Context: an optimization exercise on an open-source flow, tuned for small area and a short achievable clock period. The choices shown serve that exercise and are no tape-out recipe.
At most, simulation tests tie the RTL to the original design; equivalence was not proved.
Not every run is shown, and edits may drop behaviour that the tests do not exercise.
Only the layout flow was run in run 2; the RTL was not checked for function there.
Power is estimated from default activity; no workload was simulated.

--- constraint.sdc ---
create_clock -name core_clock -period 16.0 [get_ports {clk}]
set_input_delay 3.2000 -clock core_clock [delete_from_list [all_inputs] [get_ports {clk}]]
set_output_delay 3.2000 -clock core_clock [all_outputs]
set_load 0.01 [all_outputs]
--- run.sh ---
#!/bin/bash
# synth_recipe.tcl (not shown) runs the flow's synth.tcl, then flattens the netlist and writes it again
# the make line also repeats each setting of config.mk as NAME=value (left out here)
make -C /OpenROAD-flow-scripts/flow DESIGN_CONFIG=/design/flow/config.mk WORK_HOME=/design/flow/orfs CLKGATE_MAP_FILE= SYNTH_SCRIPT=/design/flow/synth_recipe.tcl finish
--- config.mk ---
export PLATFORM = sky130hd
export DESIGN_NAME = core
export DESIGN_NICKNAME = core
export VERILOG_FILES = /design/flow/design.v
export SDC_FILE = /design/flow/constraint.sdc
export NUM_CORES = 4
export LEC_CHECK = 0
export CAP_MARGIN = 20
export CORE_MARGIN = 2
export CORE_UTILIZATION = 40
export SLEW_MARGIN = 20
--- design.v ---
module alu
  #(
    parameter N = 32
    )
   (
    input logic [N-1:0]  src1, src2,
    input logic [3:0]    op,
    output logic [N-1:0] res,
    output logic [3:0]   flags
    );
   logic                 carry_out;
   logic [N:0]           temp;
   assign temp = src1 - src2;
   logic signed [31:0]   temp1, temp2;
   always_comb begin : alu_results
           temp1 = src1;
           temp2 = src2;
      case (op)
        'b0000 : {carry_out, res} = src1 + src2;
        'b0001 : {carry_out, res} = temp;
        'b0010 : {carry_out, res} = {1'b0, src1} & {1'b0, src2};
        'b0011 : {carry_out, res} = {1'b0, src1} | {1'b0, src2};
        'b0101 : begin
           if(temp1 < temp2) {carry_out, res} = 1;
           else {carry_out, res} = 0;
        end
        'b1001 : begin
           if(src1 < src2) {carry_out, res} = 1;
           else {carry_out, res} = 0;
        end
        'b0100 : {carry_out, res} = {1'b0, src1} ^ {1'b0, src2};
        'b0110 : {carry_out, res} = {1'b0, $signed(src1) >>> src2[4:0]};
        'b0111 : {carry_out, res} = {1'b0, src1 >> src2[4:0]};
        'b1000 : {carry_out, res} = {1'b0, src1 << src2[4:0]};
        default : {carry_out, res} = src1 + src2;
      endcase  
   end
   assign flags[0] = & (~res);
   assign flags[1] = res[N-1];
   assign flags[2] = carry_out && (~op[1]);
   assign flags[3] = (~op[1]) && (temp[N-1] ^ src1[N-1]) && (~(~(op[0] ^ src1[N-1]) ^ src2[N-1]));
endmodule  
module register_file
  # (
     parameter N = 32,
     parameter A = $clog2(N)
     )
   (
    input logic          clk, we3, rst,
    input logic [A-1:0]  addr1, addr2, addr3,
    output logic [N-1:0] rd1, rd2,
    input logic [N-1:0]  wd3,
    output logic [N-1:0] x14
    );
   logic [N-1:0]         regs [0:31];
   always_ff @(posedge clk, posedge rst) begin
      if(rst) begin
         for(integer i = 0; i < 32; i = i + 1) begin
            regs[i] <= 32'b0;
         end
      end
      else if(we3) begin
         regs[addr3] <= wd3;
         regs[0] <= 0;
      end
   end
   assign x14 = regs[14];
   assign rd1 = regs[addr1];
   assign rd2 = regs[addr2];
endmodule  
module core
  (
   input clk, rst,
   output [31:0] imem_addr,
   input [31:0] imem_rdata,
   output [31:0] dmem_addr,
   output [31:0] dmem_wdata,
   output dmem_we,
   input [31:0] dmem_rdata,
   output logic [31:0] io_o,
   output [31:0] test
   );
   localparam N = 32;
   localparam A = 5;
   logic [N-1:0] pc, pc_next, pc_plus_4, pc_target;
   logic [N-1:0] instr;
   logic [A-1:0] ra1, ra2, wa3;
   logic [N-1:0] rd1, rd2, wd3;
   logic [N-1:0] result, immExt;
   logic [N-1:0] srcA, srcB, aluResult;
   logic [3:0]   _flags;
   logic [N-1:0] readData, writeData;
   logic         regWrite, pcSrc, memWrite, aluSrc, zero, branch_, jump, io_s;
   logic [3:0]   aluControl;
   logic [2:0]   immSrc;
   logic [3:0]   resultSrc;
   logic [1:0]   aluOp;
   logic [1:0]   writeSrc;
   logic [6:0]   op;
   logic [2:0]   funct3;
   logic         funct7;
    logic [31:0] io;
   assign imem_addr = pc;
   assign instr = imem_rdata;
   register_file regs(
                      .clk(clk),
                      .rst(rst),
                      .we3(regWrite),
                      .addr1(ra1),
                      .addr2(ra2),
                      .rd1(rd1),
                      .rd2(rd2),
                      .addr3(wa3),
                      .wd3(wd3),
                      .x14(test)
                      );
   alu alu(
           .src1(srcA),
           .src2(srcB),
           .op(aluControl),
           .res(aluResult),
           .flags(_flags)
           );
   assign dmem_addr = aluResult;
   assign dmem_wdata = writeData;
   assign dmem_we = memWrite;
   assign readData = dmem_rdata;
    always_ff @(posedge clk or posedge rst) begin
        if(rst) {io_o} <= 32'b0;
        else io_o <= io;
    end
    always_comb begin
        if(io_s == 1'b1) io = writeData;
        else io = io_o;
    end
   always_ff @(posedge rst or posedge clk) begin  
      if(rst) pc <= 0;
      else begin
         pc <= pc_next;
      end
   end
always @* begin
        pc_plus_4 = pc + 4;
        pc_target = (op[4:2] == 3'b001) ? {aluResult[N-1:1], 1'b0} : pc + immExt;
        pc_next = (pcSrc == 1'b1) ? pc_target : pc_plus_4;
   end
   assign ra1 = instr[19:15];
   assign ra2 = instr[24:20];
   assign wa3 = instr[11:7];
   assign wd3 = result;
   assign srcA = rd1;
   assign srcB = (aluSrc == 1'b1) ? immExt : rd2;
   always_comb begin
      case(writeSrc)
        2'b00: writeData = rd2;
        2'b01: writeData = {16'b0, rd2[15:0]};
        2'b10: writeData = {24'b0, rd2[7:0]};
        default: writeData = rd2;
      endcase  
   end
   always_comb begin
      case(immSrc)
        'b000: immExt = {{20{instr[31]}}, instr[31:20]};
        'b001: immExt = {{20{instr[31]}}, instr[31:25], instr[11:7]};
        'b010: immExt = {{20{instr[31]}}, instr[7], instr[30:25], instr[11:8], 1'b0};
        'b011: immExt = {{12{instr[31]}}, instr[19:12], instr[20], instr[30:21], 1'b0};
        'b100: immExt = {instr[31:12], 12'b0};
        default: immExt = {{20{instr[31]}}, instr[31:20]};
      endcase  
   end
   always_comb begin
      case(resultSrc)
        4'b000 : result = aluResult;
        4'b001 : result = readData;
        4'b010 : result = pc_plus_4;
        4'b011 : result = immExt;
        4'b100 : result = pc_target;
        4'b101 : result = {{16{readData[15]}}, readData[15:0]};
        4'b110 : result = {{24{readData[7]}}, readData[7:0]};
        4'b111 : result = {16'b0, readData[15:0]};
        4'b1000: result = {24'b0, readData[7:0]};
        4'b1001: result = io_o;
        default : result = aluResult;
      endcase  
   end
   assign op = instr[6:0];
   assign funct3 = instr[14:12];
   assign funct7 = instr[30];
   assign zero = _flags[0];
   always_comb begin
        io_s = 1'b0;
      case (op)
        7'b0000011: begin    
           regWrite = 1'b1;
           immSrc = 3'b000;
           aluSrc = 1'b1;
           memWrite = 1'b0;
           case(funct3)
             3'b000: resultSrc = 4'b0110;
             3'b001: resultSrc = 4'b0101;
             3'b010: resultSrc = 4'b0001;
             3'b101: resultSrc = 4'b0111;
             3'b100: resultSrc = 4'b1000;
             default: resultSrc = 4'b0001;
           endcase  
            if(aluResult[31] == 1'b0) begin
              resultSrc = 4'b1001;
           end
           branch_ = 1'b0;
           aluOp = 2'b00;
           jump = 1'b0;
           writeSrc = 2'b00;
        end
        7'b0100011: begin     
           regWrite = 1'b0;
           immSrc = 3'b001;
           aluSrc = 1'b1;
            if(aluResult[31] == 0) begin
              io_s = 1'b1;
              memWrite = 1'b0;
           end
           else begin
              memWrite = 1'b1;
              io_s = 1'b0;
           end
           resultSrc = 4'bxxx;
           branch_ = 1'b0;
           aluOp = 2'b00;
           jump = 1'b0;
           case (funct3)
             3'b000: writeSrc = 2'b10;
             3'b001: writeSrc = 2'b01;
             3'b010: writeSrc = 2'b00;
             default: writeSrc = 2'b00;
           endcase  
        end
        7'b0110011: begin    
           regWrite = 1'b1;
           immSrc = 3'bxxx;
           aluSrc = 1'b0;
           memWrite = 1'b0;
           resultSrc = 4'b000;
           branch_ = 1'b0;
           aluOp = 2'b10;
           jump = 1'b0;
           writeSrc = 2'b00;
        end
        7'b1100011: begin   
           regWrite = 1'b0;
           immSrc = 3'b010;
           aluSrc = 1'b0;
           memWrite = 1'b0;
           resultSrc = 4'bxxx;
           branch_ = 1'b1;
           if(funct3 == 3'b000 || funct3 == 3'b001) aluOp = 2'b01;
           else aluOp = 2'b11;
           jump = 1'b0;
           writeSrc = 2'b00;
        end
        7'b0010011: begin  
           regWrite = 1'b1;
           immSrc = 3'b000;
           aluSrc = 1'b1;
           memWrite = 1'b0;
           resultSrc = 4'b000;
           branch_ = 1'b0;
           aluOp = 2'b10;
           jump = 1'b0;
           writeSrc = 2'b00;
        end
        7'b1101111: begin  
           regWrite = 1'b1;
           immSrc = 3'b011;
           aluSrc = 1'bx;
           memWrite = 1'b0;
           resultSrc = 4'b010;
           branch_ = 1'b0;
           aluOp = 2'bxx;
           jump = 1'b1;
           writeSrc = 2'b00;
        end
        7'b1100111: begin  
           regWrite = 1'b1;
           immSrc = 3'b000;
           aluSrc = 1'b1;
           memWrite = 1'b0;
           resultSrc = 4'b010;
           branch_ = 1'b0;
           aluOp = 2'b00;
           jump = 1'b1;
           writeSrc = 2'b00;
        end
        7'b0110111: begin  
           regWrite = 1'b1;
           immSrc = 3'b100;
           aluSrc = 1'bx;
           memWrite = 1'b0;
           resultSrc = 4'b011;
           branch_ = 1'b0;
           aluOp = 2'bxx;
           jump = 1'b0;
           writeSrc = 2'b00;
        end
        7'b0010111: begin  
           regWrite = 1'b1;
           immSrc = 3'b100;
           aluSrc = 1'bx;
           memWrite = 1'b0;
           resultSrc = 4'b100;
           branch_ = 1'b0;
           aluOp = 2'bxx;
           jump = 1'b0;
           writeSrc = 2'b00;
        end
        default: begin
           regWrite = 1'b0;
           immSrc = 3'bxxx;
           aluSrc = 1'bx;
           memWrite = 1'b0;
           resultSrc = 4'bxxx;
           branch_ = 1'b0;
           aluOp = 2'bxx;
           jump = 1'b0;
           writeSrc = 2'b00;
        end
      endcase  
   end  
   always_comb begin
      case(funct3)
        3'b000: pcSrc = (zero && branch_) || jump;
        3'b001: pcSrc = (~zero && branch_) || jump;
        3'b100: pcSrc = (~zero && branch_) || jump;
        3'b101: pcSrc = (zero && branch_) || jump;
        3'b110: pcSrc = (~zero && branch_) || jump;
        3'b111: pcSrc = (zero && branch_) || jump;
        default: pcSrc =  branch_ || jump;
      endcase  
   end
   always_comb begin
      case (aluOp)
        2'b00: aluControl = 4'b0000;
        2'b01: aluControl = 4'b0001;
        2'b10: begin
           case (funct3)
             3'b000: begin
                if({op[5], funct7} == 2'b11) aluControl = 4'b0001;
                else aluControl = 4'b0000;
             end
             3'b001: aluControl = 4'b1000;
             3'b010: aluControl = 4'b0101;
             3'b011: aluControl = 4'b1001;
             3'b100: aluControl = 4'b0100;
             3'b101: begin
                if(funct7 == 1'b1) aluControl = 4'b0110;
                else aluControl = 4'b0111;
             end
             3'b110: aluControl = 4'b0011;
             3'b111: aluControl = 4'b0010;
             default: aluControl = 4'b0000;
           endcase  
        end  
        2'b11: begin
           case(funct3)
             3'b100: aluControl = 4'b0101;
             3'b101: aluControl = 4'b0101;
             3'b110: aluControl = 4'b1001;
             3'b111: aluControl = 4'b1001;
             default: aluControl = 4'b0001;
           endcase  
        end
        default: aluControl = 4'b0000;
      endcase  
   end  
endmodule  
==> summary.md, run 1 <==
| Metric | Value |
|---|---|
| Total area of sequential cells | `26400 um^2` |
| Max Cap Viol | `0` |
| Signal buffers | `546` |
| Achievable frequency | `0.0648 GHz` |
| Nets@finish | `7789` |
| Cell chosen for the clock root | `clkbuf_16` |
| Final Wtd Congestion | `1.06` |
| Fraction of area in non-clock buffers | `6.32%` |
| Startpoint types | `input port` |
| Inserted Diodes | `39` |
| Clock tree from TritonCTS | `built` |
| CTS Buf Count | `115` |
| Number of antenna violations at the first check in global routing | `43` |
| Number of buffers on the longest clock path | `3` |
| Detail Route Antenna Nets | `0` |
| Multiplexer fraction of the synthesized cell area | `4.95%` |
| Latest clock arrival within the worst-skew pair | `0.81 ns` |
| Multi-input gate area | `36400 um^2` |
| Most Used Layer, Global Route | `met2` |
| Number of violations reported at the end of detailed-routing iteration 0 | `13335` |
| Total half-perimeter wirelength after legalization and detailed placement | `280000 um` |
| Launch point of the critical path | `imem_rdata[23]` |
| Compound-cell area share of the yosys netlist | `25.1%` |
| Final count of pins violating max slew | `0` |
| Final worst-path cycle share | `96.4%` |
| Inverter count of the layout excluding clock inverters | `126` |
| Seq_cells | `1056` |
| Dominant cells by area after synthesis | `dfrtp_1 41%, o21ai_0 8.1%, nand2_1 7.1%, a22oi_1 5.5%, and3_1 4.9%` |
| R2R Path Start | `regs.regs[28][1]` |
| Setup repair after global routing missed its margin | `no` |
| Number of I/O port buffers | `226` |
| Wire length of the first global-routing pass | `556000 um` |
| Sequential cell area share | `35.3%` |
| Flop and latch count out of synthesis | `1056` |
| Vias in the first global route | `66525` |
| Distinct cell type count after synthesis | `102` |
| Main combinational cell family by area after synthesis | `compound AO/OA/AOI/OAI gates` |
| CP max stage delay | `1.02 ns` |
| Count of instances resized after the clock tree is built | `0` |
| Final setup viols | `0` |
| Status | `finished clean` |
| Number of hold buffers added after cts | `0` |
| Worst clock skew on the final layout | `0.0781 ns` |
| Ratio of routed vias to standard cells | `7.24` |
| Path class of the lowest-slack min-delay path | `flop to flop` |
| Switching Power | `2950 uW` |
| CORE AREA | `162000 um^2` |
| Count of yosys warnings during synthesis | `4` |
| Transition time of the tightest slew-check pin | `1.36 ns` |
| Synth Cell Area | `65200 um^2` |
| Commonest non-fill, non-tap cell in the layout | `nand2_1` |
| Global route total overflow | `0` |
| Peak supply drop | `0.0954 mV` |
| CP Capture Point | `dmem_addr[30]` |
| Initial core utilization | `40.1%` |
| Ports | `227` |
| Reg2reg end | `regs.regs[26][19]` |
| Final setup margin | `0.578 ns` |
| Tap cell count | `2175` |
| Share of synthesized cell area in and, or, nand and nor gates | `20.8%` |
| Cell count after placement | `9646` |
| Post-synthesis cell type with the largest combined area | `dfrtp_1` |
| Total number of clock tree sinks | `1056` |
| Cell kind with the greatest summed area | `multi-input gates` |
| Multi-input gate share of the layout cell area | `48.6%` |
| Width of the die | `408 um` |
| Most used DFF post-synth | `dfrtp_1` |
| Adder-cell share of the synthesized area | `2.59%` |
| Clk_buf instances | `163` |
| Fraction of registers with async set/reset | `100%` |
| Share of the synthesized area in the top cell type | `40.5%` |
| Final cell utilization of the core | `46.1%` |
| Comb_multi_in | `5745` |
| Total leakage power | `0.0338 uW` |
| Final number of hold-violating endpoints | `0` |
| Clk slew on worst S/H paths | `0.06 ns` |
| Register-to-register setup slack | `6.05 ns` |
| Total power of the final layout | `8030 uW` |
| Crit-path max FO | `15` |
| Clock buffer and inverter area fraction after layout | `5.38%` |
| Top library cells by usage in the layout, fill and taps aside | `1205 x nand2_1, 1056 x dfrtp_1, 1037 x o21ai_0` |
| Number of synthesized flops with an enable pin | `0` |
| Global Route Usage Sum | `47.7%` |
| Chip Height | `408 um` |
| Seq/Total Area, Yosys | `40.5%` |
| Worst EP arrival | `12.22 ns` |
| H-tree levels | `3` |
| Fraction of power consumed by sequential logic | `37.0%` |
| Number of setup buffers added after CTS | `0` |
| Final instance count without filler cells | `9905` |
| Ratio of total power to cell area | `107 nW/um^2` |
| Share of layout cells above drive strength 1 | `11.5%` |
| Switching share of power | `36.7%` |
| # rows | `148` |
| Post-DR wirelength/cell | `41.4 um` |
| Total DRC errors in the routed layout | `0` |
| Number of detailed-routing iterations run before antenna repair | `10` |
| Final critical path time including I/O delays and setup | `15.42 ns` |
| Category of the worst setup path capture point | `output pin` |
| Pin count of the biggest net entering global routing | `163` |
| Per-instance average area after synthesis | `8.53 um^2` |
| Area growth, synth to finish | `14.8%` |
| Number of fill cells | `15910` |
| Number of instances in the synthesized netlist | `7643` |
| R2R depth | `25` |
| Fraction of power consumed by combinational cells | `27.3%` |
| Worst-path cell with the longest stage delay | `clkdlybuf4s50_1` |
| Remaining max-slew budget at the tightest pin | `9.48%` |
| Share of total power in the clock network | `35.8%` |
| WS Path Type | `input port to output pin` |
-- run 1: synthesized netlist by cell type, types with 19 or more instances --
cell type and instances:
a2111oi_0 139, and3_1 513, a22o_1 47, nand3_1 153, nor3b_1 19, o21ai_0 1053, a22oi_1 478, a21o_1 33
ha_1 130, mux2_2 163, nor2b_1 39, nor4_1 37, clkbuf_1 629, nand3b_1 35, a221oi_1 91, buf_1 28
nand2b_1 28, or3_1 19, o221ai_1 43, xnor2_1 46, inv_1 122, and2_1 51, nor3_1 75, nand4_1 111
a211oi_1 28, o22ai_1 74, nor2_1 292, nand2_1 1227, and4_1 53, a21oi_1 179, mux2i_1 108, buf_2 47
dfrtp_1 1056, or4_1 31, o211ai_1 40, a2111o_1 20, a221o_1 19, o21a_1 24, a222oi_1 39, a31oi_1 28
xor2_1 24
-- run 1: critical path, delay by kind of cell --
family                     cells  cell delay [ns]
adders and majority gates      1             0.52
AOI/OAI and AO/OA              9             2.30
and+or+nand+nor               11             3.45
buffers and inverters          5             2.70
-- run 1: metrics by stage --
step                hold WS, ns  instance area, um^2   TNS, ns
finish                    0.501                74800         0
global placement          0.479                70700         0
floorplan                 0.455                65200  -1860.18
detailed placement        0.487                70700         0
CTS                       0.501                74700         0
global route              0.531                74800         0
-- run 1: worst min-delay path by stage --
stage / startpoint / end / depth (start not counted)
after floorplan: regs.regs[10][1] / regs.regs[10][1] / 2
after global placement: regs.regs[16][9] / regs.regs[16][9] / 2
after detailed placement: regs.regs[17][29] / regs.regs[17][29] / 2
after CTS: regs.regs[15][18] / regs.regs[15][18] / 2
after global routing: regs.regs[15][18] / regs.regs[15][18] / 2
final: regs.regs[3][1] / regs.regs[3][1] / 2
-- run 1: layer usage --
layer	share of wire, %	wire (um)
met1	36	146000
met2	40	165000
met3	14	56900
met4	10	41700
met5	0.077	317
-- run 1: state kept, by name, summed over array words and instances (netlist names) --
name and count:
regs.regs 992, io_o 32, pc 32
-- run 1: power groups by stage --
stage               clock network [uW]  logic [uW]  registers (uW)
CTS                               2880        2100            2960
detailed placement                   0        2090            3010
global placement                     0        2080            3010
floorplan                            0        1110            2950
finish                            2870        2190            2970
global route                      2980        2270            2970
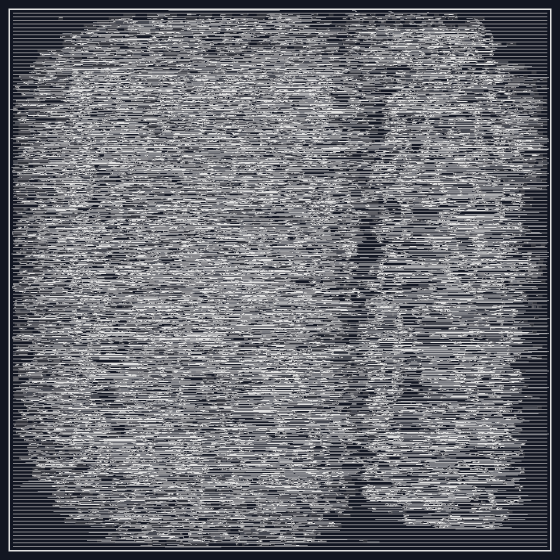
(run_1/met1.png)
Supply wires on this layer in grey. Cells faint in the background.
nets with wire on the layer: 7303
wire length on this layer: 146 mm
longest straight run: 105 um
share of all routed wire: 36%
Routed Wire Length: 410000 um
routed vias: 71697
met1 global-route usage: 56.8%

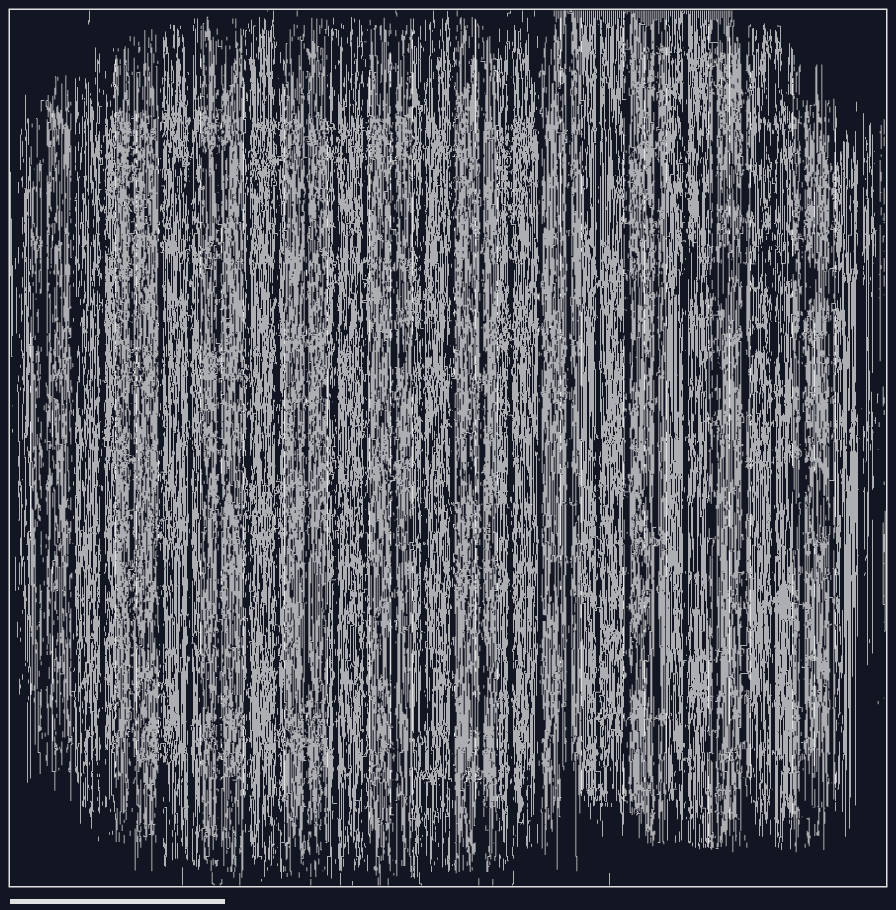
(run_1/met2.png)
Bar = 100 um.
longest straight run: 154 um
main direction: vertical
share of all routed wire: 40%
nets with wire on the layer: 6167
wire length on this layer: 165 mm
met2 track utilization from global routing: 67.6%

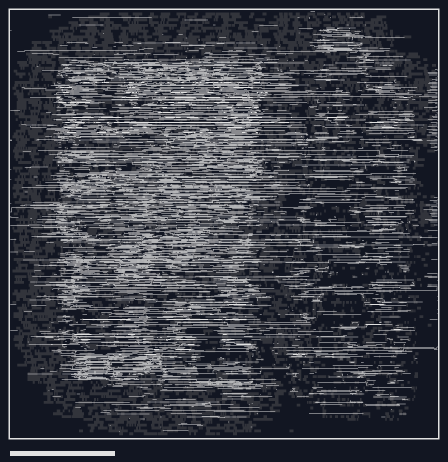
(run_1/met3.png)
Bar = 100 um. Cells faint in the background.
nets with wire on the layer: 1547
main direction: horizontal
met3 global-route usage: 18.8%

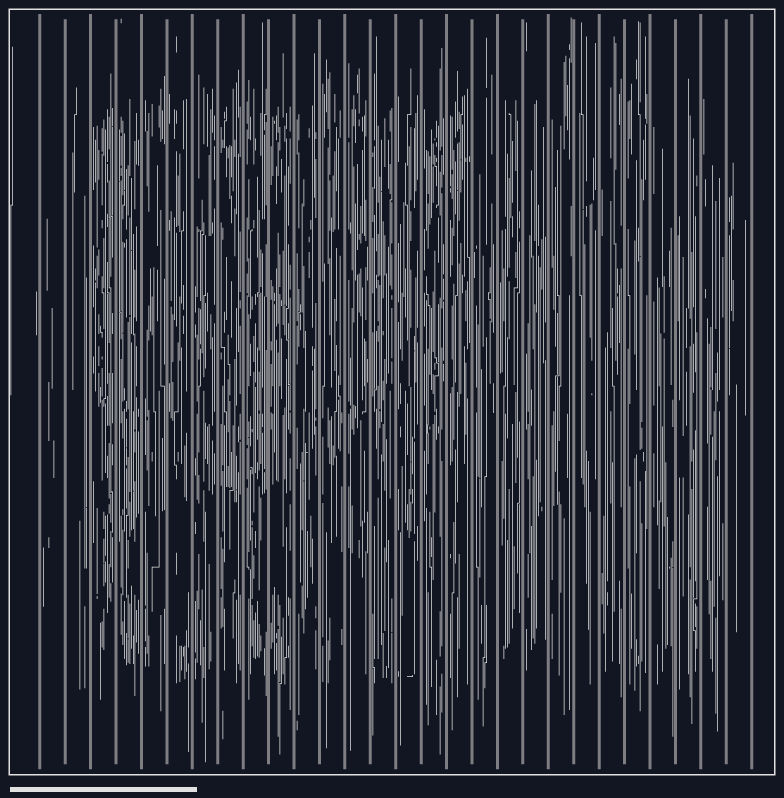
(run_1/met4.png)
Bar = 100 um. Supply wires on this layer in grey.
longest straight run: 221 um
nets with wire on the layer: 550
main direction: vertical

==> run 2: a larger rewrite; changed files in full <==
==> design.v <==
module alu
  (
   input  logic [31:0] a, b,
   input  logic        sub,
   output logic [31:0] s,
   output logic        lt, ltu, eq
   );
   logic [32:0] t;
   assign t   = {1'b0, a} + {1'b0, b ^ {32{sub}}} + {32'b0, sub};
   assign s   = t[31:0];
   assign ltu = ~t[32];
   assign lt  = (a[31] ^ b[31]) ? a[31] : t[31];
   assign eq  = ~|t[31:0];
endmodule
module shifter
  (
   input  logic [31:0] x,
   input  logic [4:0]  n,
   input  logic        left, arith,
   output logic [31:0] y
   );
   logic [31:0] xr, r;
   logic        fill;
   always_comb begin
      for (integer i = 0; i < 32; i = i + 1) xr[i] = left ? x[31-i] : x[i];
   end
   assign fill = arith & ~left & x[31];
   assign r = $signed({fill, xr}) >>> n;
   always_comb begin
      for (integer i = 0; i < 32; i = i + 1) y[i] = left ? r[31-i] : r[i];
   end
endmodule
module register_file
  (
   input  logic        clk, rst, we3,
   input  logic [4:0]  addr1, addr2, addr3,
   output logic [31:0] rd1, rd2,
   input  logic [31:0] wd3,
   output logic [31:0] x14
   );
   logic [31:0] regs [1:31];
   logic [31:1] valid;
   always_ff @(posedge clk) begin
      if (we3) begin
         for (integer i = 1; i < 32; i = i + 1)
           if (i != 14 && addr3 == i[4:0]) regs[i] <= wd3;
      end
   end
   always_ff @(posedge clk, posedge rst) begin
      if (rst) regs[14] <= 32'b0;
      else if (we3 && addr3 == 5'd14) regs[14] <= wd3;
   end
   always_ff @(posedge clk, posedge rst) begin
      if (rst) valid <= '0;
      else if (we3) begin
         for (integer i = 1; i < 32; i = i + 1)
           if (i != 14 && addr3 == i[4:0]) valid[i] <= 1'b1;
      end
   end
   assign x14 = regs[14];
   always_comb begin
      rd1 = 32'b0;
      rd2 = 32'b0;
      for (integer i = 1; i < 32; i = i + 1) begin
         rd1 = rd1 | (regs[i] & {32{addr1 == i[4:0] && (i == 14 || valid[i])}});
         rd2 = rd2 | (regs[i] & {32{addr2 == i[4:0] && (i == 14 || valid[i])}});
      end
   end
endmodule
module core
  (
   input clk, rst,
   output [31:0] imem_addr,
   input [31:0] imem_rdata,
   output [31:0] dmem_addr,
   output [31:0] dmem_wdata,
   output dmem_we,
   input [31:0] dmem_rdata,
   output logic [31:0] io_o,
   output [31:0] test
   );
   logic [31:0] pc;
   logic [31:0] instr;
   assign instr = imem_rdata;
   assign imem_addr = pc;
   logic [6:0] op;
   logic [2:0] f3;
   assign op = instr[6:0];
   assign f3 = instr[14:12];
   logic is_load, is_store, is_r, is_i, is_br, is_jal, is_jalr, is_lui, is_auipc;
   assign is_load  = op == 7'b0000011;
   assign is_store = op == 7'b0100011;
   assign is_r     = op == 7'b0110011;
   assign is_i     = op == 7'b0010011;
   assign is_br    = op == 7'b1100011;
   assign is_jal   = op == 7'b1101111;
   assign is_jalr  = op == 7'b1100111;
   assign is_lui   = op == 7'b0110111;
   assign is_auipc = op == 7'b0010111;
   logic [31:0] immI, immS, immB, immJ, immU, immA, immP;
   assign immI = {{20{instr[31]}}, instr[31:20]};
   assign immS = {{20{instr[31]}}, instr[31:25], instr[11:7]};
   assign immB = {{20{instr[31]}}, instr[7], instr[30:25], instr[11:8], 1'b0};
   assign immJ = {{12{instr[31]}}, instr[19:12], instr[20], instr[30:21], 1'b0};
   assign immU = {instr[31:12], 12'b0};
   assign immA = is_store ? immS : immI;
   assign immP = is_jal ? immJ : (is_br ? immB : immU);
   logic [31:0] rd1, rd2, wd;
   logic        we;
   register_file regs(.clk(clk), .rst(rst), .we3(we),
                      .addr1(instr[19:15]), .addr2(instr[24:20]), .addr3(instr[11:7]),
                      .rd1(rd1), .rd2(rd2), .wd3(wd), .x14(test));
   logic use_imm, sub;
   assign use_imm = ~(is_r | is_br);
   assign sub = is_br | ((is_r | is_i) & ((f3 == 3'b000 & is_r & instr[30]) | f3 == 3'b010 | f3 == 3'b011));
   logic [31:0] opb, sum;
   logic        lt, ltu, eq;
   assign opb = use_imm ? immA : rd2;
   alu alu(.a(rd1), .b(opb), .sub(sub), .s(sum), .lt(lt), .ltu(ltu), .eq(eq));
   logic [31:0] sh;
   shifter shifter(.x(rd1), .n(opb[4:0]), .left(~f3[2]), .arith(instr[30]), .y(sh));
   logic [31:0] wdata;
   assign wdata = (f3 == 3'b000) ? {24'b0, rd2[7:0]} :
                  (f3 == 3'b001) ? {16'b0, rd2[15:0]} : rd2;
   assign dmem_addr  = sum;
   assign dmem_wdata = wdata;
   assign dmem_we    = is_store & sum[31];
   always_ff @(posedge clk or posedge rst) begin
      if (rst) io_o <= 32'b0;
      else if (is_store & ~sum[31]) io_o <= wdata;
   end
   logic [31:0] pc4, pct;
   assign pc4 = pc + 32'd4;
   assign pct = pc + immP;
   logic taken;
   always_comb begin
      case (f3)
        3'b000: taken = eq;
        3'b001: taken = ~eq;
        3'b100: taken = lt;
        3'b101: taken = ~lt;
        3'b110: taken = ltu;
        3'b111: taken = ~ltu;
        default: taken = 1'b1;
      endcase
   end
   always_ff @(posedge clk or posedge rst) begin
      if (rst) pc <= 32'b0;
      else if (is_jalr) pc <= {sum[31:1], 1'b0};
      else if (is_jal | (is_br & taken)) pc <= pct;
      else pc <= pc4;
   end
   logic [31:0] alu_res, ld;
   always_comb begin
      case (f3)
        3'b000: alu_res = sum;
        3'b001: alu_res = sh;
        3'b010: alu_res = {31'b0, lt};
        3'b011: alu_res = {31'b0, ltu};
        3'b100: alu_res = rd1 ^ opb;
        3'b101: alu_res = sh;
        3'b110: alu_res = rd1 | opb;
        default: alu_res = rd1 & opb;
      endcase
   end
   always_comb begin
      if (~sum[31]) ld = io_o;
      else case (f3)
        3'b000: ld = {{24{dmem_rdata[7]}}, dmem_rdata[7:0]};
        3'b001: ld = {{16{dmem_rdata[15]}}, dmem_rdata[15:0]};
        3'b100: ld = {24'b0, dmem_rdata[7:0]};
        3'b101: ld = {16'b0, dmem_rdata[15:0]};
        default: ld = dmem_rdata;
      endcase
   end
   assign we = is_load | is_r | is_i | is_jal | is_jalr | is_lui | is_auipc;
   assign wd = is_load ? ld :
               (is_jal | is_jalr) ? pc4 :
               is_lui ? immU :
               is_auipc ? pct : alu_res;
endmodule
==> run 2 against run 1 <==
Compared with the run above:
- total power decreased by 9.8%
- sequential share of layout area increased by 13 points
- sequential power increased by 8.8%
- via count decreased by 25%
- critical endpoint is now dmem_addr[21]
- largest power group unchanged
- highest routed layer unchanged
==> summary.md, run 2 <==
| Metric | Value |
|---|---|
| Width of the die | `378 um` |
| Count of instances resized after the clock tree is built | `0` |
| Top flop regs | `regs.regs: 960 flops, io_o: 32 flops, pc: 31 flops` |
| Category of the worst setup path capture point | `output pin` |
| Number of I/O port buffers | `193` |
| Total leakage power | `0.0238 uW` |
| Flop and latch count out of synthesis | `1053` |
| Chip Height | `378 um` |
| Number of antenna violations at the first check in global routing | `46` |
| Cell count after placement | `6699` |
| Switching share of power | `30.0%` |
| Initial core utilization | `40.2%` |
| Routed vias | `53979` |
| Worst-path cell with the longest stage delay | `clkdlybuf4s50_1` |
| Ratio of routed vias to standard cells | `7.75` |
| Final setup viols | `0` |
| Wire length on met2 | `135000 um` |
| Clock tree from TritonCTS | `built` |
| Top metal layer carrying routed signals | `met5` |
| Final critical path time including I/O delays and setup | `14.52 ns` |
| Routed met1 length | `111000 um` |
| Post-synthesis cell type with the largest combined area | `edfxtp_1` |
| Data required, critical path | `12.80 ns` |
| Transition time of the tightest slew-check pin | `1.33 ns` |
| Final worst-path cycle share | `90.7%` |
| Max FFs per register | `960` |
| Per-instance average area after synthesis | `11.8 um^2` |
| Power attributed to sequential cells | `3230 uW` |
| Area growth, synth to finish | `16.2%` |
| Internal Pwr Total | `5070 uW` |
| Setup TNS | `0 ns` |
| Number of setup buffers added after CTS | `0` |
| Ports | `227` |
| Pin count of the biggest net entering global routing | `59` |
| Power in combinational cells | `1290 uW` |
| Register with the most flip-flops | `regs.regs` |
| Clk. pwr | `2720 uW` |
| Seq/Total Area, Yosys | `55.6%` |
| Status | `finished clean` |
| Wire length of the first global-routing pass | `442000 um` |
| Number of synthesized flops with an enable pin | `960` |
| Number of cells on the worst hold path | `1` |
| Worst hold slack across all endpoints | `0.498 ns` |
| Reg2reg end | `pc[2]` |
| Final number of hold-violating endpoints | `0` |
| Final Wtd Congestion | `1.10` |
| Detail Route Antenna Nets | `0` |
| Top library cells by usage in the layout, fill and taps aside | `960 x edfxtp_1, 482 x a22oi_1, 258 x buf_4` |
| Crit path buf inv count | `4` |
| Setup repair after global routing missed its margin | `no` |
| Share of the synthesized area in the top cell type | `51.4%` |
| Worst Hold End | `regs.valid[1]` |
| Routed Wire Length | `338000 um` |
| Peak supply drop | `0.102 mV` |
| Share of total power in the clock network | `37.6%` |
| Commonest non-fill, non-tap cell in the layout | `edfxtp_1` |
| Switching Power | `2170 uW` |
| CORE AREA | `139000 um^2` |
| CP max stage delay | `1.10 ns` |
| Total half-perimeter wirelength after legalization and detailed placement | `217000 um` |
| Count of yosys warnings during synthesis | `68` |
| Worst EP arrival | `11.32 ns` |
| Met3 wire length | `56900 um` |
| Most common cell in the synthesized netlist | `edfxtp_1` |
| Achievable frequency | `0.0689 GHz` |
| Number of buffers on the longest clock path | `3` |
| Leading post-synthesis cells by instance count | `960 x edfxtp_1, 484 x a22oi_1, 317 x clkbuf_1` |
| Dominant cells by area after synthesis | `edfxtp_1 51%, a22oi_1 6.5%, dfrtp_1 4.1%, ha_1 2.8%, nand3_1 2.2%` |
| Fraction of power consumed by sequential logic | `44.6%` |
| Distinct cell type count after synthesis | `101` |
| Crit-path leading delay family | `buffers and inverters` |
| Register-to-register setup slack | `6.27 ns` |
| Number of instances in the synthesized netlist | `4763` |
| Hold wc startpoint | `regs.valid[1]` |
| Critical path depth | `22` |
| Max Cap Viol | `0` |
| Most Frequent Cell on Critical Path | `a21o_1` |
| R2R depth | `25` |
| Fraction of power consumed by combinational cells | `17.8%` |
| Share of layout cells above drive strength 1 | `13.9%` |
| Clk slew on worst S/H paths | `0.06 ns` |
| Synth Cell Area | `56100 um^2` |
| Number of hold buffers added after cts | `0` |
| Fraction of registers with async set/reset | `8.83%` |
| Ratio of total power to cell area | `111 nW/um^2` |
| Main power-consuming group | `sequential cells` |
| Final count of pins violating max slew | `0` |
| # rows | `137` |
| WS Path Type | `input port to output pin` |
| Global route total overflow | `0` |
| Path class of the lowest-slack min-delay path | `flop to flop` |
| Nets@finish | `5136` |
| Most used DFF post-synth | `edfxtp_1` |
| Number of detailed-routing iterations run before antenna repair | `13` |
| Latest clock arrival within the worst-skew pair | `0.81 ns` |
| Worst clock skew on the final layout | `0.0715 ns` |
| Final instance count without filler cells | `6966` |
| Startpoint types | `input port` |
| CTS Buf Count | `111` |
| Total DRC errors in the routed layout | `0` |
| Remaining max-slew budget at the tightest pin | `11.5%` |
| Total number of clock tree sinks | `1053` |
| R2R Path Start | `regs.valid[4]` |
| H-tree levels | `3` |
| Crit-path max FO | `22` |
| Vias in the first global route | `49477` |
| Cell chosen for the clock root | `clkbuf_16` |
| Number of violations reported at the end of detailed-routing iteration 0 | `13692` |
==> run 2: cell count changes in the layout (fill, tap and decap cells not counted), sizes merged, moves of 132 or more <==
cell,delta
and3,-332
dfrtp,-963
o21ai,-933
nand2,-1004
edfxtp,+960
mux2,-139
nor2,-132
==> run 2: worst max path at each step <==
| stage | startpoint | to | slack (ns) |
|---|---|---|---|
| floorplan | imem_rdata[20] | dmem_we | 4.10 |
| global placement | imem_rdata[23] | dmem_addr[30] | 1.99 |
| detailed placement | imem_rdata[23] | dmem_addr[21] | 1.92 |
| CTS | imem_rdata[23] | dmem_addr[21] | 1.90 |
| global route | imem_rdata[23] | dmem_addr[21] | 1.25 |
| finish | imem_rdata[23] | dmem_addr[21] | 1.48 |
==> run 2: cells by family (layout without fill, tap and decap cells) <==
kind of cell / count (synthesis) / in the layout / synth area share [%]
AND/OR/NAND/NOR: 1300 / 1300 / 12.6
other: 1 / 88 / 0.00669
AO/OA/AOI/OAI: 1477 / 1477 / 19.5
adder cells (fa/ha/maj): 128 / 128 / 2.88
buffers and inverters: 519 / 759 / 3.83
multiplexers: 171 / 171 / 3.80
flip-flops: 1053 / 1053 / 55.6
XOR/XNOR: 114 / 114 / 1.79
==> run 2: stage by stage <==
stage / setup slack (ns) / area [um^2] / total power, uW / util (%)
floorplan: 4.10 / 56200 / 3880 / -
global placement: 1.99 / 61100 / 4510 / 43.9
detailed placement: 1.92 / 61200 / 4510 / 43.9
CTS: 1.90 / 64900 / 7170 / 46.6
global route: 1.25 / 65100 / 7380 / 46.7
finish: 1.48 / 65200 / 7240 / 46.8
==> run 2: worst reg2reg max path: cells and delay by family (launching register included) <==
kind                       cells  cell delay, ns
AOI/OAI and AO/OA             14            3.85
and+or+nand+nor                5            3.04
buffers and inverters          2            1.04
muxes                          2            0.67
adders and majority gates      1            0.44
DFF                            1            0.43
xor gates and xnor gates       1            0.18
==> run 2: routing by layer <==
metal | vias up | global-route usage, %
li1 | 19569 | -
met1 | 26054 | 54.0
met2 | 6356 | 63.7
met3 | 1976 | 21.4
met4 | 24 | 36.9
met5 | - | 1.65
==> run 2: cell type report <==
class	instances	area, um^2
fillers	12572	74200
repair buffers	458	3920
inverters	95	359
clock inverters	78	896
diodes	55	138
well taps	1876	2350
clock buffers	128	2880
flip-flops and latches	1053	31200
multi-input cells	3223	23500
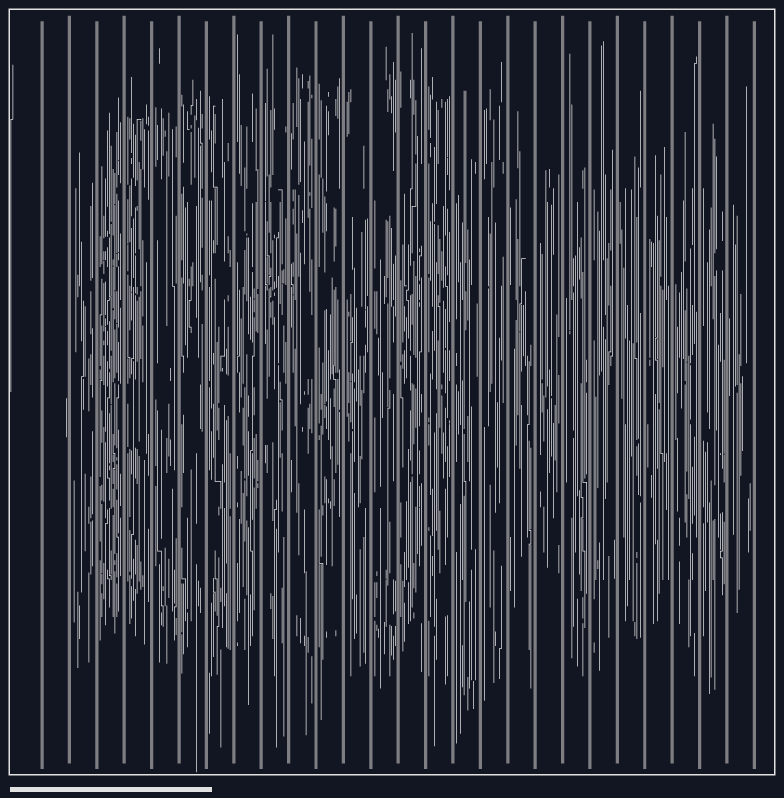
(run_2/met4.png)
Bar = 100 um. Supply wires on this layer in grey.
wire length on this layer: 35.1 mm
longest straight run: 207 um

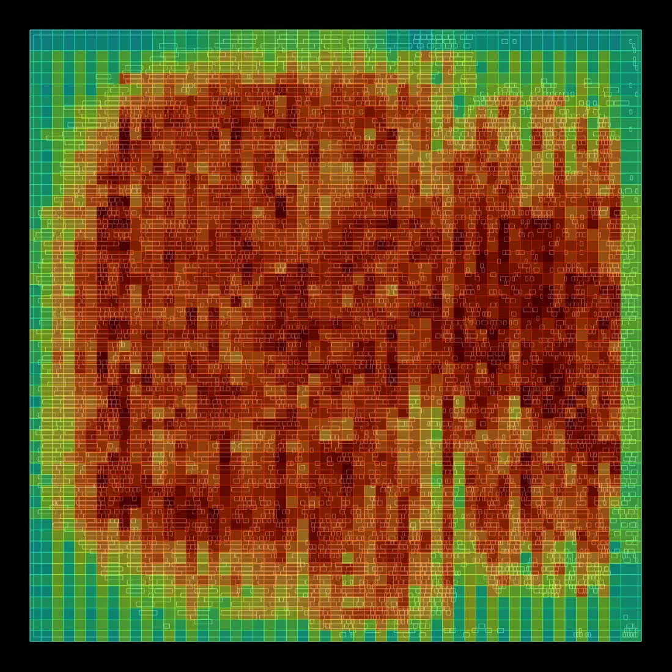
(run_2/final_congestion.png)
Global Route Usage Sum: 45.9%
post-DR wirelength/cell: 48.6 um
final cell utilization of the core: 46.8%
Most Used Layer, Global Route: met2

==> inputs of run 3 (changes only) <==
--- a/design.v
+++ b/design.v
@@ -48,5 +48,6 @@
    end
+   logic [31:0] r14;
    always_ff @(posedge clk, posedge rst) begin
-      if (rst) regs[14] <= 32'b0;
-      else if (we3 && addr3 == 5'd14) regs[14] <= wd3;
+      if (rst) r14 <= 32'b0;
+      else if (we3 && addr3 == 5'd14) r14 <= wd3;
    end
@@ -59,3 +60,3 @@
    end
-   assign x14 = regs[14];
+   assign x14 = r14;
    always_comb begin
@@ -64,4 +65,10 @@
       for (integer i = 1; i < 32; i = i + 1) begin
-         rd1 = rd1 | (regs[i] & {32{addr1 == i[4:0] && (i == 14 || valid[i])}});
-         rd2 = rd2 | (regs[i] & {32{addr2 == i[4:0] && (i == 14 || valid[i])}});
+         if (i == 14) begin
+            rd1 = rd1 | (r14 & {32{addr1 == 5'd14}});
+            rd2 = rd2 | (r14 & {32{addr2 == 5'd14}});
+         end
+         else begin
+            rd1 = rd1 | (regs[i] & {32{addr1 == i[4:0] && valid[i]}});
+            rd2 = rd2 | (regs[i] & {32{addr2 == i[4:0] && valid[i]}});
+         end
       end
@@ -115,6 +122,7 @@
    assign sub = is_br | ((is_r | is_i) & ((f3 == 3'b000 & is_r & instr[30]) | f3 == 3'b010 | f3 == 3'b011));
-   logic [31:0] opb, sum;
+   logic [31:0] opb, sum, addr;
    logic        lt, ltu, eq;
-   assign opb = use_imm ? immA : rd2;
+   assign opb = use_imm ? immI : rd2;
    alu alu(.a(rd1), .b(opb), .sub(sub), .s(sum), .lt(lt), .ltu(ltu), .eq(eq));
+   assign addr = rd1 + immA;
    logic [31:0] sh;
@@ -124,8 +132,8 @@
                   (f3 == 3'b001) ? {16'b0, rd2[15:0]} : rd2;
-   assign dmem_addr  = sum;
+   assign dmem_addr  = addr;
    assign dmem_wdata = wdata;
-   assign dmem_we    = is_store & sum[31];
+   assign dmem_we    = is_store & addr[31];
    always_ff @(posedge clk or posedge rst) begin
       if (rst) io_o <= 32'b0;
-      else if (is_store & ~sum[31]) io_o <= wdata;
+      else if (is_store & ~addr[31]) io_o <= wdata;
    end
@@ -148,3 +156,3 @@
       if (rst) pc <= 32'b0;
-      else if (is_jalr) pc <= {sum[31:1], 1'b0};
+      else if (is_jalr) pc <= {addr[31:1], 1'b0};
       else if (is_jal | (is_br & taken)) pc <= pct;
@@ -166,3 +174,3 @@
    always_comb begin
-      if (~sum[31]) ld = io_o;
+      if (~addr[31]) ld = io_o;
       else case (f3)
--- a/config.mk
+++ b/config.mk
@@ -10,2 +10,4 @@
 export CORE_UTILIZATION = 40
+export SETUP_SLACK_MARGIN = 5
 export SLEW_MARGIN = 20
+export TNS_END_PERCENT = 10
==> run 3 against run 2 <==
Compared with the run above:
- sequential cell count rose by 32
- die area rose by 4.5%
- routed wire length rose by 1.4%
- largest power group unchanged
- first-iteration DRC count fell by 13%
- critical path type unchanged
- still clean
==> summary.md, run 3 <==
| Metric | Value |
|---|---|
| Post-synthesis cell type with the largest combined area | `edfxtp_1` |
| Achievable frequency | `0.0905 GHz` |
| Ports | `227` |
| Pre-CTS worst setup slack | `1.94 ns` |
| Latest clock arrival within the worst-skew pair | `0.79 ns` |
| Category of the worst setup path capture point | `output pin` |
| Share of synthesized cell area in and, or, nand and nor gates | `12.0%` |
| CORE AREA | `146000 um^2` |
| Number of synthesized flops with an enable pin | `960` |
| CTS Buf Count | `114` |
| Number of instances in the synthesized netlist | `5129` |
| Status | `finished clean` |
| Crit path buf inv count | `4` |
| Crit-path leading delay family | `buffers and inverters` |
| # rows | `140` |
| Area growth, synth to finish | `20.7%` |
| Max FFs per register | `960` |
| Fraction of power consumed by sequential logic | `43.3%` |
| Clk. pwr | `2850 uW` |
| Final critical path time including I/O delays and setup | `11.05 ns` |
| Number of fill cells | `13099` |
| Total DRC errors in the routed layout | `0` |
| Final worst-path cycle share | `69.0%` |
| Final number of hold-violating endpoints | `0` |
| Most common cell in the synthesized netlist | `edfxtp_1` |
| Final count of pins violating max slew | `0` |
| Register with the most flip-flops | `regs.regs` |
| Total leakage power | `0.0265 uW` |
| Total power of the final layout | `7660 uW` |
| Top library cells by usage in the layout, fill and taps aside | `960 x edfxtp_1, 747 x a22oi_1, 528 x nand2_1` |
| Most used DFF post-synth | `edfxtp_1` |
| Total number of clock tree sinks | `1085` |
| Fraction of registers with async set/reset | `11.5%` |
| CP max stage delay | `0.91 ns` |
| Data required, critical path | `12.80 ns` |
| Share of layout cells above drive strength 1 | `18.0%` |
| Number of detailed-routing iterations run before antenna repair | `20` |
| Startpoint types | `input port` |
| Clock tree from TritonCTS | `built` |
| Vias in the first global route | `51986` |
| Final setup viols | `0` |
| Total area of sequential cells | `32000 um^2` |
| Per-instance average area after synthesis | `11.4 um^2` |
| Switching share of power | `30.8%` |
| Count of yosys warnings during synthesis | `4` |
| Main power-consuming group | `sequential cells` |
| Initial core utilization | `40.3%` |
| Cell chosen for the clock root | `clkbuf_16` |
| Switching Power | `2350 uW` |
| Ratio of total power to cell area | `108 nW/um^2` |
| Distinct cell type count after synthesis | `94` |
| Peak supply drop | `0.0873 mV` |
| Flop and latch count out of synthesis | `1085` |
[run 3: cell types whose count changed after synthesis, moves of 40 or more]
cell / delta
mux2_2: +40
clkbuf_1: -67
nand3_1: -123
nand4_1: -41
a22oi_1: +268
nor3_1: +54
a22o_1: -57
and3_1: -69
nand2_1: +310
a221oi_1: -46
[run 3: cells by family (layout without fill, tap and decap cells)]
| group | after synthesis | after routing |
|---|---|---|
| compound gates | 1620 | 1620 |
| xor+xnor | 138 | 138 |
| fa+ha+maj | 160 | 160 |
| buf+inv | 474 | 926 |
| flops | 1085 | 1085 |
| mux | 224 | 224 |
| other cells | 1 | 16 |
| simple gates | 1427 | 1433 |
[run 3: worst register-to-register path, cell delays in order (launching register included)]
cell	delay, ns
dfrtp_1	0.58
nor3b_1	0.54
and2_2	0.83
buf_4	0.53
a22oi_1	0.11
nand3_1	0.12
nor3_1	0.07
nand3_1	0.35
mux2i_1	0.23
xnor2_1	0.17
ha_1	0.48
o21a_1	0.17
o21ai_0	0.06
nand2b_1	0.09
a21oi_1	0.10
or3_1	0.43
a311oi_2	0.40
nor2_2	0.16
o21ai_1	0.29
o21ai_0	0.26
a311oi_2	0.56
a2bb2oi_1	0.30
a211o_1	0.16
o211ai_1	0.09
a31o_2	0.51
mux2_2	0.37
[run 3: routing by layer]
layer | global-route usage, % | up-vias | part of all wire (%)
met3 | 16.0 | 1679 | 15
li1 | - | 21080 | -
met2 | 63.4 | 5842 | 41
met1 | 54.7 | 27157 | 35
met5 | 1.59 | - | 0.18
met4 | 32.4 | 32 | 9.5
[run 3: worst paths after layout]
| check | to | depth (start not counted) | from | slack (ns) |
|---|---|---|---|---|
| worst min-delay path | regs.valid[1] | 1 | regs.valid[1] | 0.53 |
| worst max-delay path | dmem_wdata[17] | 10 | imem_rdata[23] | 4.95 |
| max in group asynchronous | regs.r14[13] | 3 | rst | 11.29 |
| min in group asynchronous | pc[20] | 2 | rst | 3.04 |
| worst max register to register | regs.r14[29] | 25 | regs.valid[8] | 7.86 |
| worst min register to register | regs.valid[1] | 1 | regs.valid[1] | 0.53 |
[run 3: layout make-up]
class | instances | area share, %
antenna | 15 | 0.0530
clock inverter | 76 | 1.30
clock buffer | 142 | 4.32
multi-input combinational | 3576 | 37.3
timing repair buffer | 594 | 7.90
sequential | 1085 | 45.1
tap | 1917 | 3.39
inverter | 114 | 0.615
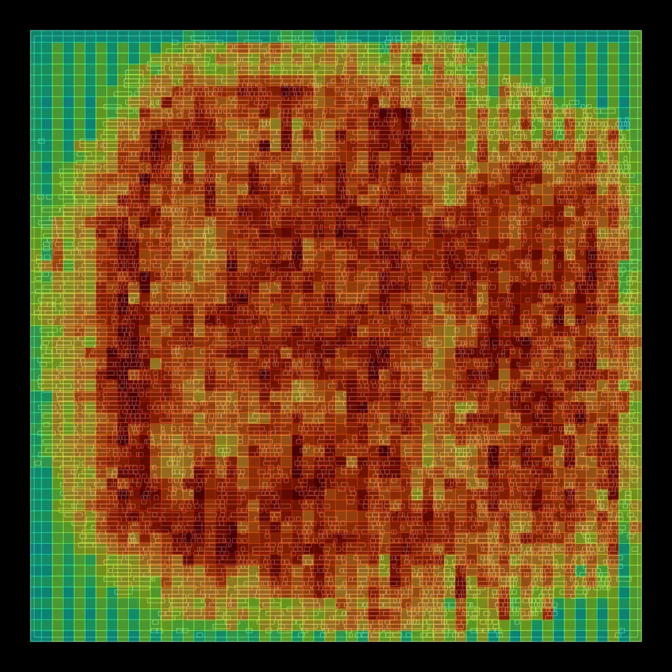
(run_3/final_congestion.png)
final cell utilization of the core: 48.7%
post-DR wirelength/cell: 45.6 um
Global Route Usage Sum: 44.3%
met2 track utilization from global routing: 63.4%
met3 global-route usage: 16.0%

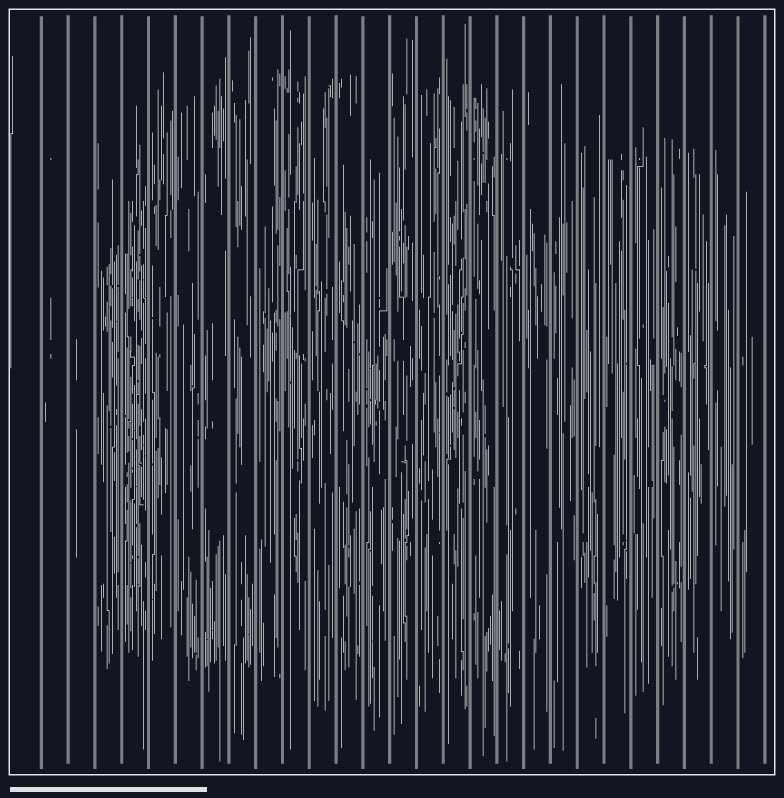
(run_3/met4.png)
Bar = 100 um. Supply wires on this layer in grey.
nets with wire on the layer: 422
main direction: vertical
Routed Wire Length: 343000 um
routed vias: 55790

## Run 4: files that changed since run 3, shown whole
==> design.v <==
module addr_add
  (
   input  logic [31:0] a, b,
   output logic [31:0] s
   );
   assign s = a + b;
endmodule
module rf_readbit
  (
   input  logic [31:1] d,
   input  logic [31:1] s,
   output logic        y
   );
   logic [15:0] n;
   logic [3:0]  m;
   always_comb begin
      n[0] = ~(d[1] & s[1]);
      for (integer k = 1; k < 16; k = k + 1) n[k] = ~((d[2*k] & s[2*k]) | (d[2*k+1] & s[2*k+1]));
      for (integer j = 0; j < 4; j = j + 1) m[j] = ~&n[4*j +: 4];
   end
   assign y = |m;
endmodule
module rf_read
  (
   input  logic [1023:32] q,
   input  logic [31:1]    sel,
   output logic [31:0]    rd
   );
   for (genvar b = 0; b < 32; b = b + 1) begin : g_bit
      logic [31:1] d;
      for (genvar i = 1; i < 32; i = i + 1) begin : g_d
         assign d[i] = q[32*i + b];
      end
      rf_readbit rb (.d(d), .s(sel), .y(rd[b]));
   end
endmodule
module core
  (
   input clk, rst,
   output [31:0] imem_addr,
   input [31:0] imem_rdata,
   output [31:0] dmem_addr,
   output [31:0] dmem_wdata,
   output dmem_we,
   input [31:0] dmem_rdata,
   output logic [31:0] io_o,
   output [31:0] test
   );
   logic [31:0] pc;
   logic [31:0] instr;
   assign instr = imem_rdata;
   assign imem_addr = pc;
   logic [6:0] op;
   logic [2:0] f3;
   logic [4:0] ra1, ra2, wa;
   assign op = instr[6:0];
   assign f3 = instr[14:12];
   assign ra1 = instr[19:15];
   assign ra2 = instr[24:20];
   assign wa  = instr[11:7];
   logic is_load, is_store, is_r, is_i, is_br, is_jal, is_jalr, is_lui, is_auipc;
   assign is_load  = op == 7'b0000011;
   assign is_store = op == 7'b0100011;
   assign is_r     = op == 7'b0110011;
   assign is_i     = op == 7'b0010011;
   assign is_br    = op == 7'b1100011;
   assign is_jal   = op == 7'b1101111;
   assign is_jalr  = op == 7'b1100111;
   assign is_lui   = op == 7'b0110111;
   assign is_auipc = op == 7'b0010111;
   logic [31:0] immI, immS, immB, immJ, immU, immA, immP;
   assign immI = {{20{instr[31]}}, instr[31:20]};
   assign immS = {{20{instr[31]}}, instr[31:25], instr[11:7]};
   assign immB = {{20{instr[31]}}, instr[7], instr[30:25], instr[11:8], 1'b0};
   assign immJ = {{12{instr[31]}}, instr[19:12], instr[20], instr[30:21], 1'b0};
   assign immU = {instr[31:12], 12'b0};
   assign immA = is_store ? immS : immI;
   assign immP = is_jal ? immJ : (is_br ? immB : immU);
   logic [31:0] regs [1:31];
   logic [31:0] r14;
   logic [31:0] valid;
   logic        we;
   logic [31:0] wd;
   always_ff @(posedge clk) begin
      if (we) begin
         for (integer i = 1; i < 32; i = i + 1)
           if (i != 14 && wa == i[4:0]) regs[i] <= wd;
      end
   end
   always_ff @(posedge clk, posedge rst) begin
      if (rst) r14 <= 32'b0;
      else if (we && wa == 5'd14) r14 <= wd;
   end
   always_ff @(posedge clk, posedge rst) begin
      if (rst) valid <= 32'b0;
      else if (we) begin
         for (integer i = 1; i < 32; i = i + 1)
           if (i != 14 && wa == i[4:0]) valid[i] <= 1'b1;
      end
   end
   assign test = r14;
   logic [1023:0] q;
   logic [31:0]   qvalid;
   always_comb begin
      q = '0;
      qvalid = valid;
      qvalid[0] = 1'b0;
      qvalid[14] = 1'b1;
      for (integer i = 1; i < 32; i = i + 1)
        q[32*i +: 32] = (i == 14) ? r14 : regs[i];
   end
   logic [31:0] rd1, rd2;
   logic [31:1] sel1, sel2;
   always_comb begin
      for (integer i = 1; i < 32; i = i + 1) begin
         sel1[i] = ra1 == i[4:0] && qvalid[i];
         sel2[i] = ra2 == i[4:0] && qvalid[i];
      end
   end
   rf_read rp1 (.q(q[1023:32]), .sel(sel1), .rd(rd1));
   rf_read rp2 (.q(q[1023:32]), .sel(sel2), .rd(rd2));
   logic sub;
   assign sub = is_br | ((is_r | is_i) & ((f3 == 3'b000 & is_r & instr[30]) | f3 == 3'b010 | f3 == 3'b011));
   logic [31:0] opb, sum, addr;
   logic [32:0] t;
   assign opb = (is_r | is_br) ? rd2 : immI;
   assign t   = {1'b0, rd1} + {1'b0, opb ^ {32{sub}}} + {32'b0, sub};
   assign sum = t[31:0];
   logic lt, ltu, eq;
   assign ltu = ~t[32];
   assign lt  = (rd1[31] ^ opb[31]) ? rd1[31] : t[31];
   assign eq  = ~|t[31:0];
   addr_add aa(.a(rd1), .b(immA), .s(addr));
   logic [31:0] shx, shr, sh;
   logic        left, fill;
   assign left = ~f3[2];
   assign fill = instr[30] & ~left & rd1[31];
   always_comb for (integer i = 0; i < 32; i = i + 1) shx[i] = left ? rd1[31-i] : rd1[i];
   assign shr = $signed({fill, shx}) >>> opb[4:0];
   always_comb for (integer i = 0; i < 32; i = i + 1) sh[i] = left ? shr[31-i] : shr[i];
   logic [31:0] wdata;
   assign wdata = (f3 == 3'b000) ? {24'b0, rd2[7:0]} :
                  (f3 == 3'b001) ? {16'b0, rd2[15:0]} : rd2;
   assign dmem_addr  = addr;
   assign dmem_wdata = wdata;
   assign dmem_we    = is_store & addr[31];
   always_ff @(posedge clk or posedge rst) begin
      if (rst) io_o <= 32'b0;
      else if (is_store & ~addr[31]) io_o <= wdata;
   end
   logic [31:0] pc4, pct;
   assign pc4 = pc + 32'd4;
   assign pct = pc + immP;
   logic taken;
   always_comb begin
      case (f3)
        3'b000: taken = eq;
        3'b001: taken = ~eq;
        3'b100: taken = lt;
        3'b101: taken = ~lt;
        3'b110: taken = ltu;
        3'b111: taken = ~ltu;
        default: taken = 1'b1;
      endcase
   end
   always_ff @(posedge clk or posedge rst) begin
      if (rst) pc <= 32'b0;
      else if (is_jalr) pc <= {addr[31:1], 1'b0};
      else if (is_jal | (is_br & taken)) pc <= pct;
      else pc <= pc4;
   end
   logic [31:0] alu_res, ld;
   always_comb begin
      case (f3)
        3'b000: alu_res = sum;
        3'b001: alu_res = sh;
        3'b010: alu_res = {31'b0, lt};
        3'b011: alu_res = {31'b0, ltu};
        3'b100: alu_res = rd1 ^ opb;
        3'b101: alu_res = sh;
        3'b110: alu_res = rd1 | opb;
        default: alu_res = rd1 & opb;
      endcase
   end
   always_comb begin
      if (~addr[31]) ld = io_o;
      else case (f3)
        3'b000: ld = {{24{dmem_rdata[7]}}, dmem_rdata[7:0]};
        3'b001: ld = {{16{dmem_rdata[15]}}, dmem_rdata[15:0]};
        3'b100: ld = {24'b0, dmem_rdata[7:0]};
        3'b101: ld = {16'b0, dmem_rdata[15:0]};
        default: ld = dmem_rdata;
      endcase
   end
   assign we = is_load | is_r | is_i | is_jal | is_jalr | is_lui | is_auipc;
   assign wd = is_load ? ld :
               (is_jal | is_jalr) ? pc4 :
               is_lui ? immU :
               is_auipc ? pct : alu_res;
endmodule
==> config.mk <==
export PLATFORM = sky130hd
export DESIGN_NAME = core
export DESIGN_NICKNAME = core
export VERILOG_FILES = /design/flow/design.v
export SDC_FILE = /design/flow/constraint.sdc
export NUM_CORES = 4
export LEC_CHECK = 0
export CAP_MARGIN = 20
export CORE_MARGIN = 2
export CORE_UTILIZATION = 40
export SETUP_SLACK_MARGIN = 5
export SLEW_MARGIN = 20
export SYNTH_HIERARCHICAL = 1
export TNS_END_PERCENT = 10
==> run 4 against run 3 <==
Compared with the run above:
- sequential power hardly changed
- cell count is 3.1% lower
- utilization is 0.34 points lower
- clock power is 4% lower
- register-to-register slack better by 0.50 ns
- worst setup slack worse by 0.19 ns
- clock-buffer cell count is 4 higher
- combinational power is 6% higher
- routed wire length is 11% lower
- die area is 0.71% lower
- clock skew is 0.00059 ns lower
- critical path type unchanged
==> summary.md, run 4 <==
| Metric | Value |
|---|---|
| Number of I/O port buffers | `225` |
| Top library cells by usage in the layout, fill and taps aside | `960 x edfxtp_1, 771 x a22oi_1, 224 x a21oi_1, 224 x buf_4, 211 x nand2_1` |
| Peak supply drop | `0.109 mV` |
| Routed vias | `52081` |
| Number of hold buffers added after cts | `0` |
| CP max stage delay | `0.73 ns` |
| Max Cap Viol | `0` |
| Crit path buf inv count | `6` |
| Worst hold slack across all endpoints | `0.491 ns` |
| Vias in the first global route | `48221` |
| Die area | `149000 um^2` |
| Path class of the lowest-slack min-delay path | `flop to flop` |
| Ratio of routed vias to standard cells | `7.15` |
| Register-to-register setup slack | `8.36 ns` |
| Crit-path max FO | `16` |
| Status | `finished clean` |
| Share of layout cells above drive strength 1 | `17.1%` |
| Number of antenna violations at the first check in global routing | `32` |
| Seq/Total Area, Yosys | `54.9%` |
| Dominant cells by area after synthesis | `edfxtp_1 50%, a22oi_1 10%, dfrtp_1 5.4%, ha_1 3.4%, a21oi_1 2.0%` |
| Final number of hold-violating endpoints | `0` |
| # rows | `140` |
| WS Path Type | `input port to output pin` |
| Most Frequent Cell on Critical Path | `buf_4` |
| Cell chosen for the clock root | `clkbuf_16` |
| Cell count after placement | `6988` |
| Synth Cell Area | `58200 um^2` |
| Category of the worst setup path capture point | `output pin` |
| Chip Height | `386 um` |
| Count of instances resized after the clock tree is built | `316` |
| Clk slew on worst S/H paths | `0.06 ns` |
| Flop and latch count out of synthesis | `1085` |
| Launch point of the critical path | `imem_rdata[19]` |
| Remaining max-slew budget at the tightest pin | `13.0%` |
| Global Route Usage Sum | `39.9%` |
| Wire length of the first global-routing pass | `409000 um` |
| Most used DFF post-synth | `edfxtp_1` |
| Number of detailed-routing iterations run before antenna repair | `9` |
| Commonest non-fill, non-tap cell in the layout | `edfxtp_1` |
| Pin count of the biggest net entering global routing | `82` |
| Total leakage power | `0.0249 uW` |
| Pre-CTS worst setup slack | `2.51 ns` |
| Fraction of registers with async set/reset | `11.5%` |
| Setup TNS | `0 ns` |
| Most common cell in the synthesized netlist | `edfxtp_1` |
| Distinct cell type count after synthesis | `104` |
| Ports | `227` |
| Crit-path leading delay family | `simple AND/OR/NAND/NOR gates` |
| Detail Route Antenna Nets | `0` |
| Initial core utilization | `40.1%` |
| Nets@finish | `5475` |
| Number of buffers on the longest clock path | `3` |
| Final worst-path cycle share | `70.2%` |
| Share of the synthesized area in the top cell type | `49.5%` |
| Data required, critical path | `12.80 ns` |
| Achievable frequency | `0.0890 GHz` |
| Startpoint types | `input port` |
| Worst clock skew on the final layout | `0.0871 ns` |
| Number of violations reported at the end of detailed-routing iteration 0 | `8810` |
| Post-synthesis cell type with the largest combined area | `edfxtp_1` |
| List of cells traversed by the critical path | `buf_6 -> nor2b_4 -> and2_4 -> and3_4 -> buf_12 -> a222oi_1 -> nand3_2 -> or4_4 -> ha_4 -> buf_4 -> buf_4 -> a211oi_1 -> o21a_2 -> buf_4 -> a21oi_1 -> o21ai_0 -> nand2b_1 -> xor2_2 -> clkdlybuf4s50_1` |
| R2R depth | `21` |
| Number of synthesized flops with an enable pin | `960` |
| Global route total overflow | `0` |
| Number of setup buffers added after CTS | `34` |
| CTS Buf Count | `115` |
| Final instance count without filler cells | `7285` |
| Final critical path time including I/O delays and setup | `11.23 ns` |
| Final cell utilization of the core | `48.3%` |
| Final design instance area without fill | `70100 um^2` |
| Routed Wire Length | `304000 um` |
| Count of yosys warnings during synthesis | `9` |
| Total half-perimeter wirelength after legalization and detailed placement | `206000 um` |
| Max FFs per register | `960` |
| CP Capture Point | `dmem_addr[9]` |
| Final setup margin | `4.77 ns` |
| Worst EP arrival | `8.03 ns` |
| Worst-path cell with the longest stage delay | `or4_4` |
| Final setup viols | `0` |
| Area growth, synth to finish | `20.3%` |
| Per-instance average area after synthesis | `12.0 um^2` |
| Total power of the final layout | `7630 uW` |
| Cell Area, Placed | `64100 um^2` |
| Critical path depth | `19` |
| R2R Path Start | `valid[5]` |
| Final Wtd Congestion | `1.05` |
| Reg2reg end | `pc[25]` |
| Setup repair after global routing missed its margin | `yes` |
| Transition time of the tightest slew-check pin | `1.31 ns` |
| Register with the most flip-flops | `regs` |
| Top flop regs | `regs: 960 flops, io_o: 32 flops, r14: 32 flops` |
| Ratio of total power to cell area | `109 nW/um^2` |
| Clock tree from TritonCTS | `built` |
| Number of instances in the synthesized netlist | `4837` |
| Post-DR wirelength/cell | `41.7 um` |
| Final count of pins violating max slew | `0` |
| Latest clock arrival within the worst-skew pair | `0.82 ns` |
| Leading post-synthesis cells by instance count | `960 x edfxtp_1, 776 x a22oi_1, 234 x a21oi_1` |
| Total DRC errors in the routed layout | `0` |
| CORE AREA | `145000 um^2` |
| Width of the die | `386 um` |
-- run 4: changes by cell type after synthesis, moves of 29 or more --
cell      change
a22o_1       +43
buf_1        -31
nand4_1      +93
nand3_1      +63
clkbuf_1    -124
a221oi_2     +61
nor3_1       -76
o21ai_0      +37
nand2_1     -321
or4_1        +68
mux2i_1      -33
and3_1       -29
-- run 4: final cells by class --
class	count	area, um^2
Fill cell	12941	75000
Sequential cell	1085	32000
Multi-Input combinational cell	3437	26500
Timing Repair Buffer	496	4940
Clock buffer	146	3020
Tap cell	1917	2400
Clock inverter	73	808
Inverter	112	429
Antenna cell	19	47.5
-- run 4: report_power, final --
part | total, uW | internal (uW) | switching [uW]
Clock | 2750 | 1540 | 1210
Combinational | 1590 | 505 | 1080
Sequential | 3300 | 3200 | 99.7
Total | 7630 | 5250 | 2390
-- run 4: layer usage --
metal / part of all wire, % / track usage, % / wire [um] / vias up
li1: - / - / - / 20891
met1: 36 / 48.9 / 108000 / 26122
met2: 42 / 58.3 / 128000 / 4050
met3: 12 / 12.2 / 36600 / 980
met4: 9.9 / 31.8 / 30100 / 38
met5: 0.11 / 0 / 332 / -
-- run 4: logic make-up (layout without fill, tap and decap cells) --
| family | Yosys count | after routing | share of synthesized area (%) |
|---|---|---|---|
| AO/OA/AOI/OAI | 1792 | 1792 | 23.0 |
| XOR/XNOR | 138 | 138 | 2.08 |
| adder cells (fa/ha/maj) | 162 | 162 | 3.52 |
| buffers and inverters | 315 | 827 | 2.35 |
| flip-flops | 1085 | 1085 | 54.9 |
| multiplexers | 183 | 183 | 3.65 |
| other | 1 | 20 | 0.00644 |
| AND/OR/NAND/NOR | 1161 | 1161 | 10.5 |
-- run 4: how the worst min path moves through the flow --
| stage | end | slack [ns] | start | depth (start not counted) |
|---|---|---|---|---|
| floorplan | valid[21] | 0.45 | valid[21] | 1 |
| global placement | valid[4] | 0.46 | valid[4] | 1 |
| detailed placement | valid[4] | 0.46 | valid[4] | 1 |
| CTS | valid[27] | 0.48 | valid[27] | 1 |
| global route | valid[27] | 0.49 | valid[27] | 1 |
| finish | valid[27] | 0.49 | valid[27] | 1 |
-- run 4: Yosys stat by module, one instance, submodules excluded, a selection --
module	flip-flops and latches	copies in the design	area (um^2)
addr_add	0	1	2050
rf_readbit	0	64	154
core	1085	1	46300
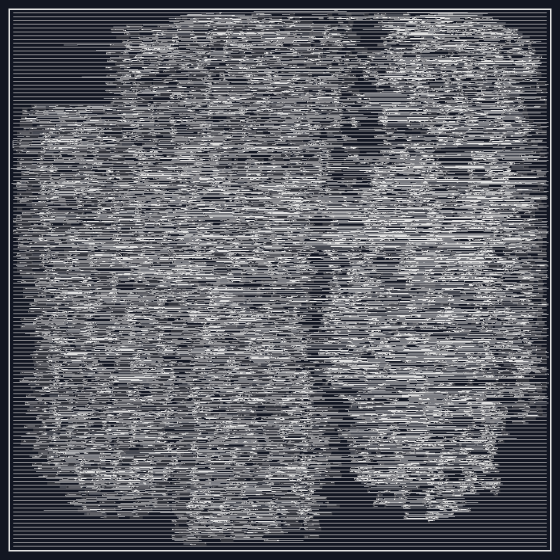
(run_4/met1.png)
Supply wires on this layer in grey. Cells faint in the background.
longest straight run: 128 um
main direction: horizontal
wire length on this layer: 108 mm
nets with wire on the layer: 5142

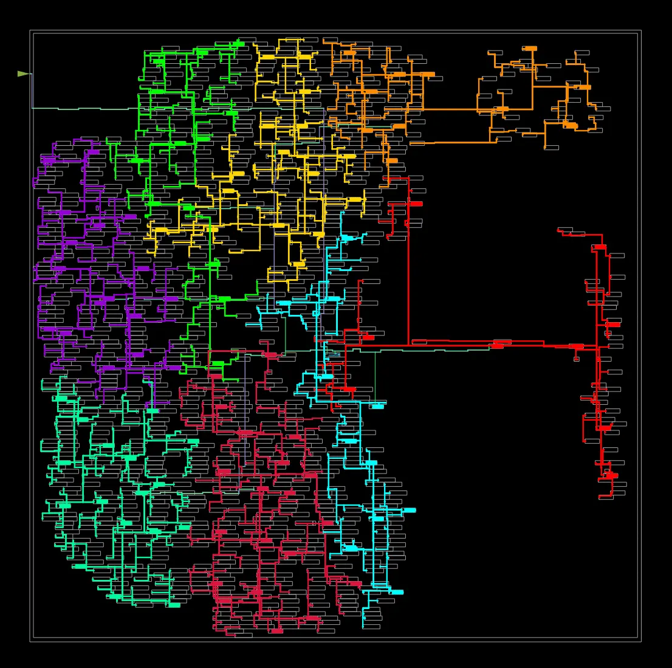
(run_4/cts_layout.png)
total number of clock tree sinks: 1085
H-tree levels: 3

==> inputs of run 5 (changes only) <==
==> flow/run.sh (new file) <==
#!/bin/bash
# The standard layout, with buf_2 cells (instead of the default clkdlybuf4s50_1) as the
# buffers that buffer_ports puts on every input and output port. ORFS's own logs are in
# orfs/logs; make's output is in flow_make.log.
set -euo pipefail
bash standard.sh "BUFFER_PORTS_ARGS=-buffer_cell sky130_fd_sc_hd__buf_2" finish > flow_make.log 2>&1
==> standard.sh (new file) <==
#!/bin/bash
# synth_recipe.tcl (not shown) runs the flow's synth.tcl, then flattens the netlist and writes it again
# the make line also repeats each setting of config.mk as NAME=value (left out here)
make -C /OpenROAD-flow-scripts/flow DESIGN_CONFIG=/design/flow/config.mk WORK_HOME=/design/flow/orfs CLKGATE_MAP_FILE= SYNTH_SCRIPT=/design/flow/synth_recipe.tcl "${@:-finish}"
removed: run.sh
==> run 5 against run 4 <==
Compared with the run above:
- synthesized cell count unchanged
- sequential share of layout area increased by 1.1 points
- worst setup slack better by 0.015 ns
- global-route usage is essentially flat
- critical endpoint is now dmem_we
- combinational power shrank 6%
- sequential power about the same
- clock-buffer cell count down 17
- sequential cell count unchanged
- hold slack got worse by 0.0080 ns
- routed wire length rose by 0.52%
- die area unchanged
- synthesized area is the same
- critical path type unchanged
==> summary.md, run 5 <==
| Metric | Value |
|---|---|
| Leading post-synthesis cells by instance count | `960 x edfxtp_1, 776 x a22oi_1, 234 x a21oi_1` |
| Switching Power | `2370 uW` |
| Worst-path cell with the longest stage delay | `or4_4` |
| Signal buffers | `457` |
| Total half-perimeter wirelength after legalization and detailed placement | `207000 um` |
| Final count of pins violating max slew | `0` |
| Peak supply drop | `0.102 mV` |
| Remaining max-slew budget at the tightest pin | `21.4%` |
| CTS Buf Count | `115` |
| Max Cap Viol | `0` |
| Fraction of registers with async set/reset | `11.5%` |
| Achievable frequency | `0.0891 GHz` |
| Clock buffer and inverter area fraction after layout | `5.81%` |
| Crit-path leading delay family | `simple AND/OR/NAND/NOR gates` |
| Distinct cell type count after synthesis | `104` |
| Total power of the final layout | `7640 uW` |
| Synth Cell Area | `58200 um^2` |
| Flop and latch count out of synthesis | `1085` |
| Number of fill cells | `13122` |
| WS Path Type | `input port to output pin` |
| Register with the most flip-flops | `regs` |
| Die area | `149000 um^2` |
| Chip Height | `386 um` |
| Final Wtd Congestion | `1.08` |
| Max FFs per register | `960` |
| Detail Route Antenna Nets | `0` |
| Commonest non-fill, non-tap cell in the layout | `edfxtp_1` |
| Area growth, synth to finish | `17.5%` |
| Number of buffers on the longest clock path | `3` |
| Dominant cells by area after synthesis | `edfxtp_1 50%, a22oi_1 10%, dfrtp_1 5.4%, ha_1 3.4%, a21oi_1 2.0%` |
| Comb_multi_in | `3438` |
| Vias in the first global route | `47854` |
| # rows | `140` |
| Status | `finished clean` |
| Setup TNS | `0 ns` |
| CP max stage delay | `0.86 ns` |
| Routed vias | `52071` |
| Per-instance average area after synthesis | `12.0 um^2` |
| Share of the synthesized area in the top cell type | `49.5%` |
| Final number of hold-violating endpoints | `0` |
| Ports | `227` |
| Multi-input gate share of the layout cell area | `38.6%` |
| Wire length of the first global-routing pass | `408000 um` |
| Share of total power in the clock network | `37.2%` |
| Crit-path max FO | `32` |
| H-tree levels | `3` |
| Tap cell count | `1917` |
| Top flop regs | `regs: 960 flops, io_o: 32 flops, r14: 32 flops` |
| Final critical path time including I/O delays and setup | `11.22 ns` |
| Crit path buf inv count | `4` |
| Final setup viols | `0` |
| Worst clock skew on the final layout | `0.0416 ns` |
| Ratio of total power to cell area | `112 nW/um^2` |
| Share of layout cells above drive strength 1 | `20.5%` |
| Most used DFF post-synth | `edfxtp_1` |
| Total leakage power | `0.0248 uW` |
| Number of hold buffers added after cts | `0` |
| Total area of sequential cells | `32000 um^2` |
| Most common cell in the synthesized netlist | `edfxtp_1` |
| Number of violations reported at the end of detailed-routing iteration 0 | `8441` |
| Number of instances in the synthesized netlist | `4837` |
| Routed Wire Length | `305000 um` |
| Top library cells by usage in the layout, fill and taps aside | `960 x edfxtp_1, 768 x a22oi_1, 228 x a21oi_1` |
| Clock tree from TritonCTS | `built` |
| Latest clock arrival within the worst-skew pair | `0.78 ns` |
| CORE AREA | `145000 um^2` |
| Clk slew on worst S/H paths | `0.06 ns` |
| Width of the die | `386 um` |
| Number of I/O port buffers | `225` |
| Switching share of power | `31.0%` |
| Clk_buf instances | `129` |
| Multi-input gate area | `26400 um^2` |
| Transition time of the tightest slew-check pin | `1.17 ns` |
| Number of detailed-routing iterations run before antenna repair | `10` |
| Fraction of power consumed by sequential logic | `43.3%` |
| Setup repair after global routing missed its margin | `yes` |
| Inserted Diodes | `16` |
==> run 5: cell types whose count changed in the layout (fill, tap and decap cells not counted), sizes merged, moves of 3 or more <==
cell           change
buf              +182
bufbuf             -7
bufinv             +5
clkbuf            -17
clkdlybuf4s50    -202
clkinvlp           +3
diode              -3
dlygate4sd2        -9
inv                +5
==> run 5: per-module statistics from Yosys (local to each module, per instance), excerpt <==
module      cells inside  cell area (um^2)
addr_add             275              2050
rf_readbit            20               154
core                3282             46300
==> run 5: metal layers <==
metal | track usage [%] | vias up | routed length (um)
met3 | 13.9 | 957 | 41400
li1 | - | 20812 | -
met2 | 57.2 | 4129 | 127000
met5 | 0 | - | 256
met1 | 49.6 | 26135 | 109000
met4 | 29.7 | 38 | 28100
==> run 5: cell families after synthesis <==
kind of cell	Yosys count	share of synthesized area (%)
buf+inv	315	2.35
other cells	1	0.00644
flops	1085	54.9
simple gates	1161	10.5
compound gates	1792	23.0
xor+xnor	138	2.08
fa+ha+maj	162	3.52
mux	183	3.65
==> run 5: timing repair <==
action / 4_1_cts / 5_1_grt
gates resized for setup: 184 / 58
cloned: 6 / 0
setup endpoints to repair: 123 / 52
setup buffers: 30 / 6
hold endpoints to repair: 0 / 0
pin swaps: 54 / 33
==> run 5: worst paths after layout <==
check | start | end | slack [ns] | cells past startpoint
min in group asynchronous | rst | r14[9] | 2.53 | 2
max in group asynchronous | rst | valid[16] | 11.97 | 3
hold / removal | valid[28] | valid[28] | 0.48 | 1
hold reg to reg | valid[28] | valid[28] | 0.48 | 1
setup reg to reg | valid[18] | pc[16] | 7.89 | 21
setup / recovery | imem_rdata[17] | dmem_we | 4.78 | 18
==> run 5: through the flow <==
step	cells	util [%]	hold slack, ns	setup WS [ns]	area, um^2
after floorplan	4837	-	0.445	5.01	58200
after global placement	6964	43.3	0.470	3.19	62800
after detailed placement	6966	43.3	0.463	3.06	62800
after CTS	7219	46.9	0.487	4.98	68100
after global routing	7228	47.2	0.504	4.88	68400
final	7242	47.2	0.483	4.78	68500
==> run 5: power by group through the flow <==
stage,clock [uW],combinational (uW),sequential [uW]
2_1_floorplan,0,713,3330
3_3_place_gp,0,1370,3360
3_5_place_dp,0,1360,3360
4_1_cts,2850,1410,3300
5_1_grt,2960,1530,3310
6_report,2840,1490,3310
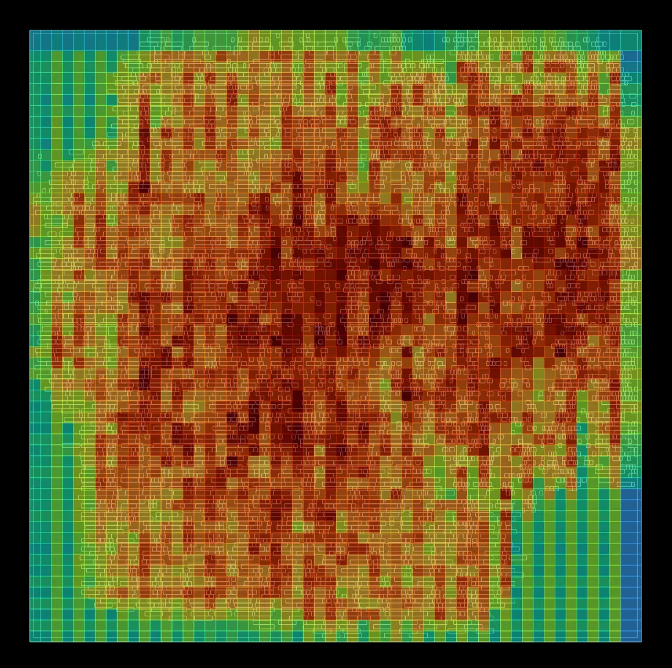
(run_5/final_congestion.png)
final cell utilization of the core: 47.2%
Global Route Usage Sum: 39.9%
post-DR wirelength/cell: 42.2 um
met3 global-route usage: 13.9%
met1 global-route usage: 49.6%

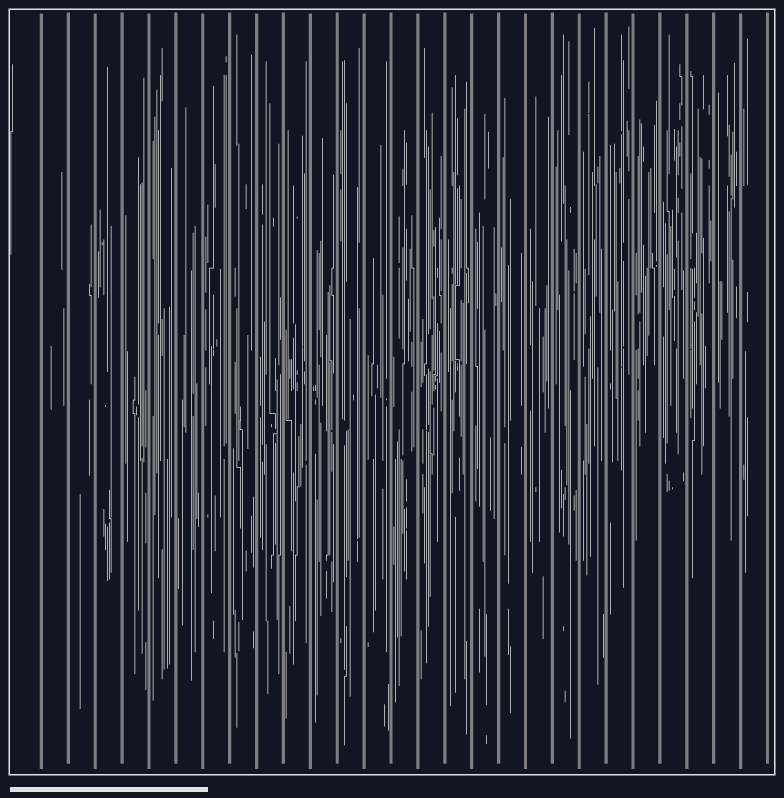
(run_5/met4.png)
Bar = 100 um. Supply wires on this layer in grey.
main direction: vertical
nets with wire on the layer: 327
wire length on this layer: 28.1 mm
longest straight run: 288 um

==> inputs of run 6 (changes only) <==
--- a/config.mk
+++ b/config.mk
@@ -10,2 +10,4 @@
 export CORE_UTILIZATION = 40
+export CTS_CLUSTER_DIAMETER = 100
+export CTS_CLUSTER_SIZE = 20
 export SETUP_SLACK_MARGIN = 5
==> run 6 against run 5 <==
Compared with the run above:
- largest cell class unchanged
- first-iteration DRC count grew 4.2%
- still clean
- clock-buffer cell count shrank 31
- total power shrank 13%
- sequential share of layout area grew 1.3 points
- via count shrank 0.63%
- die area is the same
- worst setup slack gained 0.092 ns
- clock power shrank 35%
==> summary.md, run 6 <==
| Metric | Value |
|---|---|
| Status | `finished clean` |
| Category of the worst setup path capture point | `output pin` |
| Max FFs per register | `960` |
| R2R Path Start | `valid[5]` |
| Share of the synthesized area in the top cell type | `49.5%` |
| Pin count of the biggest net entering global routing | `71` |
| Die area | `149000 um^2` |
| Final cell utilization of the core | `45.9%` |
| Post-DR wirelength/cell | `42.4 um` |
| Register-to-register setup slack | `7.98 ns` |
| Worst-path cell with the longest stage delay | `or4_4` |
| Final worst-path cycle share | `69.5%` |
| Top library cells by usage in the layout, fill and taps aside | `960 x edfxtp_1, 767 x a22oi_1, 229 x a21oi_1` |
| Number of cells on the worst hold path | `1` |
| Ports | `227` |
| Worst clock skew on the final layout | `0.0609 ns` |
| Worst Hold End | `valid[1]` |
| List of cells traversed by the critical path | `buf_6 -> nor2b_4 -> nor2b_2 -> and3_4 -> buf_12 -> a22oi_1 -> nand4_1 -> or4_4 -> ha_4 -> nand2_1 -> o21a_2 -> and3_1 -> and2_1 -> o31a_1 -> xnor2_2 -> buf_2` |
| Worst EP arrival | `7.93 ns` |
| Latest clock arrival within the worst-skew pair | `0.73 ns` |
| Cell Area, Placed | `62800 um^2` |
| Setup repair after global routing missed its margin | `yes` |
| Number of I/O port buffers | `225` |
| Nets@finish | `5401` |
| Leading post-synthesis cells by instance count | `960 x edfxtp_1, 776 x a22oi_1, 234 x a21oi_1` |
| Number of instances in the synthesized netlist | `4837` |
| Share of the synthesized netlist area taken by xor and xnor gates | `2.08%` |
| Total number of clock tree sinks | `1085` |
| Transition time of the tightest slew-check pin | `1.25 ns` |
| Startpoint types | `input port` |
| Synth Cell Area | `58200 um^2` |
| Share of layout cells above drive strength 1 | `19.1%` |
| Number of violations reported at the end of detailed-routing iteration 0 | `8795` |
| Final Wtd Congestion | `1.08` |
| Final number of hold-violating endpoints | `0` |
| Fraction of registers with async set/reset | `11.5%` |
| Multiplexer fraction of the synthesized cell area | `3.65%` |
| Final critical path time including I/O delays and setup | `11.13 ns` |
| CTS Buf Count | `68` |
| Number of detailed-routing iterations run before antenna repair | `8` |
| Total power of the final layout | `6630 uW` |
| Crit-path max FO | `16` |
| Number of buffers on the longest clock path | `3` |
| Remaining max-slew budget at the tightest pin | `15.6%` |
| Wire length of the first global-routing pass | `405000 um` |
| Seq/Total Area, Yosys | `54.9%` |
| Global route total overflow | `0` |
| Per-instance average area after synthesis | `12.0 um^2` |
| Vias in the first global route | `47210` |
| Share of synthesized cell area in and, or, nand and nor gates | `10.5%` |
| Detail Route Antenna Nets | `0` |
| Area growth, synth to finish | `14.4%` |
| Worst hold slack across all endpoints | `0.497 ns` |
| Hold wc startpoint | `valid[1]` |
| Most common cell in the synthesized netlist | `edfxtp_1` |
| Cell chosen for the clock root | `clkbuf_16` |
| Flop and latch count out of synthesis | `1085` |
| Distinct cell type count after synthesis | `104` |
| Final instance count without filler cells | `7157` |
| Global Route Usage Sum | `39.6%` |
| Compound-cell area share of the yosys netlist | `23.0%` |
| WS Path Type | `input port to output pin` |
| Number of synthesized flops with an enable pin | `960` |
| Top flop regs | `regs: 960 flops, io_o: 32 flops, r14: 32 flops` |
| Dominant cells by area after synthesis | `edfxtp_1 50%, a22oi_1 10%, dfrtp_1 5.4%, ha_1 3.4%, a21oi_1 2.0%` |
| Reg2reg end | `pc[20]` |
| Clk slew on worst S/H paths | `0.08 ns` |
| Initial core utilization | `40.1%` |
| Number of antenna violations at the first check in global routing | `48` |
| Total DRC errors in the routed layout | `0` |
| Clock tree from TritonCTS | `built` |
| Adder-cell share of the synthesized area | `3.52%` |
| Register with the most flip-flops | `regs` |
| Cell count after placement | `6966` |
| # rows | `140` |
| Final setup margin | `4.87 ns` |
| Peak supply drop | `0.0772 mV` |
| Chip Height | `386 um` |
| Post-synthesis cell type with the largest combined area | `edfxtp_1` |
| Final setup viols | `0` |
| Pre-CTS worst setup slack | `3.06 ns` |
| Number of fill cells | `13264` |
| Setup TNS | `0 ns` |
| Ratio of total power to cell area | `99.6 nW/um^2` |
| H-tree levels | `3` |
| Main combinational cell family by area after synthesis | `compound AO/OA/AOI/OAI gates` |
| CORE AREA | `145000 um^2` |
| Commonest non-fill, non-tap cell in the layout | `edfxtp_1` |
| Max Cap Viol | `0` |
| R2R depth | `21` |
| Data required, critical path | `12.80 ns` |
| Count of yosys warnings during synthesis | `9` |
| CP max stage delay | `0.83 ns` |
| Final count of pins violating max slew | `0` |
| Width of the die | `386 um` |
| Ratio of routed vias to standard cells | `7.23` |
| Total half-perimeter wirelength after legalization and detailed placement | `207000 um` |
| Total leakage power | `0.0239 uW` |
| Most used DFF post-synth | `edfxtp_1` |
| Achievable frequency | `0.0899 GHz` |
| Path class of the lowest-slack min-delay path | `flop to flop` |
| Final design instance area without fill | `66600 um^2` |
==> run 6: cell counts after synthesis <==
Identical to the previous run, type by type.
==> run 6: critical path, delay by kind of cell <==
kind            cells  cell delay (ns)
compound gates      3             0.79
buf+inv             3             0.56
xor+xnor            1             0.43
simple gates        8             2.51
fa+ha+maj           1             0.37
==> run 6: layout make-up <==
| type | instances | area, um^2 | area share [%] |
|---|---|---|---|
| Sequential cell | 1085 | 32000 | 48.0 |
| Timing Repair Buffer | 468 | 3340 | 5.01 |
| Multi-Input combinational cell | 3438 | 26400 | 39.6 |
| Inverter | 112 | 429 | 0.644 |
| Antenna cell | 25 | 62.6 | 0.0939 |
| Clock buffer | 98 | 1840 | 2.76 |
| Clock inverter | 14 | 221 | 0.332 |
| Tap cell | 1917 | 2400 | 3.60 |
==> run 6: timing repair <==
| action | in CTS | in global routing |
|---|---|---|
| setup endpoints to repair | 124 | 75 |
| gates resized for setup | 179 | 63 |
| setup buffers | 29 | 18 |
| hold buffers | 0 | 0 |
| pin swaps | 55 | 52 |
| gates cloned | 6 | 0 |
==> run 6: per-module statistics from Yosys, one instance, submodules excluded, a selection <==
module / copies in the design / area (um^2) / cells / flip-flops and latches
core: 1 / 46300 / 3282 / 1085
rf_readbit: 64 / 154 / 20 / 0
addr_add: 1 / 2050 / 275 / 0
==> run 6: kinds of logic after synthesis <==
family,Yosys count
other,1
AO/OA/AOI/OAI,1792
XOR/XNOR,138
adder cells (fa/ha/maj),162
buffers and inverters,315
multiplexers,183
flip-flops,1085
AND/OR/NAND/NOR,1161
==> run 6: worst max-delay path by stage <==
stage	cells past startpoint	slack, ns	from	end
2_1_floorplan	19	5.01	imem_rdata[15]	dmem_we
3_3_place_gp	27	3.19	imem_rdata[20]	pc[25]
3_5_place_dp	27	3.06	imem_rdata[20]	pc[25]
4_1_cts	17	4.96	imem_rdata[16]	dmem_addr[30]
5_1_grt	18	4.92	imem_rdata[16]	dmem_addr[18]
6_report	16	4.87	imem_rdata[16]	dmem_addr[19]
==> run 6: power by group <==
part / switching (uW) / total [uW] / internal (uW)
registers: 104 / 3300 / 3200
logic: 1040 / 1480 / 443
clock network: 1020 / 1850 / 826
total: 2170 / 6630 / 4470
==> run 6: metal layers <==
layer	up-vias	global-route usage (%)	routed length, um
li1	20688	-	-
met1	25916	49.5	109000
met2	4203	57.5	127000
met3	903	13.1	40800
met4	32	27.8	26300
met5	-	0	208
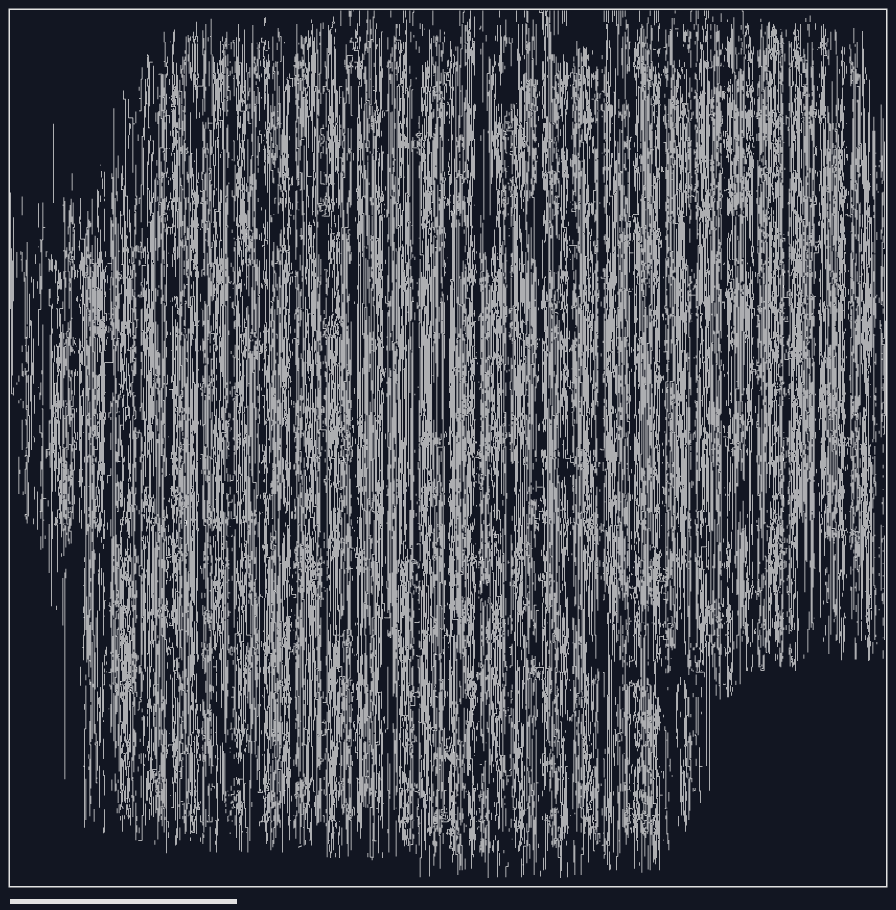
(run_6/met2.png)
Bar = 100 um.
nets with wire on the layer: 4726
main direction: vertical

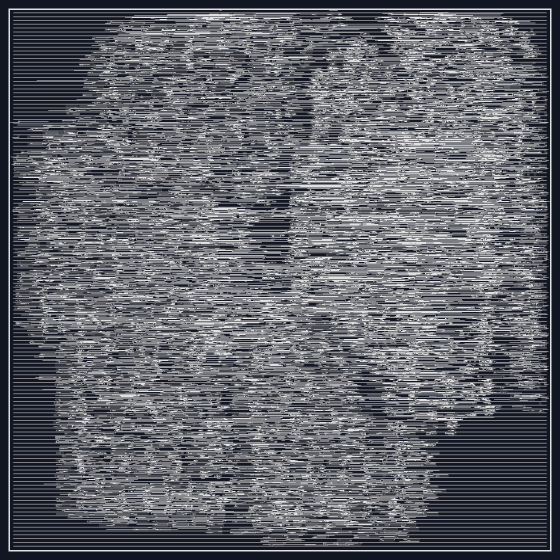
(run_6/met1.png)
Supply wires on this layer in grey. Cells faint in the background.
nets with wire on the layer: 5046
longest straight run: 133 um
share of all routed wire: 36%
met1 global-route usage: 49.5%
routed vias: 51742
Routed Wire Length: 303000 um

==> inputs of run 7 (changes only) <==
--- a/design.v
+++ b/design.v
@@ -2,5 +2,8 @@
   (
-   input  logic [31:0] a, b,
-   output logic [31:0] s
-   );
+   input  logic [127:0] ay,     
+   input  logic [31:0]  b,
+   output logic [31:0]  s
+   );
+   logic [31:0] a;
+   always_comb for (integer i = 0; i < 32; i = i + 1) a[i] = |ay[4*i +: 4];
    assign s = a + b;
@@ -11,6 +14,5 @@
    input  logic [31:1] s,
-   output logic        y
+   output logic [3:0]  y        
    );
    logic [15:0] n;
-   logic [3:0]  m;
    always_comb begin
@@ -18,5 +20,4 @@
       for (integer k = 1; k < 16; k = k + 1) n[k] = ~((d[2*k] & s[2*k]) | (d[2*k+1] & s[2*k+1]));
-      for (integer j = 0; j < 4; j = j + 1) m[j] = ~&n[4*j +: 4];
-   end
-   assign y = |m;
+      for (integer j = 0; j < 4; j = j + 1) y[j] = ~&n[4*j +: 4];
+   end
 endmodule
@@ -26,3 +27,3 @@
    input  logic [31:1]    sel,
-   output logic [31:0]    rd
+   output logic [127:0]   ry      
    );
@@ -33,3 +34,3 @@
       end
-      rf_readbit rb (.d(d), .s(sel), .y(rd[b]));
+      rf_readbit rb (.d(d), .s(sel), .y(ry[4*b +: 4]));
    end
@@ -119,4 +120,11 @@
    end
-   rf_read rp1 (.q(q[1023:32]), .sel(sel1), .rd(rd1));
-   rf_read rp2 (.q(q[1023:32]), .sel(sel2), .rd(rd2));
+   logic [127:0] ry1, ry2;
+   rf_read rp1 (.q(q[1023:32]), .sel(sel1), .ry(ry1));
+   rf_read rp2 (.q(q[1023:32]), .sel(sel2), .ry(ry2));
+   always_comb begin
+      for (integer b = 0; b < 32; b = b + 1) begin
+         rd1[b] = |ry1[4*b +: 4];
+         rd2[b] = |ry2[4*b +: 4];
+      end
+   end
    logic sub;
@@ -132,3 +140,3 @@
    assign eq  = ~|t[31:0];
-   addr_add aa(.a(rd1), .b(immA), .s(addr));
+   addr_add aa(.ay(ry1), .b(immA), .s(addr));
    logic [31:0] shx, shr, sh;
==> run 7 against run 6 <==
Compared with the run above:
- die area down 1.2%
- synthesized cell count down 0.29%
- total power down 1.3%
==> summary.md, run 7 <==
| Metric | Value |
|---|---|
| Ratio of total power to cell area | `100 nW/um^2` |
| Leading post-synthesis cells by instance count | `960 x edfxtp_1, 908 x a22oi_1, 271 x a21oi_1` |
| Cell count after placement | `6950` |
| Share of layout cells above drive strength 1 | `17.1%` |
| Worst hold slack across all endpoints | `0.490 ns` |
| Crit-path max FO | `34` |
| Worst Hold End | `valid[7]` |
| Launch point of the critical path | `imem_rdata[22]` |
| Category of the worst setup path capture point | `flop` |
| Final cell utilization of the core | `45.5%` |
| Status | `finished clean` |
| Total number of clock tree sinks | `1085` |
| CTS Buf Count | `67` |
| Max Cap Viol | `0` |
| H-tree levels | `3` |
| Flop and latch count out of synthesis | `1085` |
| Routed Wire Length | `286000 um` |
| Dominant cells by area after synthesis | `edfxtp_1 50%, a22oi_1 12%, dfrtp_1 5.4%, ha_1 3.5%, a21oi_1 2.4%` |
| Final worst-path cycle share | `69.9%` |
| Final design instance area without fill | `65200 um^2` |
| Data required, critical path | `16.63 ns` |
| Number of cells on the worst hold path | `1` |
| Most common cell in the synthesized netlist | `edfxtp_1` |
| Number of instances in the synthesized netlist | `4823` |
| Final critical path time including I/O delays and setup | `11.18 ns` |
| CORE AREA | `143000 um^2` |
| Remaining max-slew budget at the tightest pin | `8.53%` |
| Ports | `227` |
| Post-synthesis cell type with the largest combined area | `edfxtp_1` |
| R2R Path Start | `valid[28]` |
| Number of fill cells | `13186` |
| Worst EP arrival | `11.82 ns` |
| Top flop regs | `regs: 960 flops, io_o: 32 flops, r14: 32 flops` |
| Clock tree from TritonCTS | `built` |
| Total leakage power | `0.0236 uW` |
| Final Wtd Congestion | `1.08` |
| Number of antenna violations at the first check in global routing | `42` |
| Final setup margin | `4.82 ns` |
| Final count of pins violating max slew | `0` |
| Setup TNS | `0 ns` |
| Global Route Usage Sum | `37.7%` |
| Vias in the first global route | `46013` |
| Distinct cell type count after synthesis | `98` |
| Number of detailed-routing iterations run before antenna repair | `14` |
| Final setup viols | `0` |
| Transition time of the tightest slew-check pin | `1.36 ns` |
| Routed vias | `50973` |
| Ratio of routed vias to standard cells | `7.13` |
| CP max stage delay | `1.30 ns` |
| Max FFs per register | `960` |
| Total power of the final layout | `6550 uW` |
| Pre-CTS worst setup slack | `4.02 ns` |
| Global route total overflow | `0` |
| Reg2reg end | `pc[14]` |
| Number of violations reported at the end of detailed-routing iteration 0 | `9029` |
| Register-to-register setup slack | `7.90 ns` |
| Clk slew on worst S/H paths | `0.09 ns` |
| CP Capture Point | `pc[14]` |
| Total DRC errors in the routed layout | `0` |
| Number of I/O port buffers | `225` |
| Number of synthesized flops with an enable pin | `960` |
| Fraction of registers with async set/reset | `11.5%` |
| Commonest non-fill, non-tap cell in the layout | `edfxtp_1` |
| Share of the synthesized area in the top cell type | `50.1%` |
| Wire length of the first global-routing pass | `384000 um` |
| Register with the most flip-flops | `regs` |
| Peak supply drop | `0.101 mV` |
| Cell Area, Placed | `62100 um^2` |
| Path class of the lowest-slack min-delay path | `flop to flop` |
| Count of yosys warnings during synthesis | `10` |
| Top library cells by usage in the layout, fill and taps aside | `960 x edfxtp_1, 905 x a22oi_1, 266 x a21oi_1` |
| Synth Cell Area | `57500 um^2` |
| Per-instance average area after synthesis | `11.9 um^2` |
| Setup repair after global routing missed its margin | `yes` |
| Seq/Total Area, Yosys | `55.6%` |
| Latest clock arrival within the worst-skew pair | `0.72 ns` |
| WS Path Type | `input port to flop` |
| Pin count of the biggest net entering global routing | `77` |
| Final instance count without filler cells | `7145` |
| Most used DFF post-synth | `edfxtp_1` |
| Number of buffers on the longest clock path | `3` |
| Die area | `147000 um^2` |
| R2R depth | `24` |
| Hold wc startpoint | `valid[7]` |
| Final number of hold-violating endpoints | `0` |
| Worst-path cell with the longest stage delay | `nor4_1` |
| Area growth, synth to finish | `13.3%` |
| Chip Height | `383 um` |
| Cell chosen for the clock root | `clkbuf_16` |
| Nets@finish | `5413` |
| Startpoint types | `input port` |
| Initial core utilization | `40.2%` |
| Worst clock skew on the final layout | `0.0374 ns` |
| Achievable frequency | `0.0894 GHz` |
| Detail Route Antenna Nets | `0` |
| Total half-perimeter wirelength after legalization and detailed placement | `198000 um` |
| # rows | `139` |
| Width of the die | `383 um` |
[run 7: cell count changes after synthesis, moves of 20 or more]
cell | before | now
a31oi_1 | 63 | 26
nand4_1 | 167 | 215
mux2_2 | 78 | 99
a21o_1 | 57 | 79
nor4_1 | 15 | 52
a21oi_1 | 234 | 271
nand3_1 | 192 | 118
a22oi_1 | 776 | 908
a221oi_2 | 64 | 0
a22o_1 | 73 | 8
nor2_1 | 196 | 245
and2_1 | 44 | 24
[run 7: Yosys stat by module, one instance, submodules excluded, excerpt]
module | times used | cell area [um^2] | cells inside
rf_readbit | 64 | 139 | 19
addr_add | 1 | 2340 | 327
core | 1 | 46300 | 3280
[run 7: cell families after synthesis]
| group | share of synthesized area [%] |
|---|---|
| XOR/XNOR | 2.18 |
| flip-flops | 55.6 |
| other | 0.00652 |
| buffers and inverters | 2.38 |
| AND/OR/NAND/NOR | 10.7 |
| adder cells (fa/ha/maj) | 3.59 |
| multiplexers | 3.75 |
| AO/OA/AOI/OAI | 21.9 |
[run 7: layout make-up]
class / count / area (um^2) / area share (%)
Clock buffer: 94 / 1820 / 2.79
Antenna cell: 21 / 52.6 / 0.0806
Multi-Input combinational cell: 3425 / 25100 / 38.4
Sequential cell: 1085 / 32000 / 49.0
Tap cell: 1903 / 2380 / 3.65
Inverter: 117 / 444 / 0.681
Timing Repair Buffer: 488 / 3320 / 5.10
Clock inverter: 12 / 154 / 0.236
[run 7: routing by layer]
layer | vias up | track usage [%] | share of wire [%]
met5 | - | 0 | 0.093
met4 | 38 | 26.8 | 8.9
met3 | 864 | 12.7 | 14
met2 | 4168 | 53.6 | 41
met1 | 25359 | 48.0 | 36
li1 | 20544 | - | -
[run 7: repair_timing]
action / in CTS / in global routing
buffers inserted: 39 / 27
resized for setup: 66 / 67
cloned: 1 / 0
hold buffers: 0 / 0
endpoints found under the setup margin: 55 / 53
pin swaps: 26 / 27
[run 7: report_power, final]
| part | internal (uW) | total (uW) | switching [uW] |
|---|---|---|---|
| logic | 414 | 1460 | 1040 |
| clock network | 812 | 1800 | 992 |
| registers | 3190 | 3280 | 89.8 |
| total | 4420 | 6550 | 2120 |
[run 7: worst max-delay path: cells and delay by family]
family	cells	cell delay, ns
simple gates	6	3.37
compound gates	11	2.65
buf+inv	4	1.49
mux	2	0.61
fa+ha+maj	1	0.28
xor+xnor	1	0.11
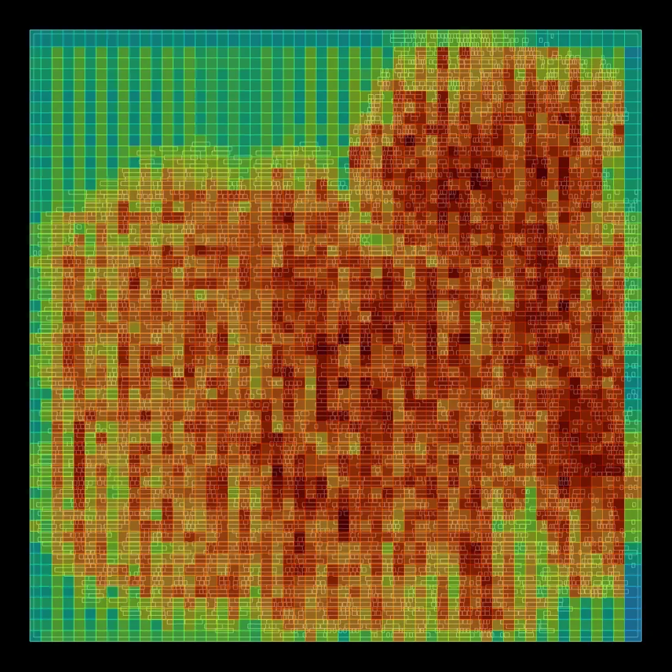
(run_7/final_congestion.png)
met3 global-route usage: 12.7%
met2 track utilization from global routing: 53.6%
met1 global-route usage: 48.0%
post-DR wirelength/cell: 40.1 um

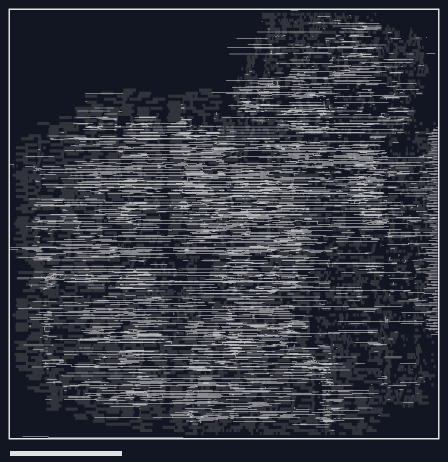
(run_7/met3.png)
Bar = 100 um. Cells faint in the background.
share of all routed wire: 14%
nets with wire on the layer: 1137
longest straight run: 201 um
wire length on this layer: 39.7 mm

==> inputs of run 8 (changes only) <==
--- a/design.v
+++ b/design.v
@@ -6,5 +6,31 @@
    );
-   logic [31:0] a;
+   logic [31:0] a, g0, p0;
    always_comb for (integer i = 0; i < 32; i = i + 1) a[i] = |ay[4*i +: 4];
-   assign s = a + b;
+   assign g0 = a & b;
+   assign p0 = a ^ b;
+   logic [31:0] g [0:5];
+   logic [31:0] p [0:5];
+   assign g[0] = g0;
+   assign p[0] = p0;
+   for (genvar k = 0; k < 5; k = k + 1) begin : g_lvl
+      for (genvar i = 0; i < 32; i = i + 1) begin : g_bit
+         if (i >= (1 << k)) begin : g_dot
+            ks_dot d (.gh(g[k][i]), .ph(p[k][i]), .gl(g[k][i - (1 << k)]), .pl(p[k][i - (1 << k)]),
+                      .go(g[k+1][i]), .po(p[k+1][i]));
+         end
+         else begin : g_pass
+            assign g[k+1][i] = g[k][i];
+            assign p[k+1][i] = p[k][i];
+         end
+      end
+   end
+   assign s = p0 ^ {g[5][30:0], 1'b0};
+endmodule
+module ks_dot
+  (
+   input  logic gh, ph, gl, pl,
+   output logic go, po
+   );
+   assign go = gh | (ph & gl);
+   assign po = ph & pl;
 endmodule
==> run 8 against run 7 <==
Compared with the run above:
- clock skew down 0.0028 ns
- cell count up 0.98%
- via count rose by 2.1%
- critical path depth fell by 7
- synthesized cell count increased by 2.2%
- critical endpoint is now dmem_we
- largest cell class unchanged
- global-route usage is 1.6 points higher
- clock-buffer cell count increased by 2
==> summary.md, run 8 <==
| Metric | Value |
|---|---|
| Worst EP arrival | `7.98 ns` |
| Vias in the first global route | `47446` |
| Top flop regs | `regs: 960 flops, io_o: 32 flops, r14: 32 flops` |
| Final count of pins violating max slew | `0` |
| Number of I/O port buffers | `225` |
| Latest clock arrival within the worst-skew pair | `0.73 ns` |
| Worst clock skew on the final layout | `0.0346 ns` |
| Share of layout cells above drive strength 1 | `14.8%` |
| H-tree levels | `3` |
| Category of the worst setup path capture point | `output pin` |
| Number of buffers on the longest clock path | `3` |
| Global Route Usage Sum | `39.3%` |
| Initial core utilization | `40.4%` |
| Crit-path max FO | `32` |
| Max FFs per register | `960` |
| Width of the die | `385 um` |
| Final design instance area without fill | `65400 um^2` |
| Launch point of the critical path | `imem_rdata[15]` |
| Data required, critical path | `12.80 ns` |
| Top library cells by usage in the layout, fill and taps aside | `960 x edfxtp_1, 913 x a22oi_1, 226 x a21oi_1` |
| Synth Cell Area | `58100 um^2` |
| R2R Path Start | `valid[12]` |
| CP max stage delay | `0.62 ns` |
| Number of violations reported at the end of detailed-routing iteration 0 | `8421` |
| Final critical path time including I/O delays and setup | `11.18 ns` |
| Chip Height | `385 um` |
| Die area | `148000 um^2` |
| Routed Wire Length | `300000 um` |
| Total half-perimeter wirelength after legalization and detailed placement | `212000 um` |
| List of cells traversed by the critical path | `buf_2 -> nor3b_1 -> and3_1 -> buf_4 -> a22oi_1 -> nand4_1 -> or4_1 -> ha_1 -> a21o_1 -> a21o_1 -> a21o_1 -> a21o_1 -> a21o_1 -> xor2_1 -> xnor2_2 -> buf_12 -> and2_1 -> buf_2` |
| Status | `finished clean` |
| R2R depth | `22` |
| Wire length of the first global-routing pass | `401000 um` |
| Final worst-path cycle share | `69.9%` |
| Total leakage power | `0.0242 uW` |
| Nets@finish | `5469` |
| Register-to-register setup slack | `7.93 ns` |
| Crit path buf inv count | `4` |
| Area growth, synth to finish | `12.6%` |
| Path class of the lowest-slack min-delay path | `flop to flop` |
| Setup repair after global routing missed its margin | `yes` |
| Max Cap Viol | `0` |
| Achievable frequency | `0.0894 GHz` |
| Ports | `227` |
| Final cell utilization of the core | `45.5%` |
| Total DRC errors in the routed layout | `0` |
| Number of hold buffers added after cts | `0` |
| Worst-path cell with the longest stage delay | `or4_1` |
| Per-instance average area after synthesis | `11.8 um^2` |
| Number of detailed-routing iterations run before antenna repair | `7` |
| Startpoint types | `input port` |
| Post-DR wirelength/cell | `41.5 um` |
| Most Frequent Cell on Critical Path | `a21o_1` |
| Register with the most flip-flops | `regs` |
| Reg2reg end | `pc[7]` |
| Ratio of total power to cell area | `95.0 nW/um^2` |
| Number of antenna violations at the first check in global routing | `43` |
| WS Path Type | `input port to output pin` |
| Transition time of the tightest slew-check pin | `1.30 ns` |
| Total number of clock tree sinks | `1085` |
| Ratio of routed vias to standard cells | `7.21` |
| Critical path depth | `18` |
| Setup TNS | `0 ns` |
| Number of instances in the synthesized netlist | `4927` |
| CORE AREA | `144000 um^2` |
| Final number of hold-violating endpoints | `0` |
| Global route total overflow | `0` |
| Peak supply drop | `0.0919 mV` |
| Clock tree from TritonCTS | `built` |
| Cell Area, Placed | `62700 um^2` |
| Remaining max-slew budget at the tightest pin | `12.7%` |
| Detail Route Antenna Nets | `0` |
| Final setup viols | `0` |
| CP Capture Point | `dmem_we` |
| Routed vias | `52039` |
| # rows | `139` |
| Clk slew on worst S/H paths | `0.08 ns` |
| Final Wtd Congestion | `1.08` |
| Pin count of the biggest net entering global routing | `65` |
| Count of yosys warnings during synthesis | `14` |
| Crit-path leading delay family | `simple AND/OR/NAND/NOR gates` |
| Commonest non-fill, non-tap cell in the layout | `edfxtp_1` |
## run 8: repair_timing
action | CTS | global route
pin swaps | 28 | 11
endpoints found under the hold margin | 0 | 0
setup buffers | 32 | 7
gates cloned | 1 | 0
gates resized for setup | 22 | 24
endpoints found under the setup margin | 35 | 44
## run 8: how the worst min path moves through the flow
stage	startpoint	to	slack [ns]	depth (start not counted)
floorplan	valid[10]	valid[10]	0.45	1
global placement	valid[16]	valid[16]	0.46	1
detailed placement	valid[16]	valid[16]	0.46	1
CTS	valid[16]	valid[16]	0.48	1
global route	valid[24]	valid[24]	0.50	1
finish	valid[16]	valid[16]	0.48	1
## run 8: layout make-up
class	count	area [um^2]
multi-input combinational	3537	25600
timing repair buffer	444	2900
antenna	27	67.6
inverter	108	410
sequential	1085	32000
clock inverter	15	284
tap	1903	2380
clock buffer	96	1860
fill	13301	78400
## run 8: per-stage QoR
step | power [uW] | hold WS [ns] | cells | worst slack (ns)
global placement | 4290 | 0.463 | 7033 | 3.77
detailed placement | 4290 | 0.462 | 7035 | 4.11
global route | 6330 | 0.499 | 7188 | 4.84
finish | 6220 | 0.483 | 7215 | 4.82
floorplan | 3760 | 0.446 | 4927 | 5.35
CTS | 6160 | 0.483 | 7179 | 4.94
## run 8: report_power, final
group | internal, uW | switching (uW) | total, uW
sequential | 3160 | 57.0 | 3220
clock | 883 | 1030 | 1910
combinational | 289 | 801 | 1090
total | 4330 | 1880 | 6220
## run 8: per-layer routing
layer	wire length, um	share of wire (%)	GRT usage, %	vias up
met2	126000	42	56.9	4102
met4	27900	9.3	29.8	32
met3	38700	13	12.4	933
met5	241	0.080	0	-
li1	-	-	-	20880
met1	107000	36	48.9	26092
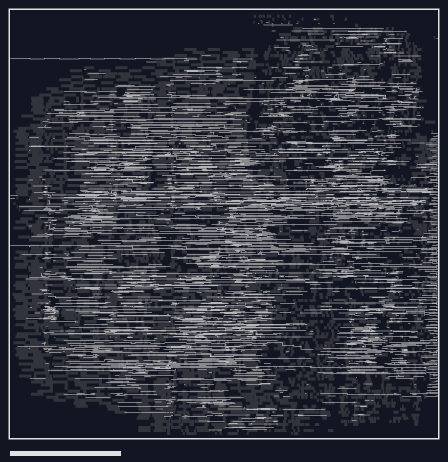
(run_8/met3.png)
Bar = 100 um. Cells faint in the background.
main direction: horizontal
share of all routed wire: 13%
wire length on this layer: 38.7 mm

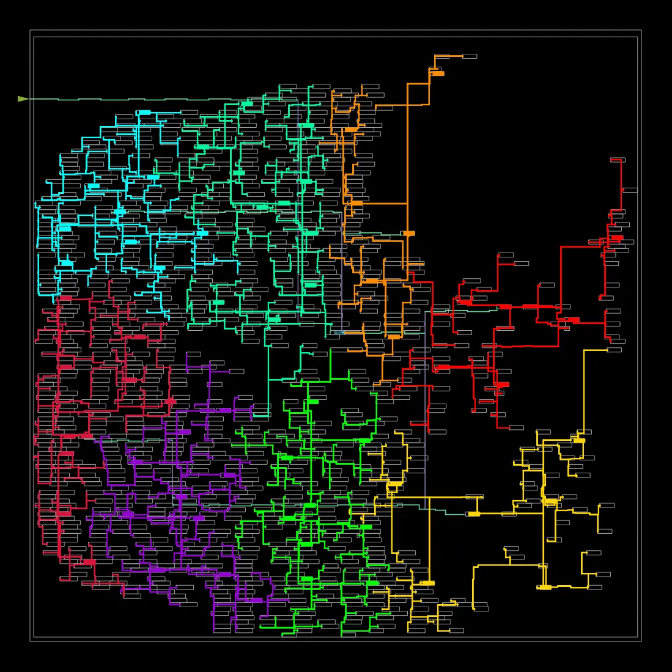
(run_8/cts_layout.png)
seq_cells: 1085
CTS Buf Count: 68
cell chosen for the clock root: clkbuf_16

## static timing again, ports no longer ideal
No port has a modelled driver above. Below, the same layouts with a new extraction and two added sets of constraints. Step 1 assumes that a clkbuf_16 drives the clock port and a buf_2 every other input. Step 2 also shifts input and output timing later by t, the mid clock arrival at the registers, as if the neighbouring blocks saw the same clock. a / b / c = ideal ports / drivers / drivers and shift; a / b = the first two.
| run | shift t [ns] | setup WS [ns] | hold slack, ns | worst data-port slew with drivers (ns) |
|---|---|---|---|---|
| run 1 | 0.862 | 0.578 / 0.552 / 0.552 | 0.501 / 0.501 / 0.501 | 0.30 |
| run 2 | 0.855 | 1.481 / 1.457 / 1.457 | 0.498 / 0.498 / 0.498 | 0.17 |
| run 3 | 0.830 | 4.954 / 4.871 / 4.364 | 0.528 / 0.528 / 0.528 | 0.19 |
| run 4 | 0.859 | 4.766 / 4.685 / 4.298 | 0.491 / 0.491 / 0.491 | 0.11 |
| run 5 | 0.848 | 4.781 / 4.692 / 4.335 | 0.483 / 0.483 / 0.483 | 0.19 |
| run 6 | 0.783 | 4.874 / 4.796 / 4.370 | 0.497 / 0.497 / 0.497 | 0.18 |
| run 7 | 0.783 | 4.816 / 4.865 / 4.082 | 0.490 / 0.490 / 0.490 | 0.12 |
| run 8 | 0.793 | 4.820 / 4.794 / 4.138 | 0.483 / 0.483 / 0.483 | 0.17 |
After both steps setup and hold are still met in every run listed. The setup slack of run 7, which loses most, moves by +0.049 ns with the drivers and by -0.734 ns with both steps.
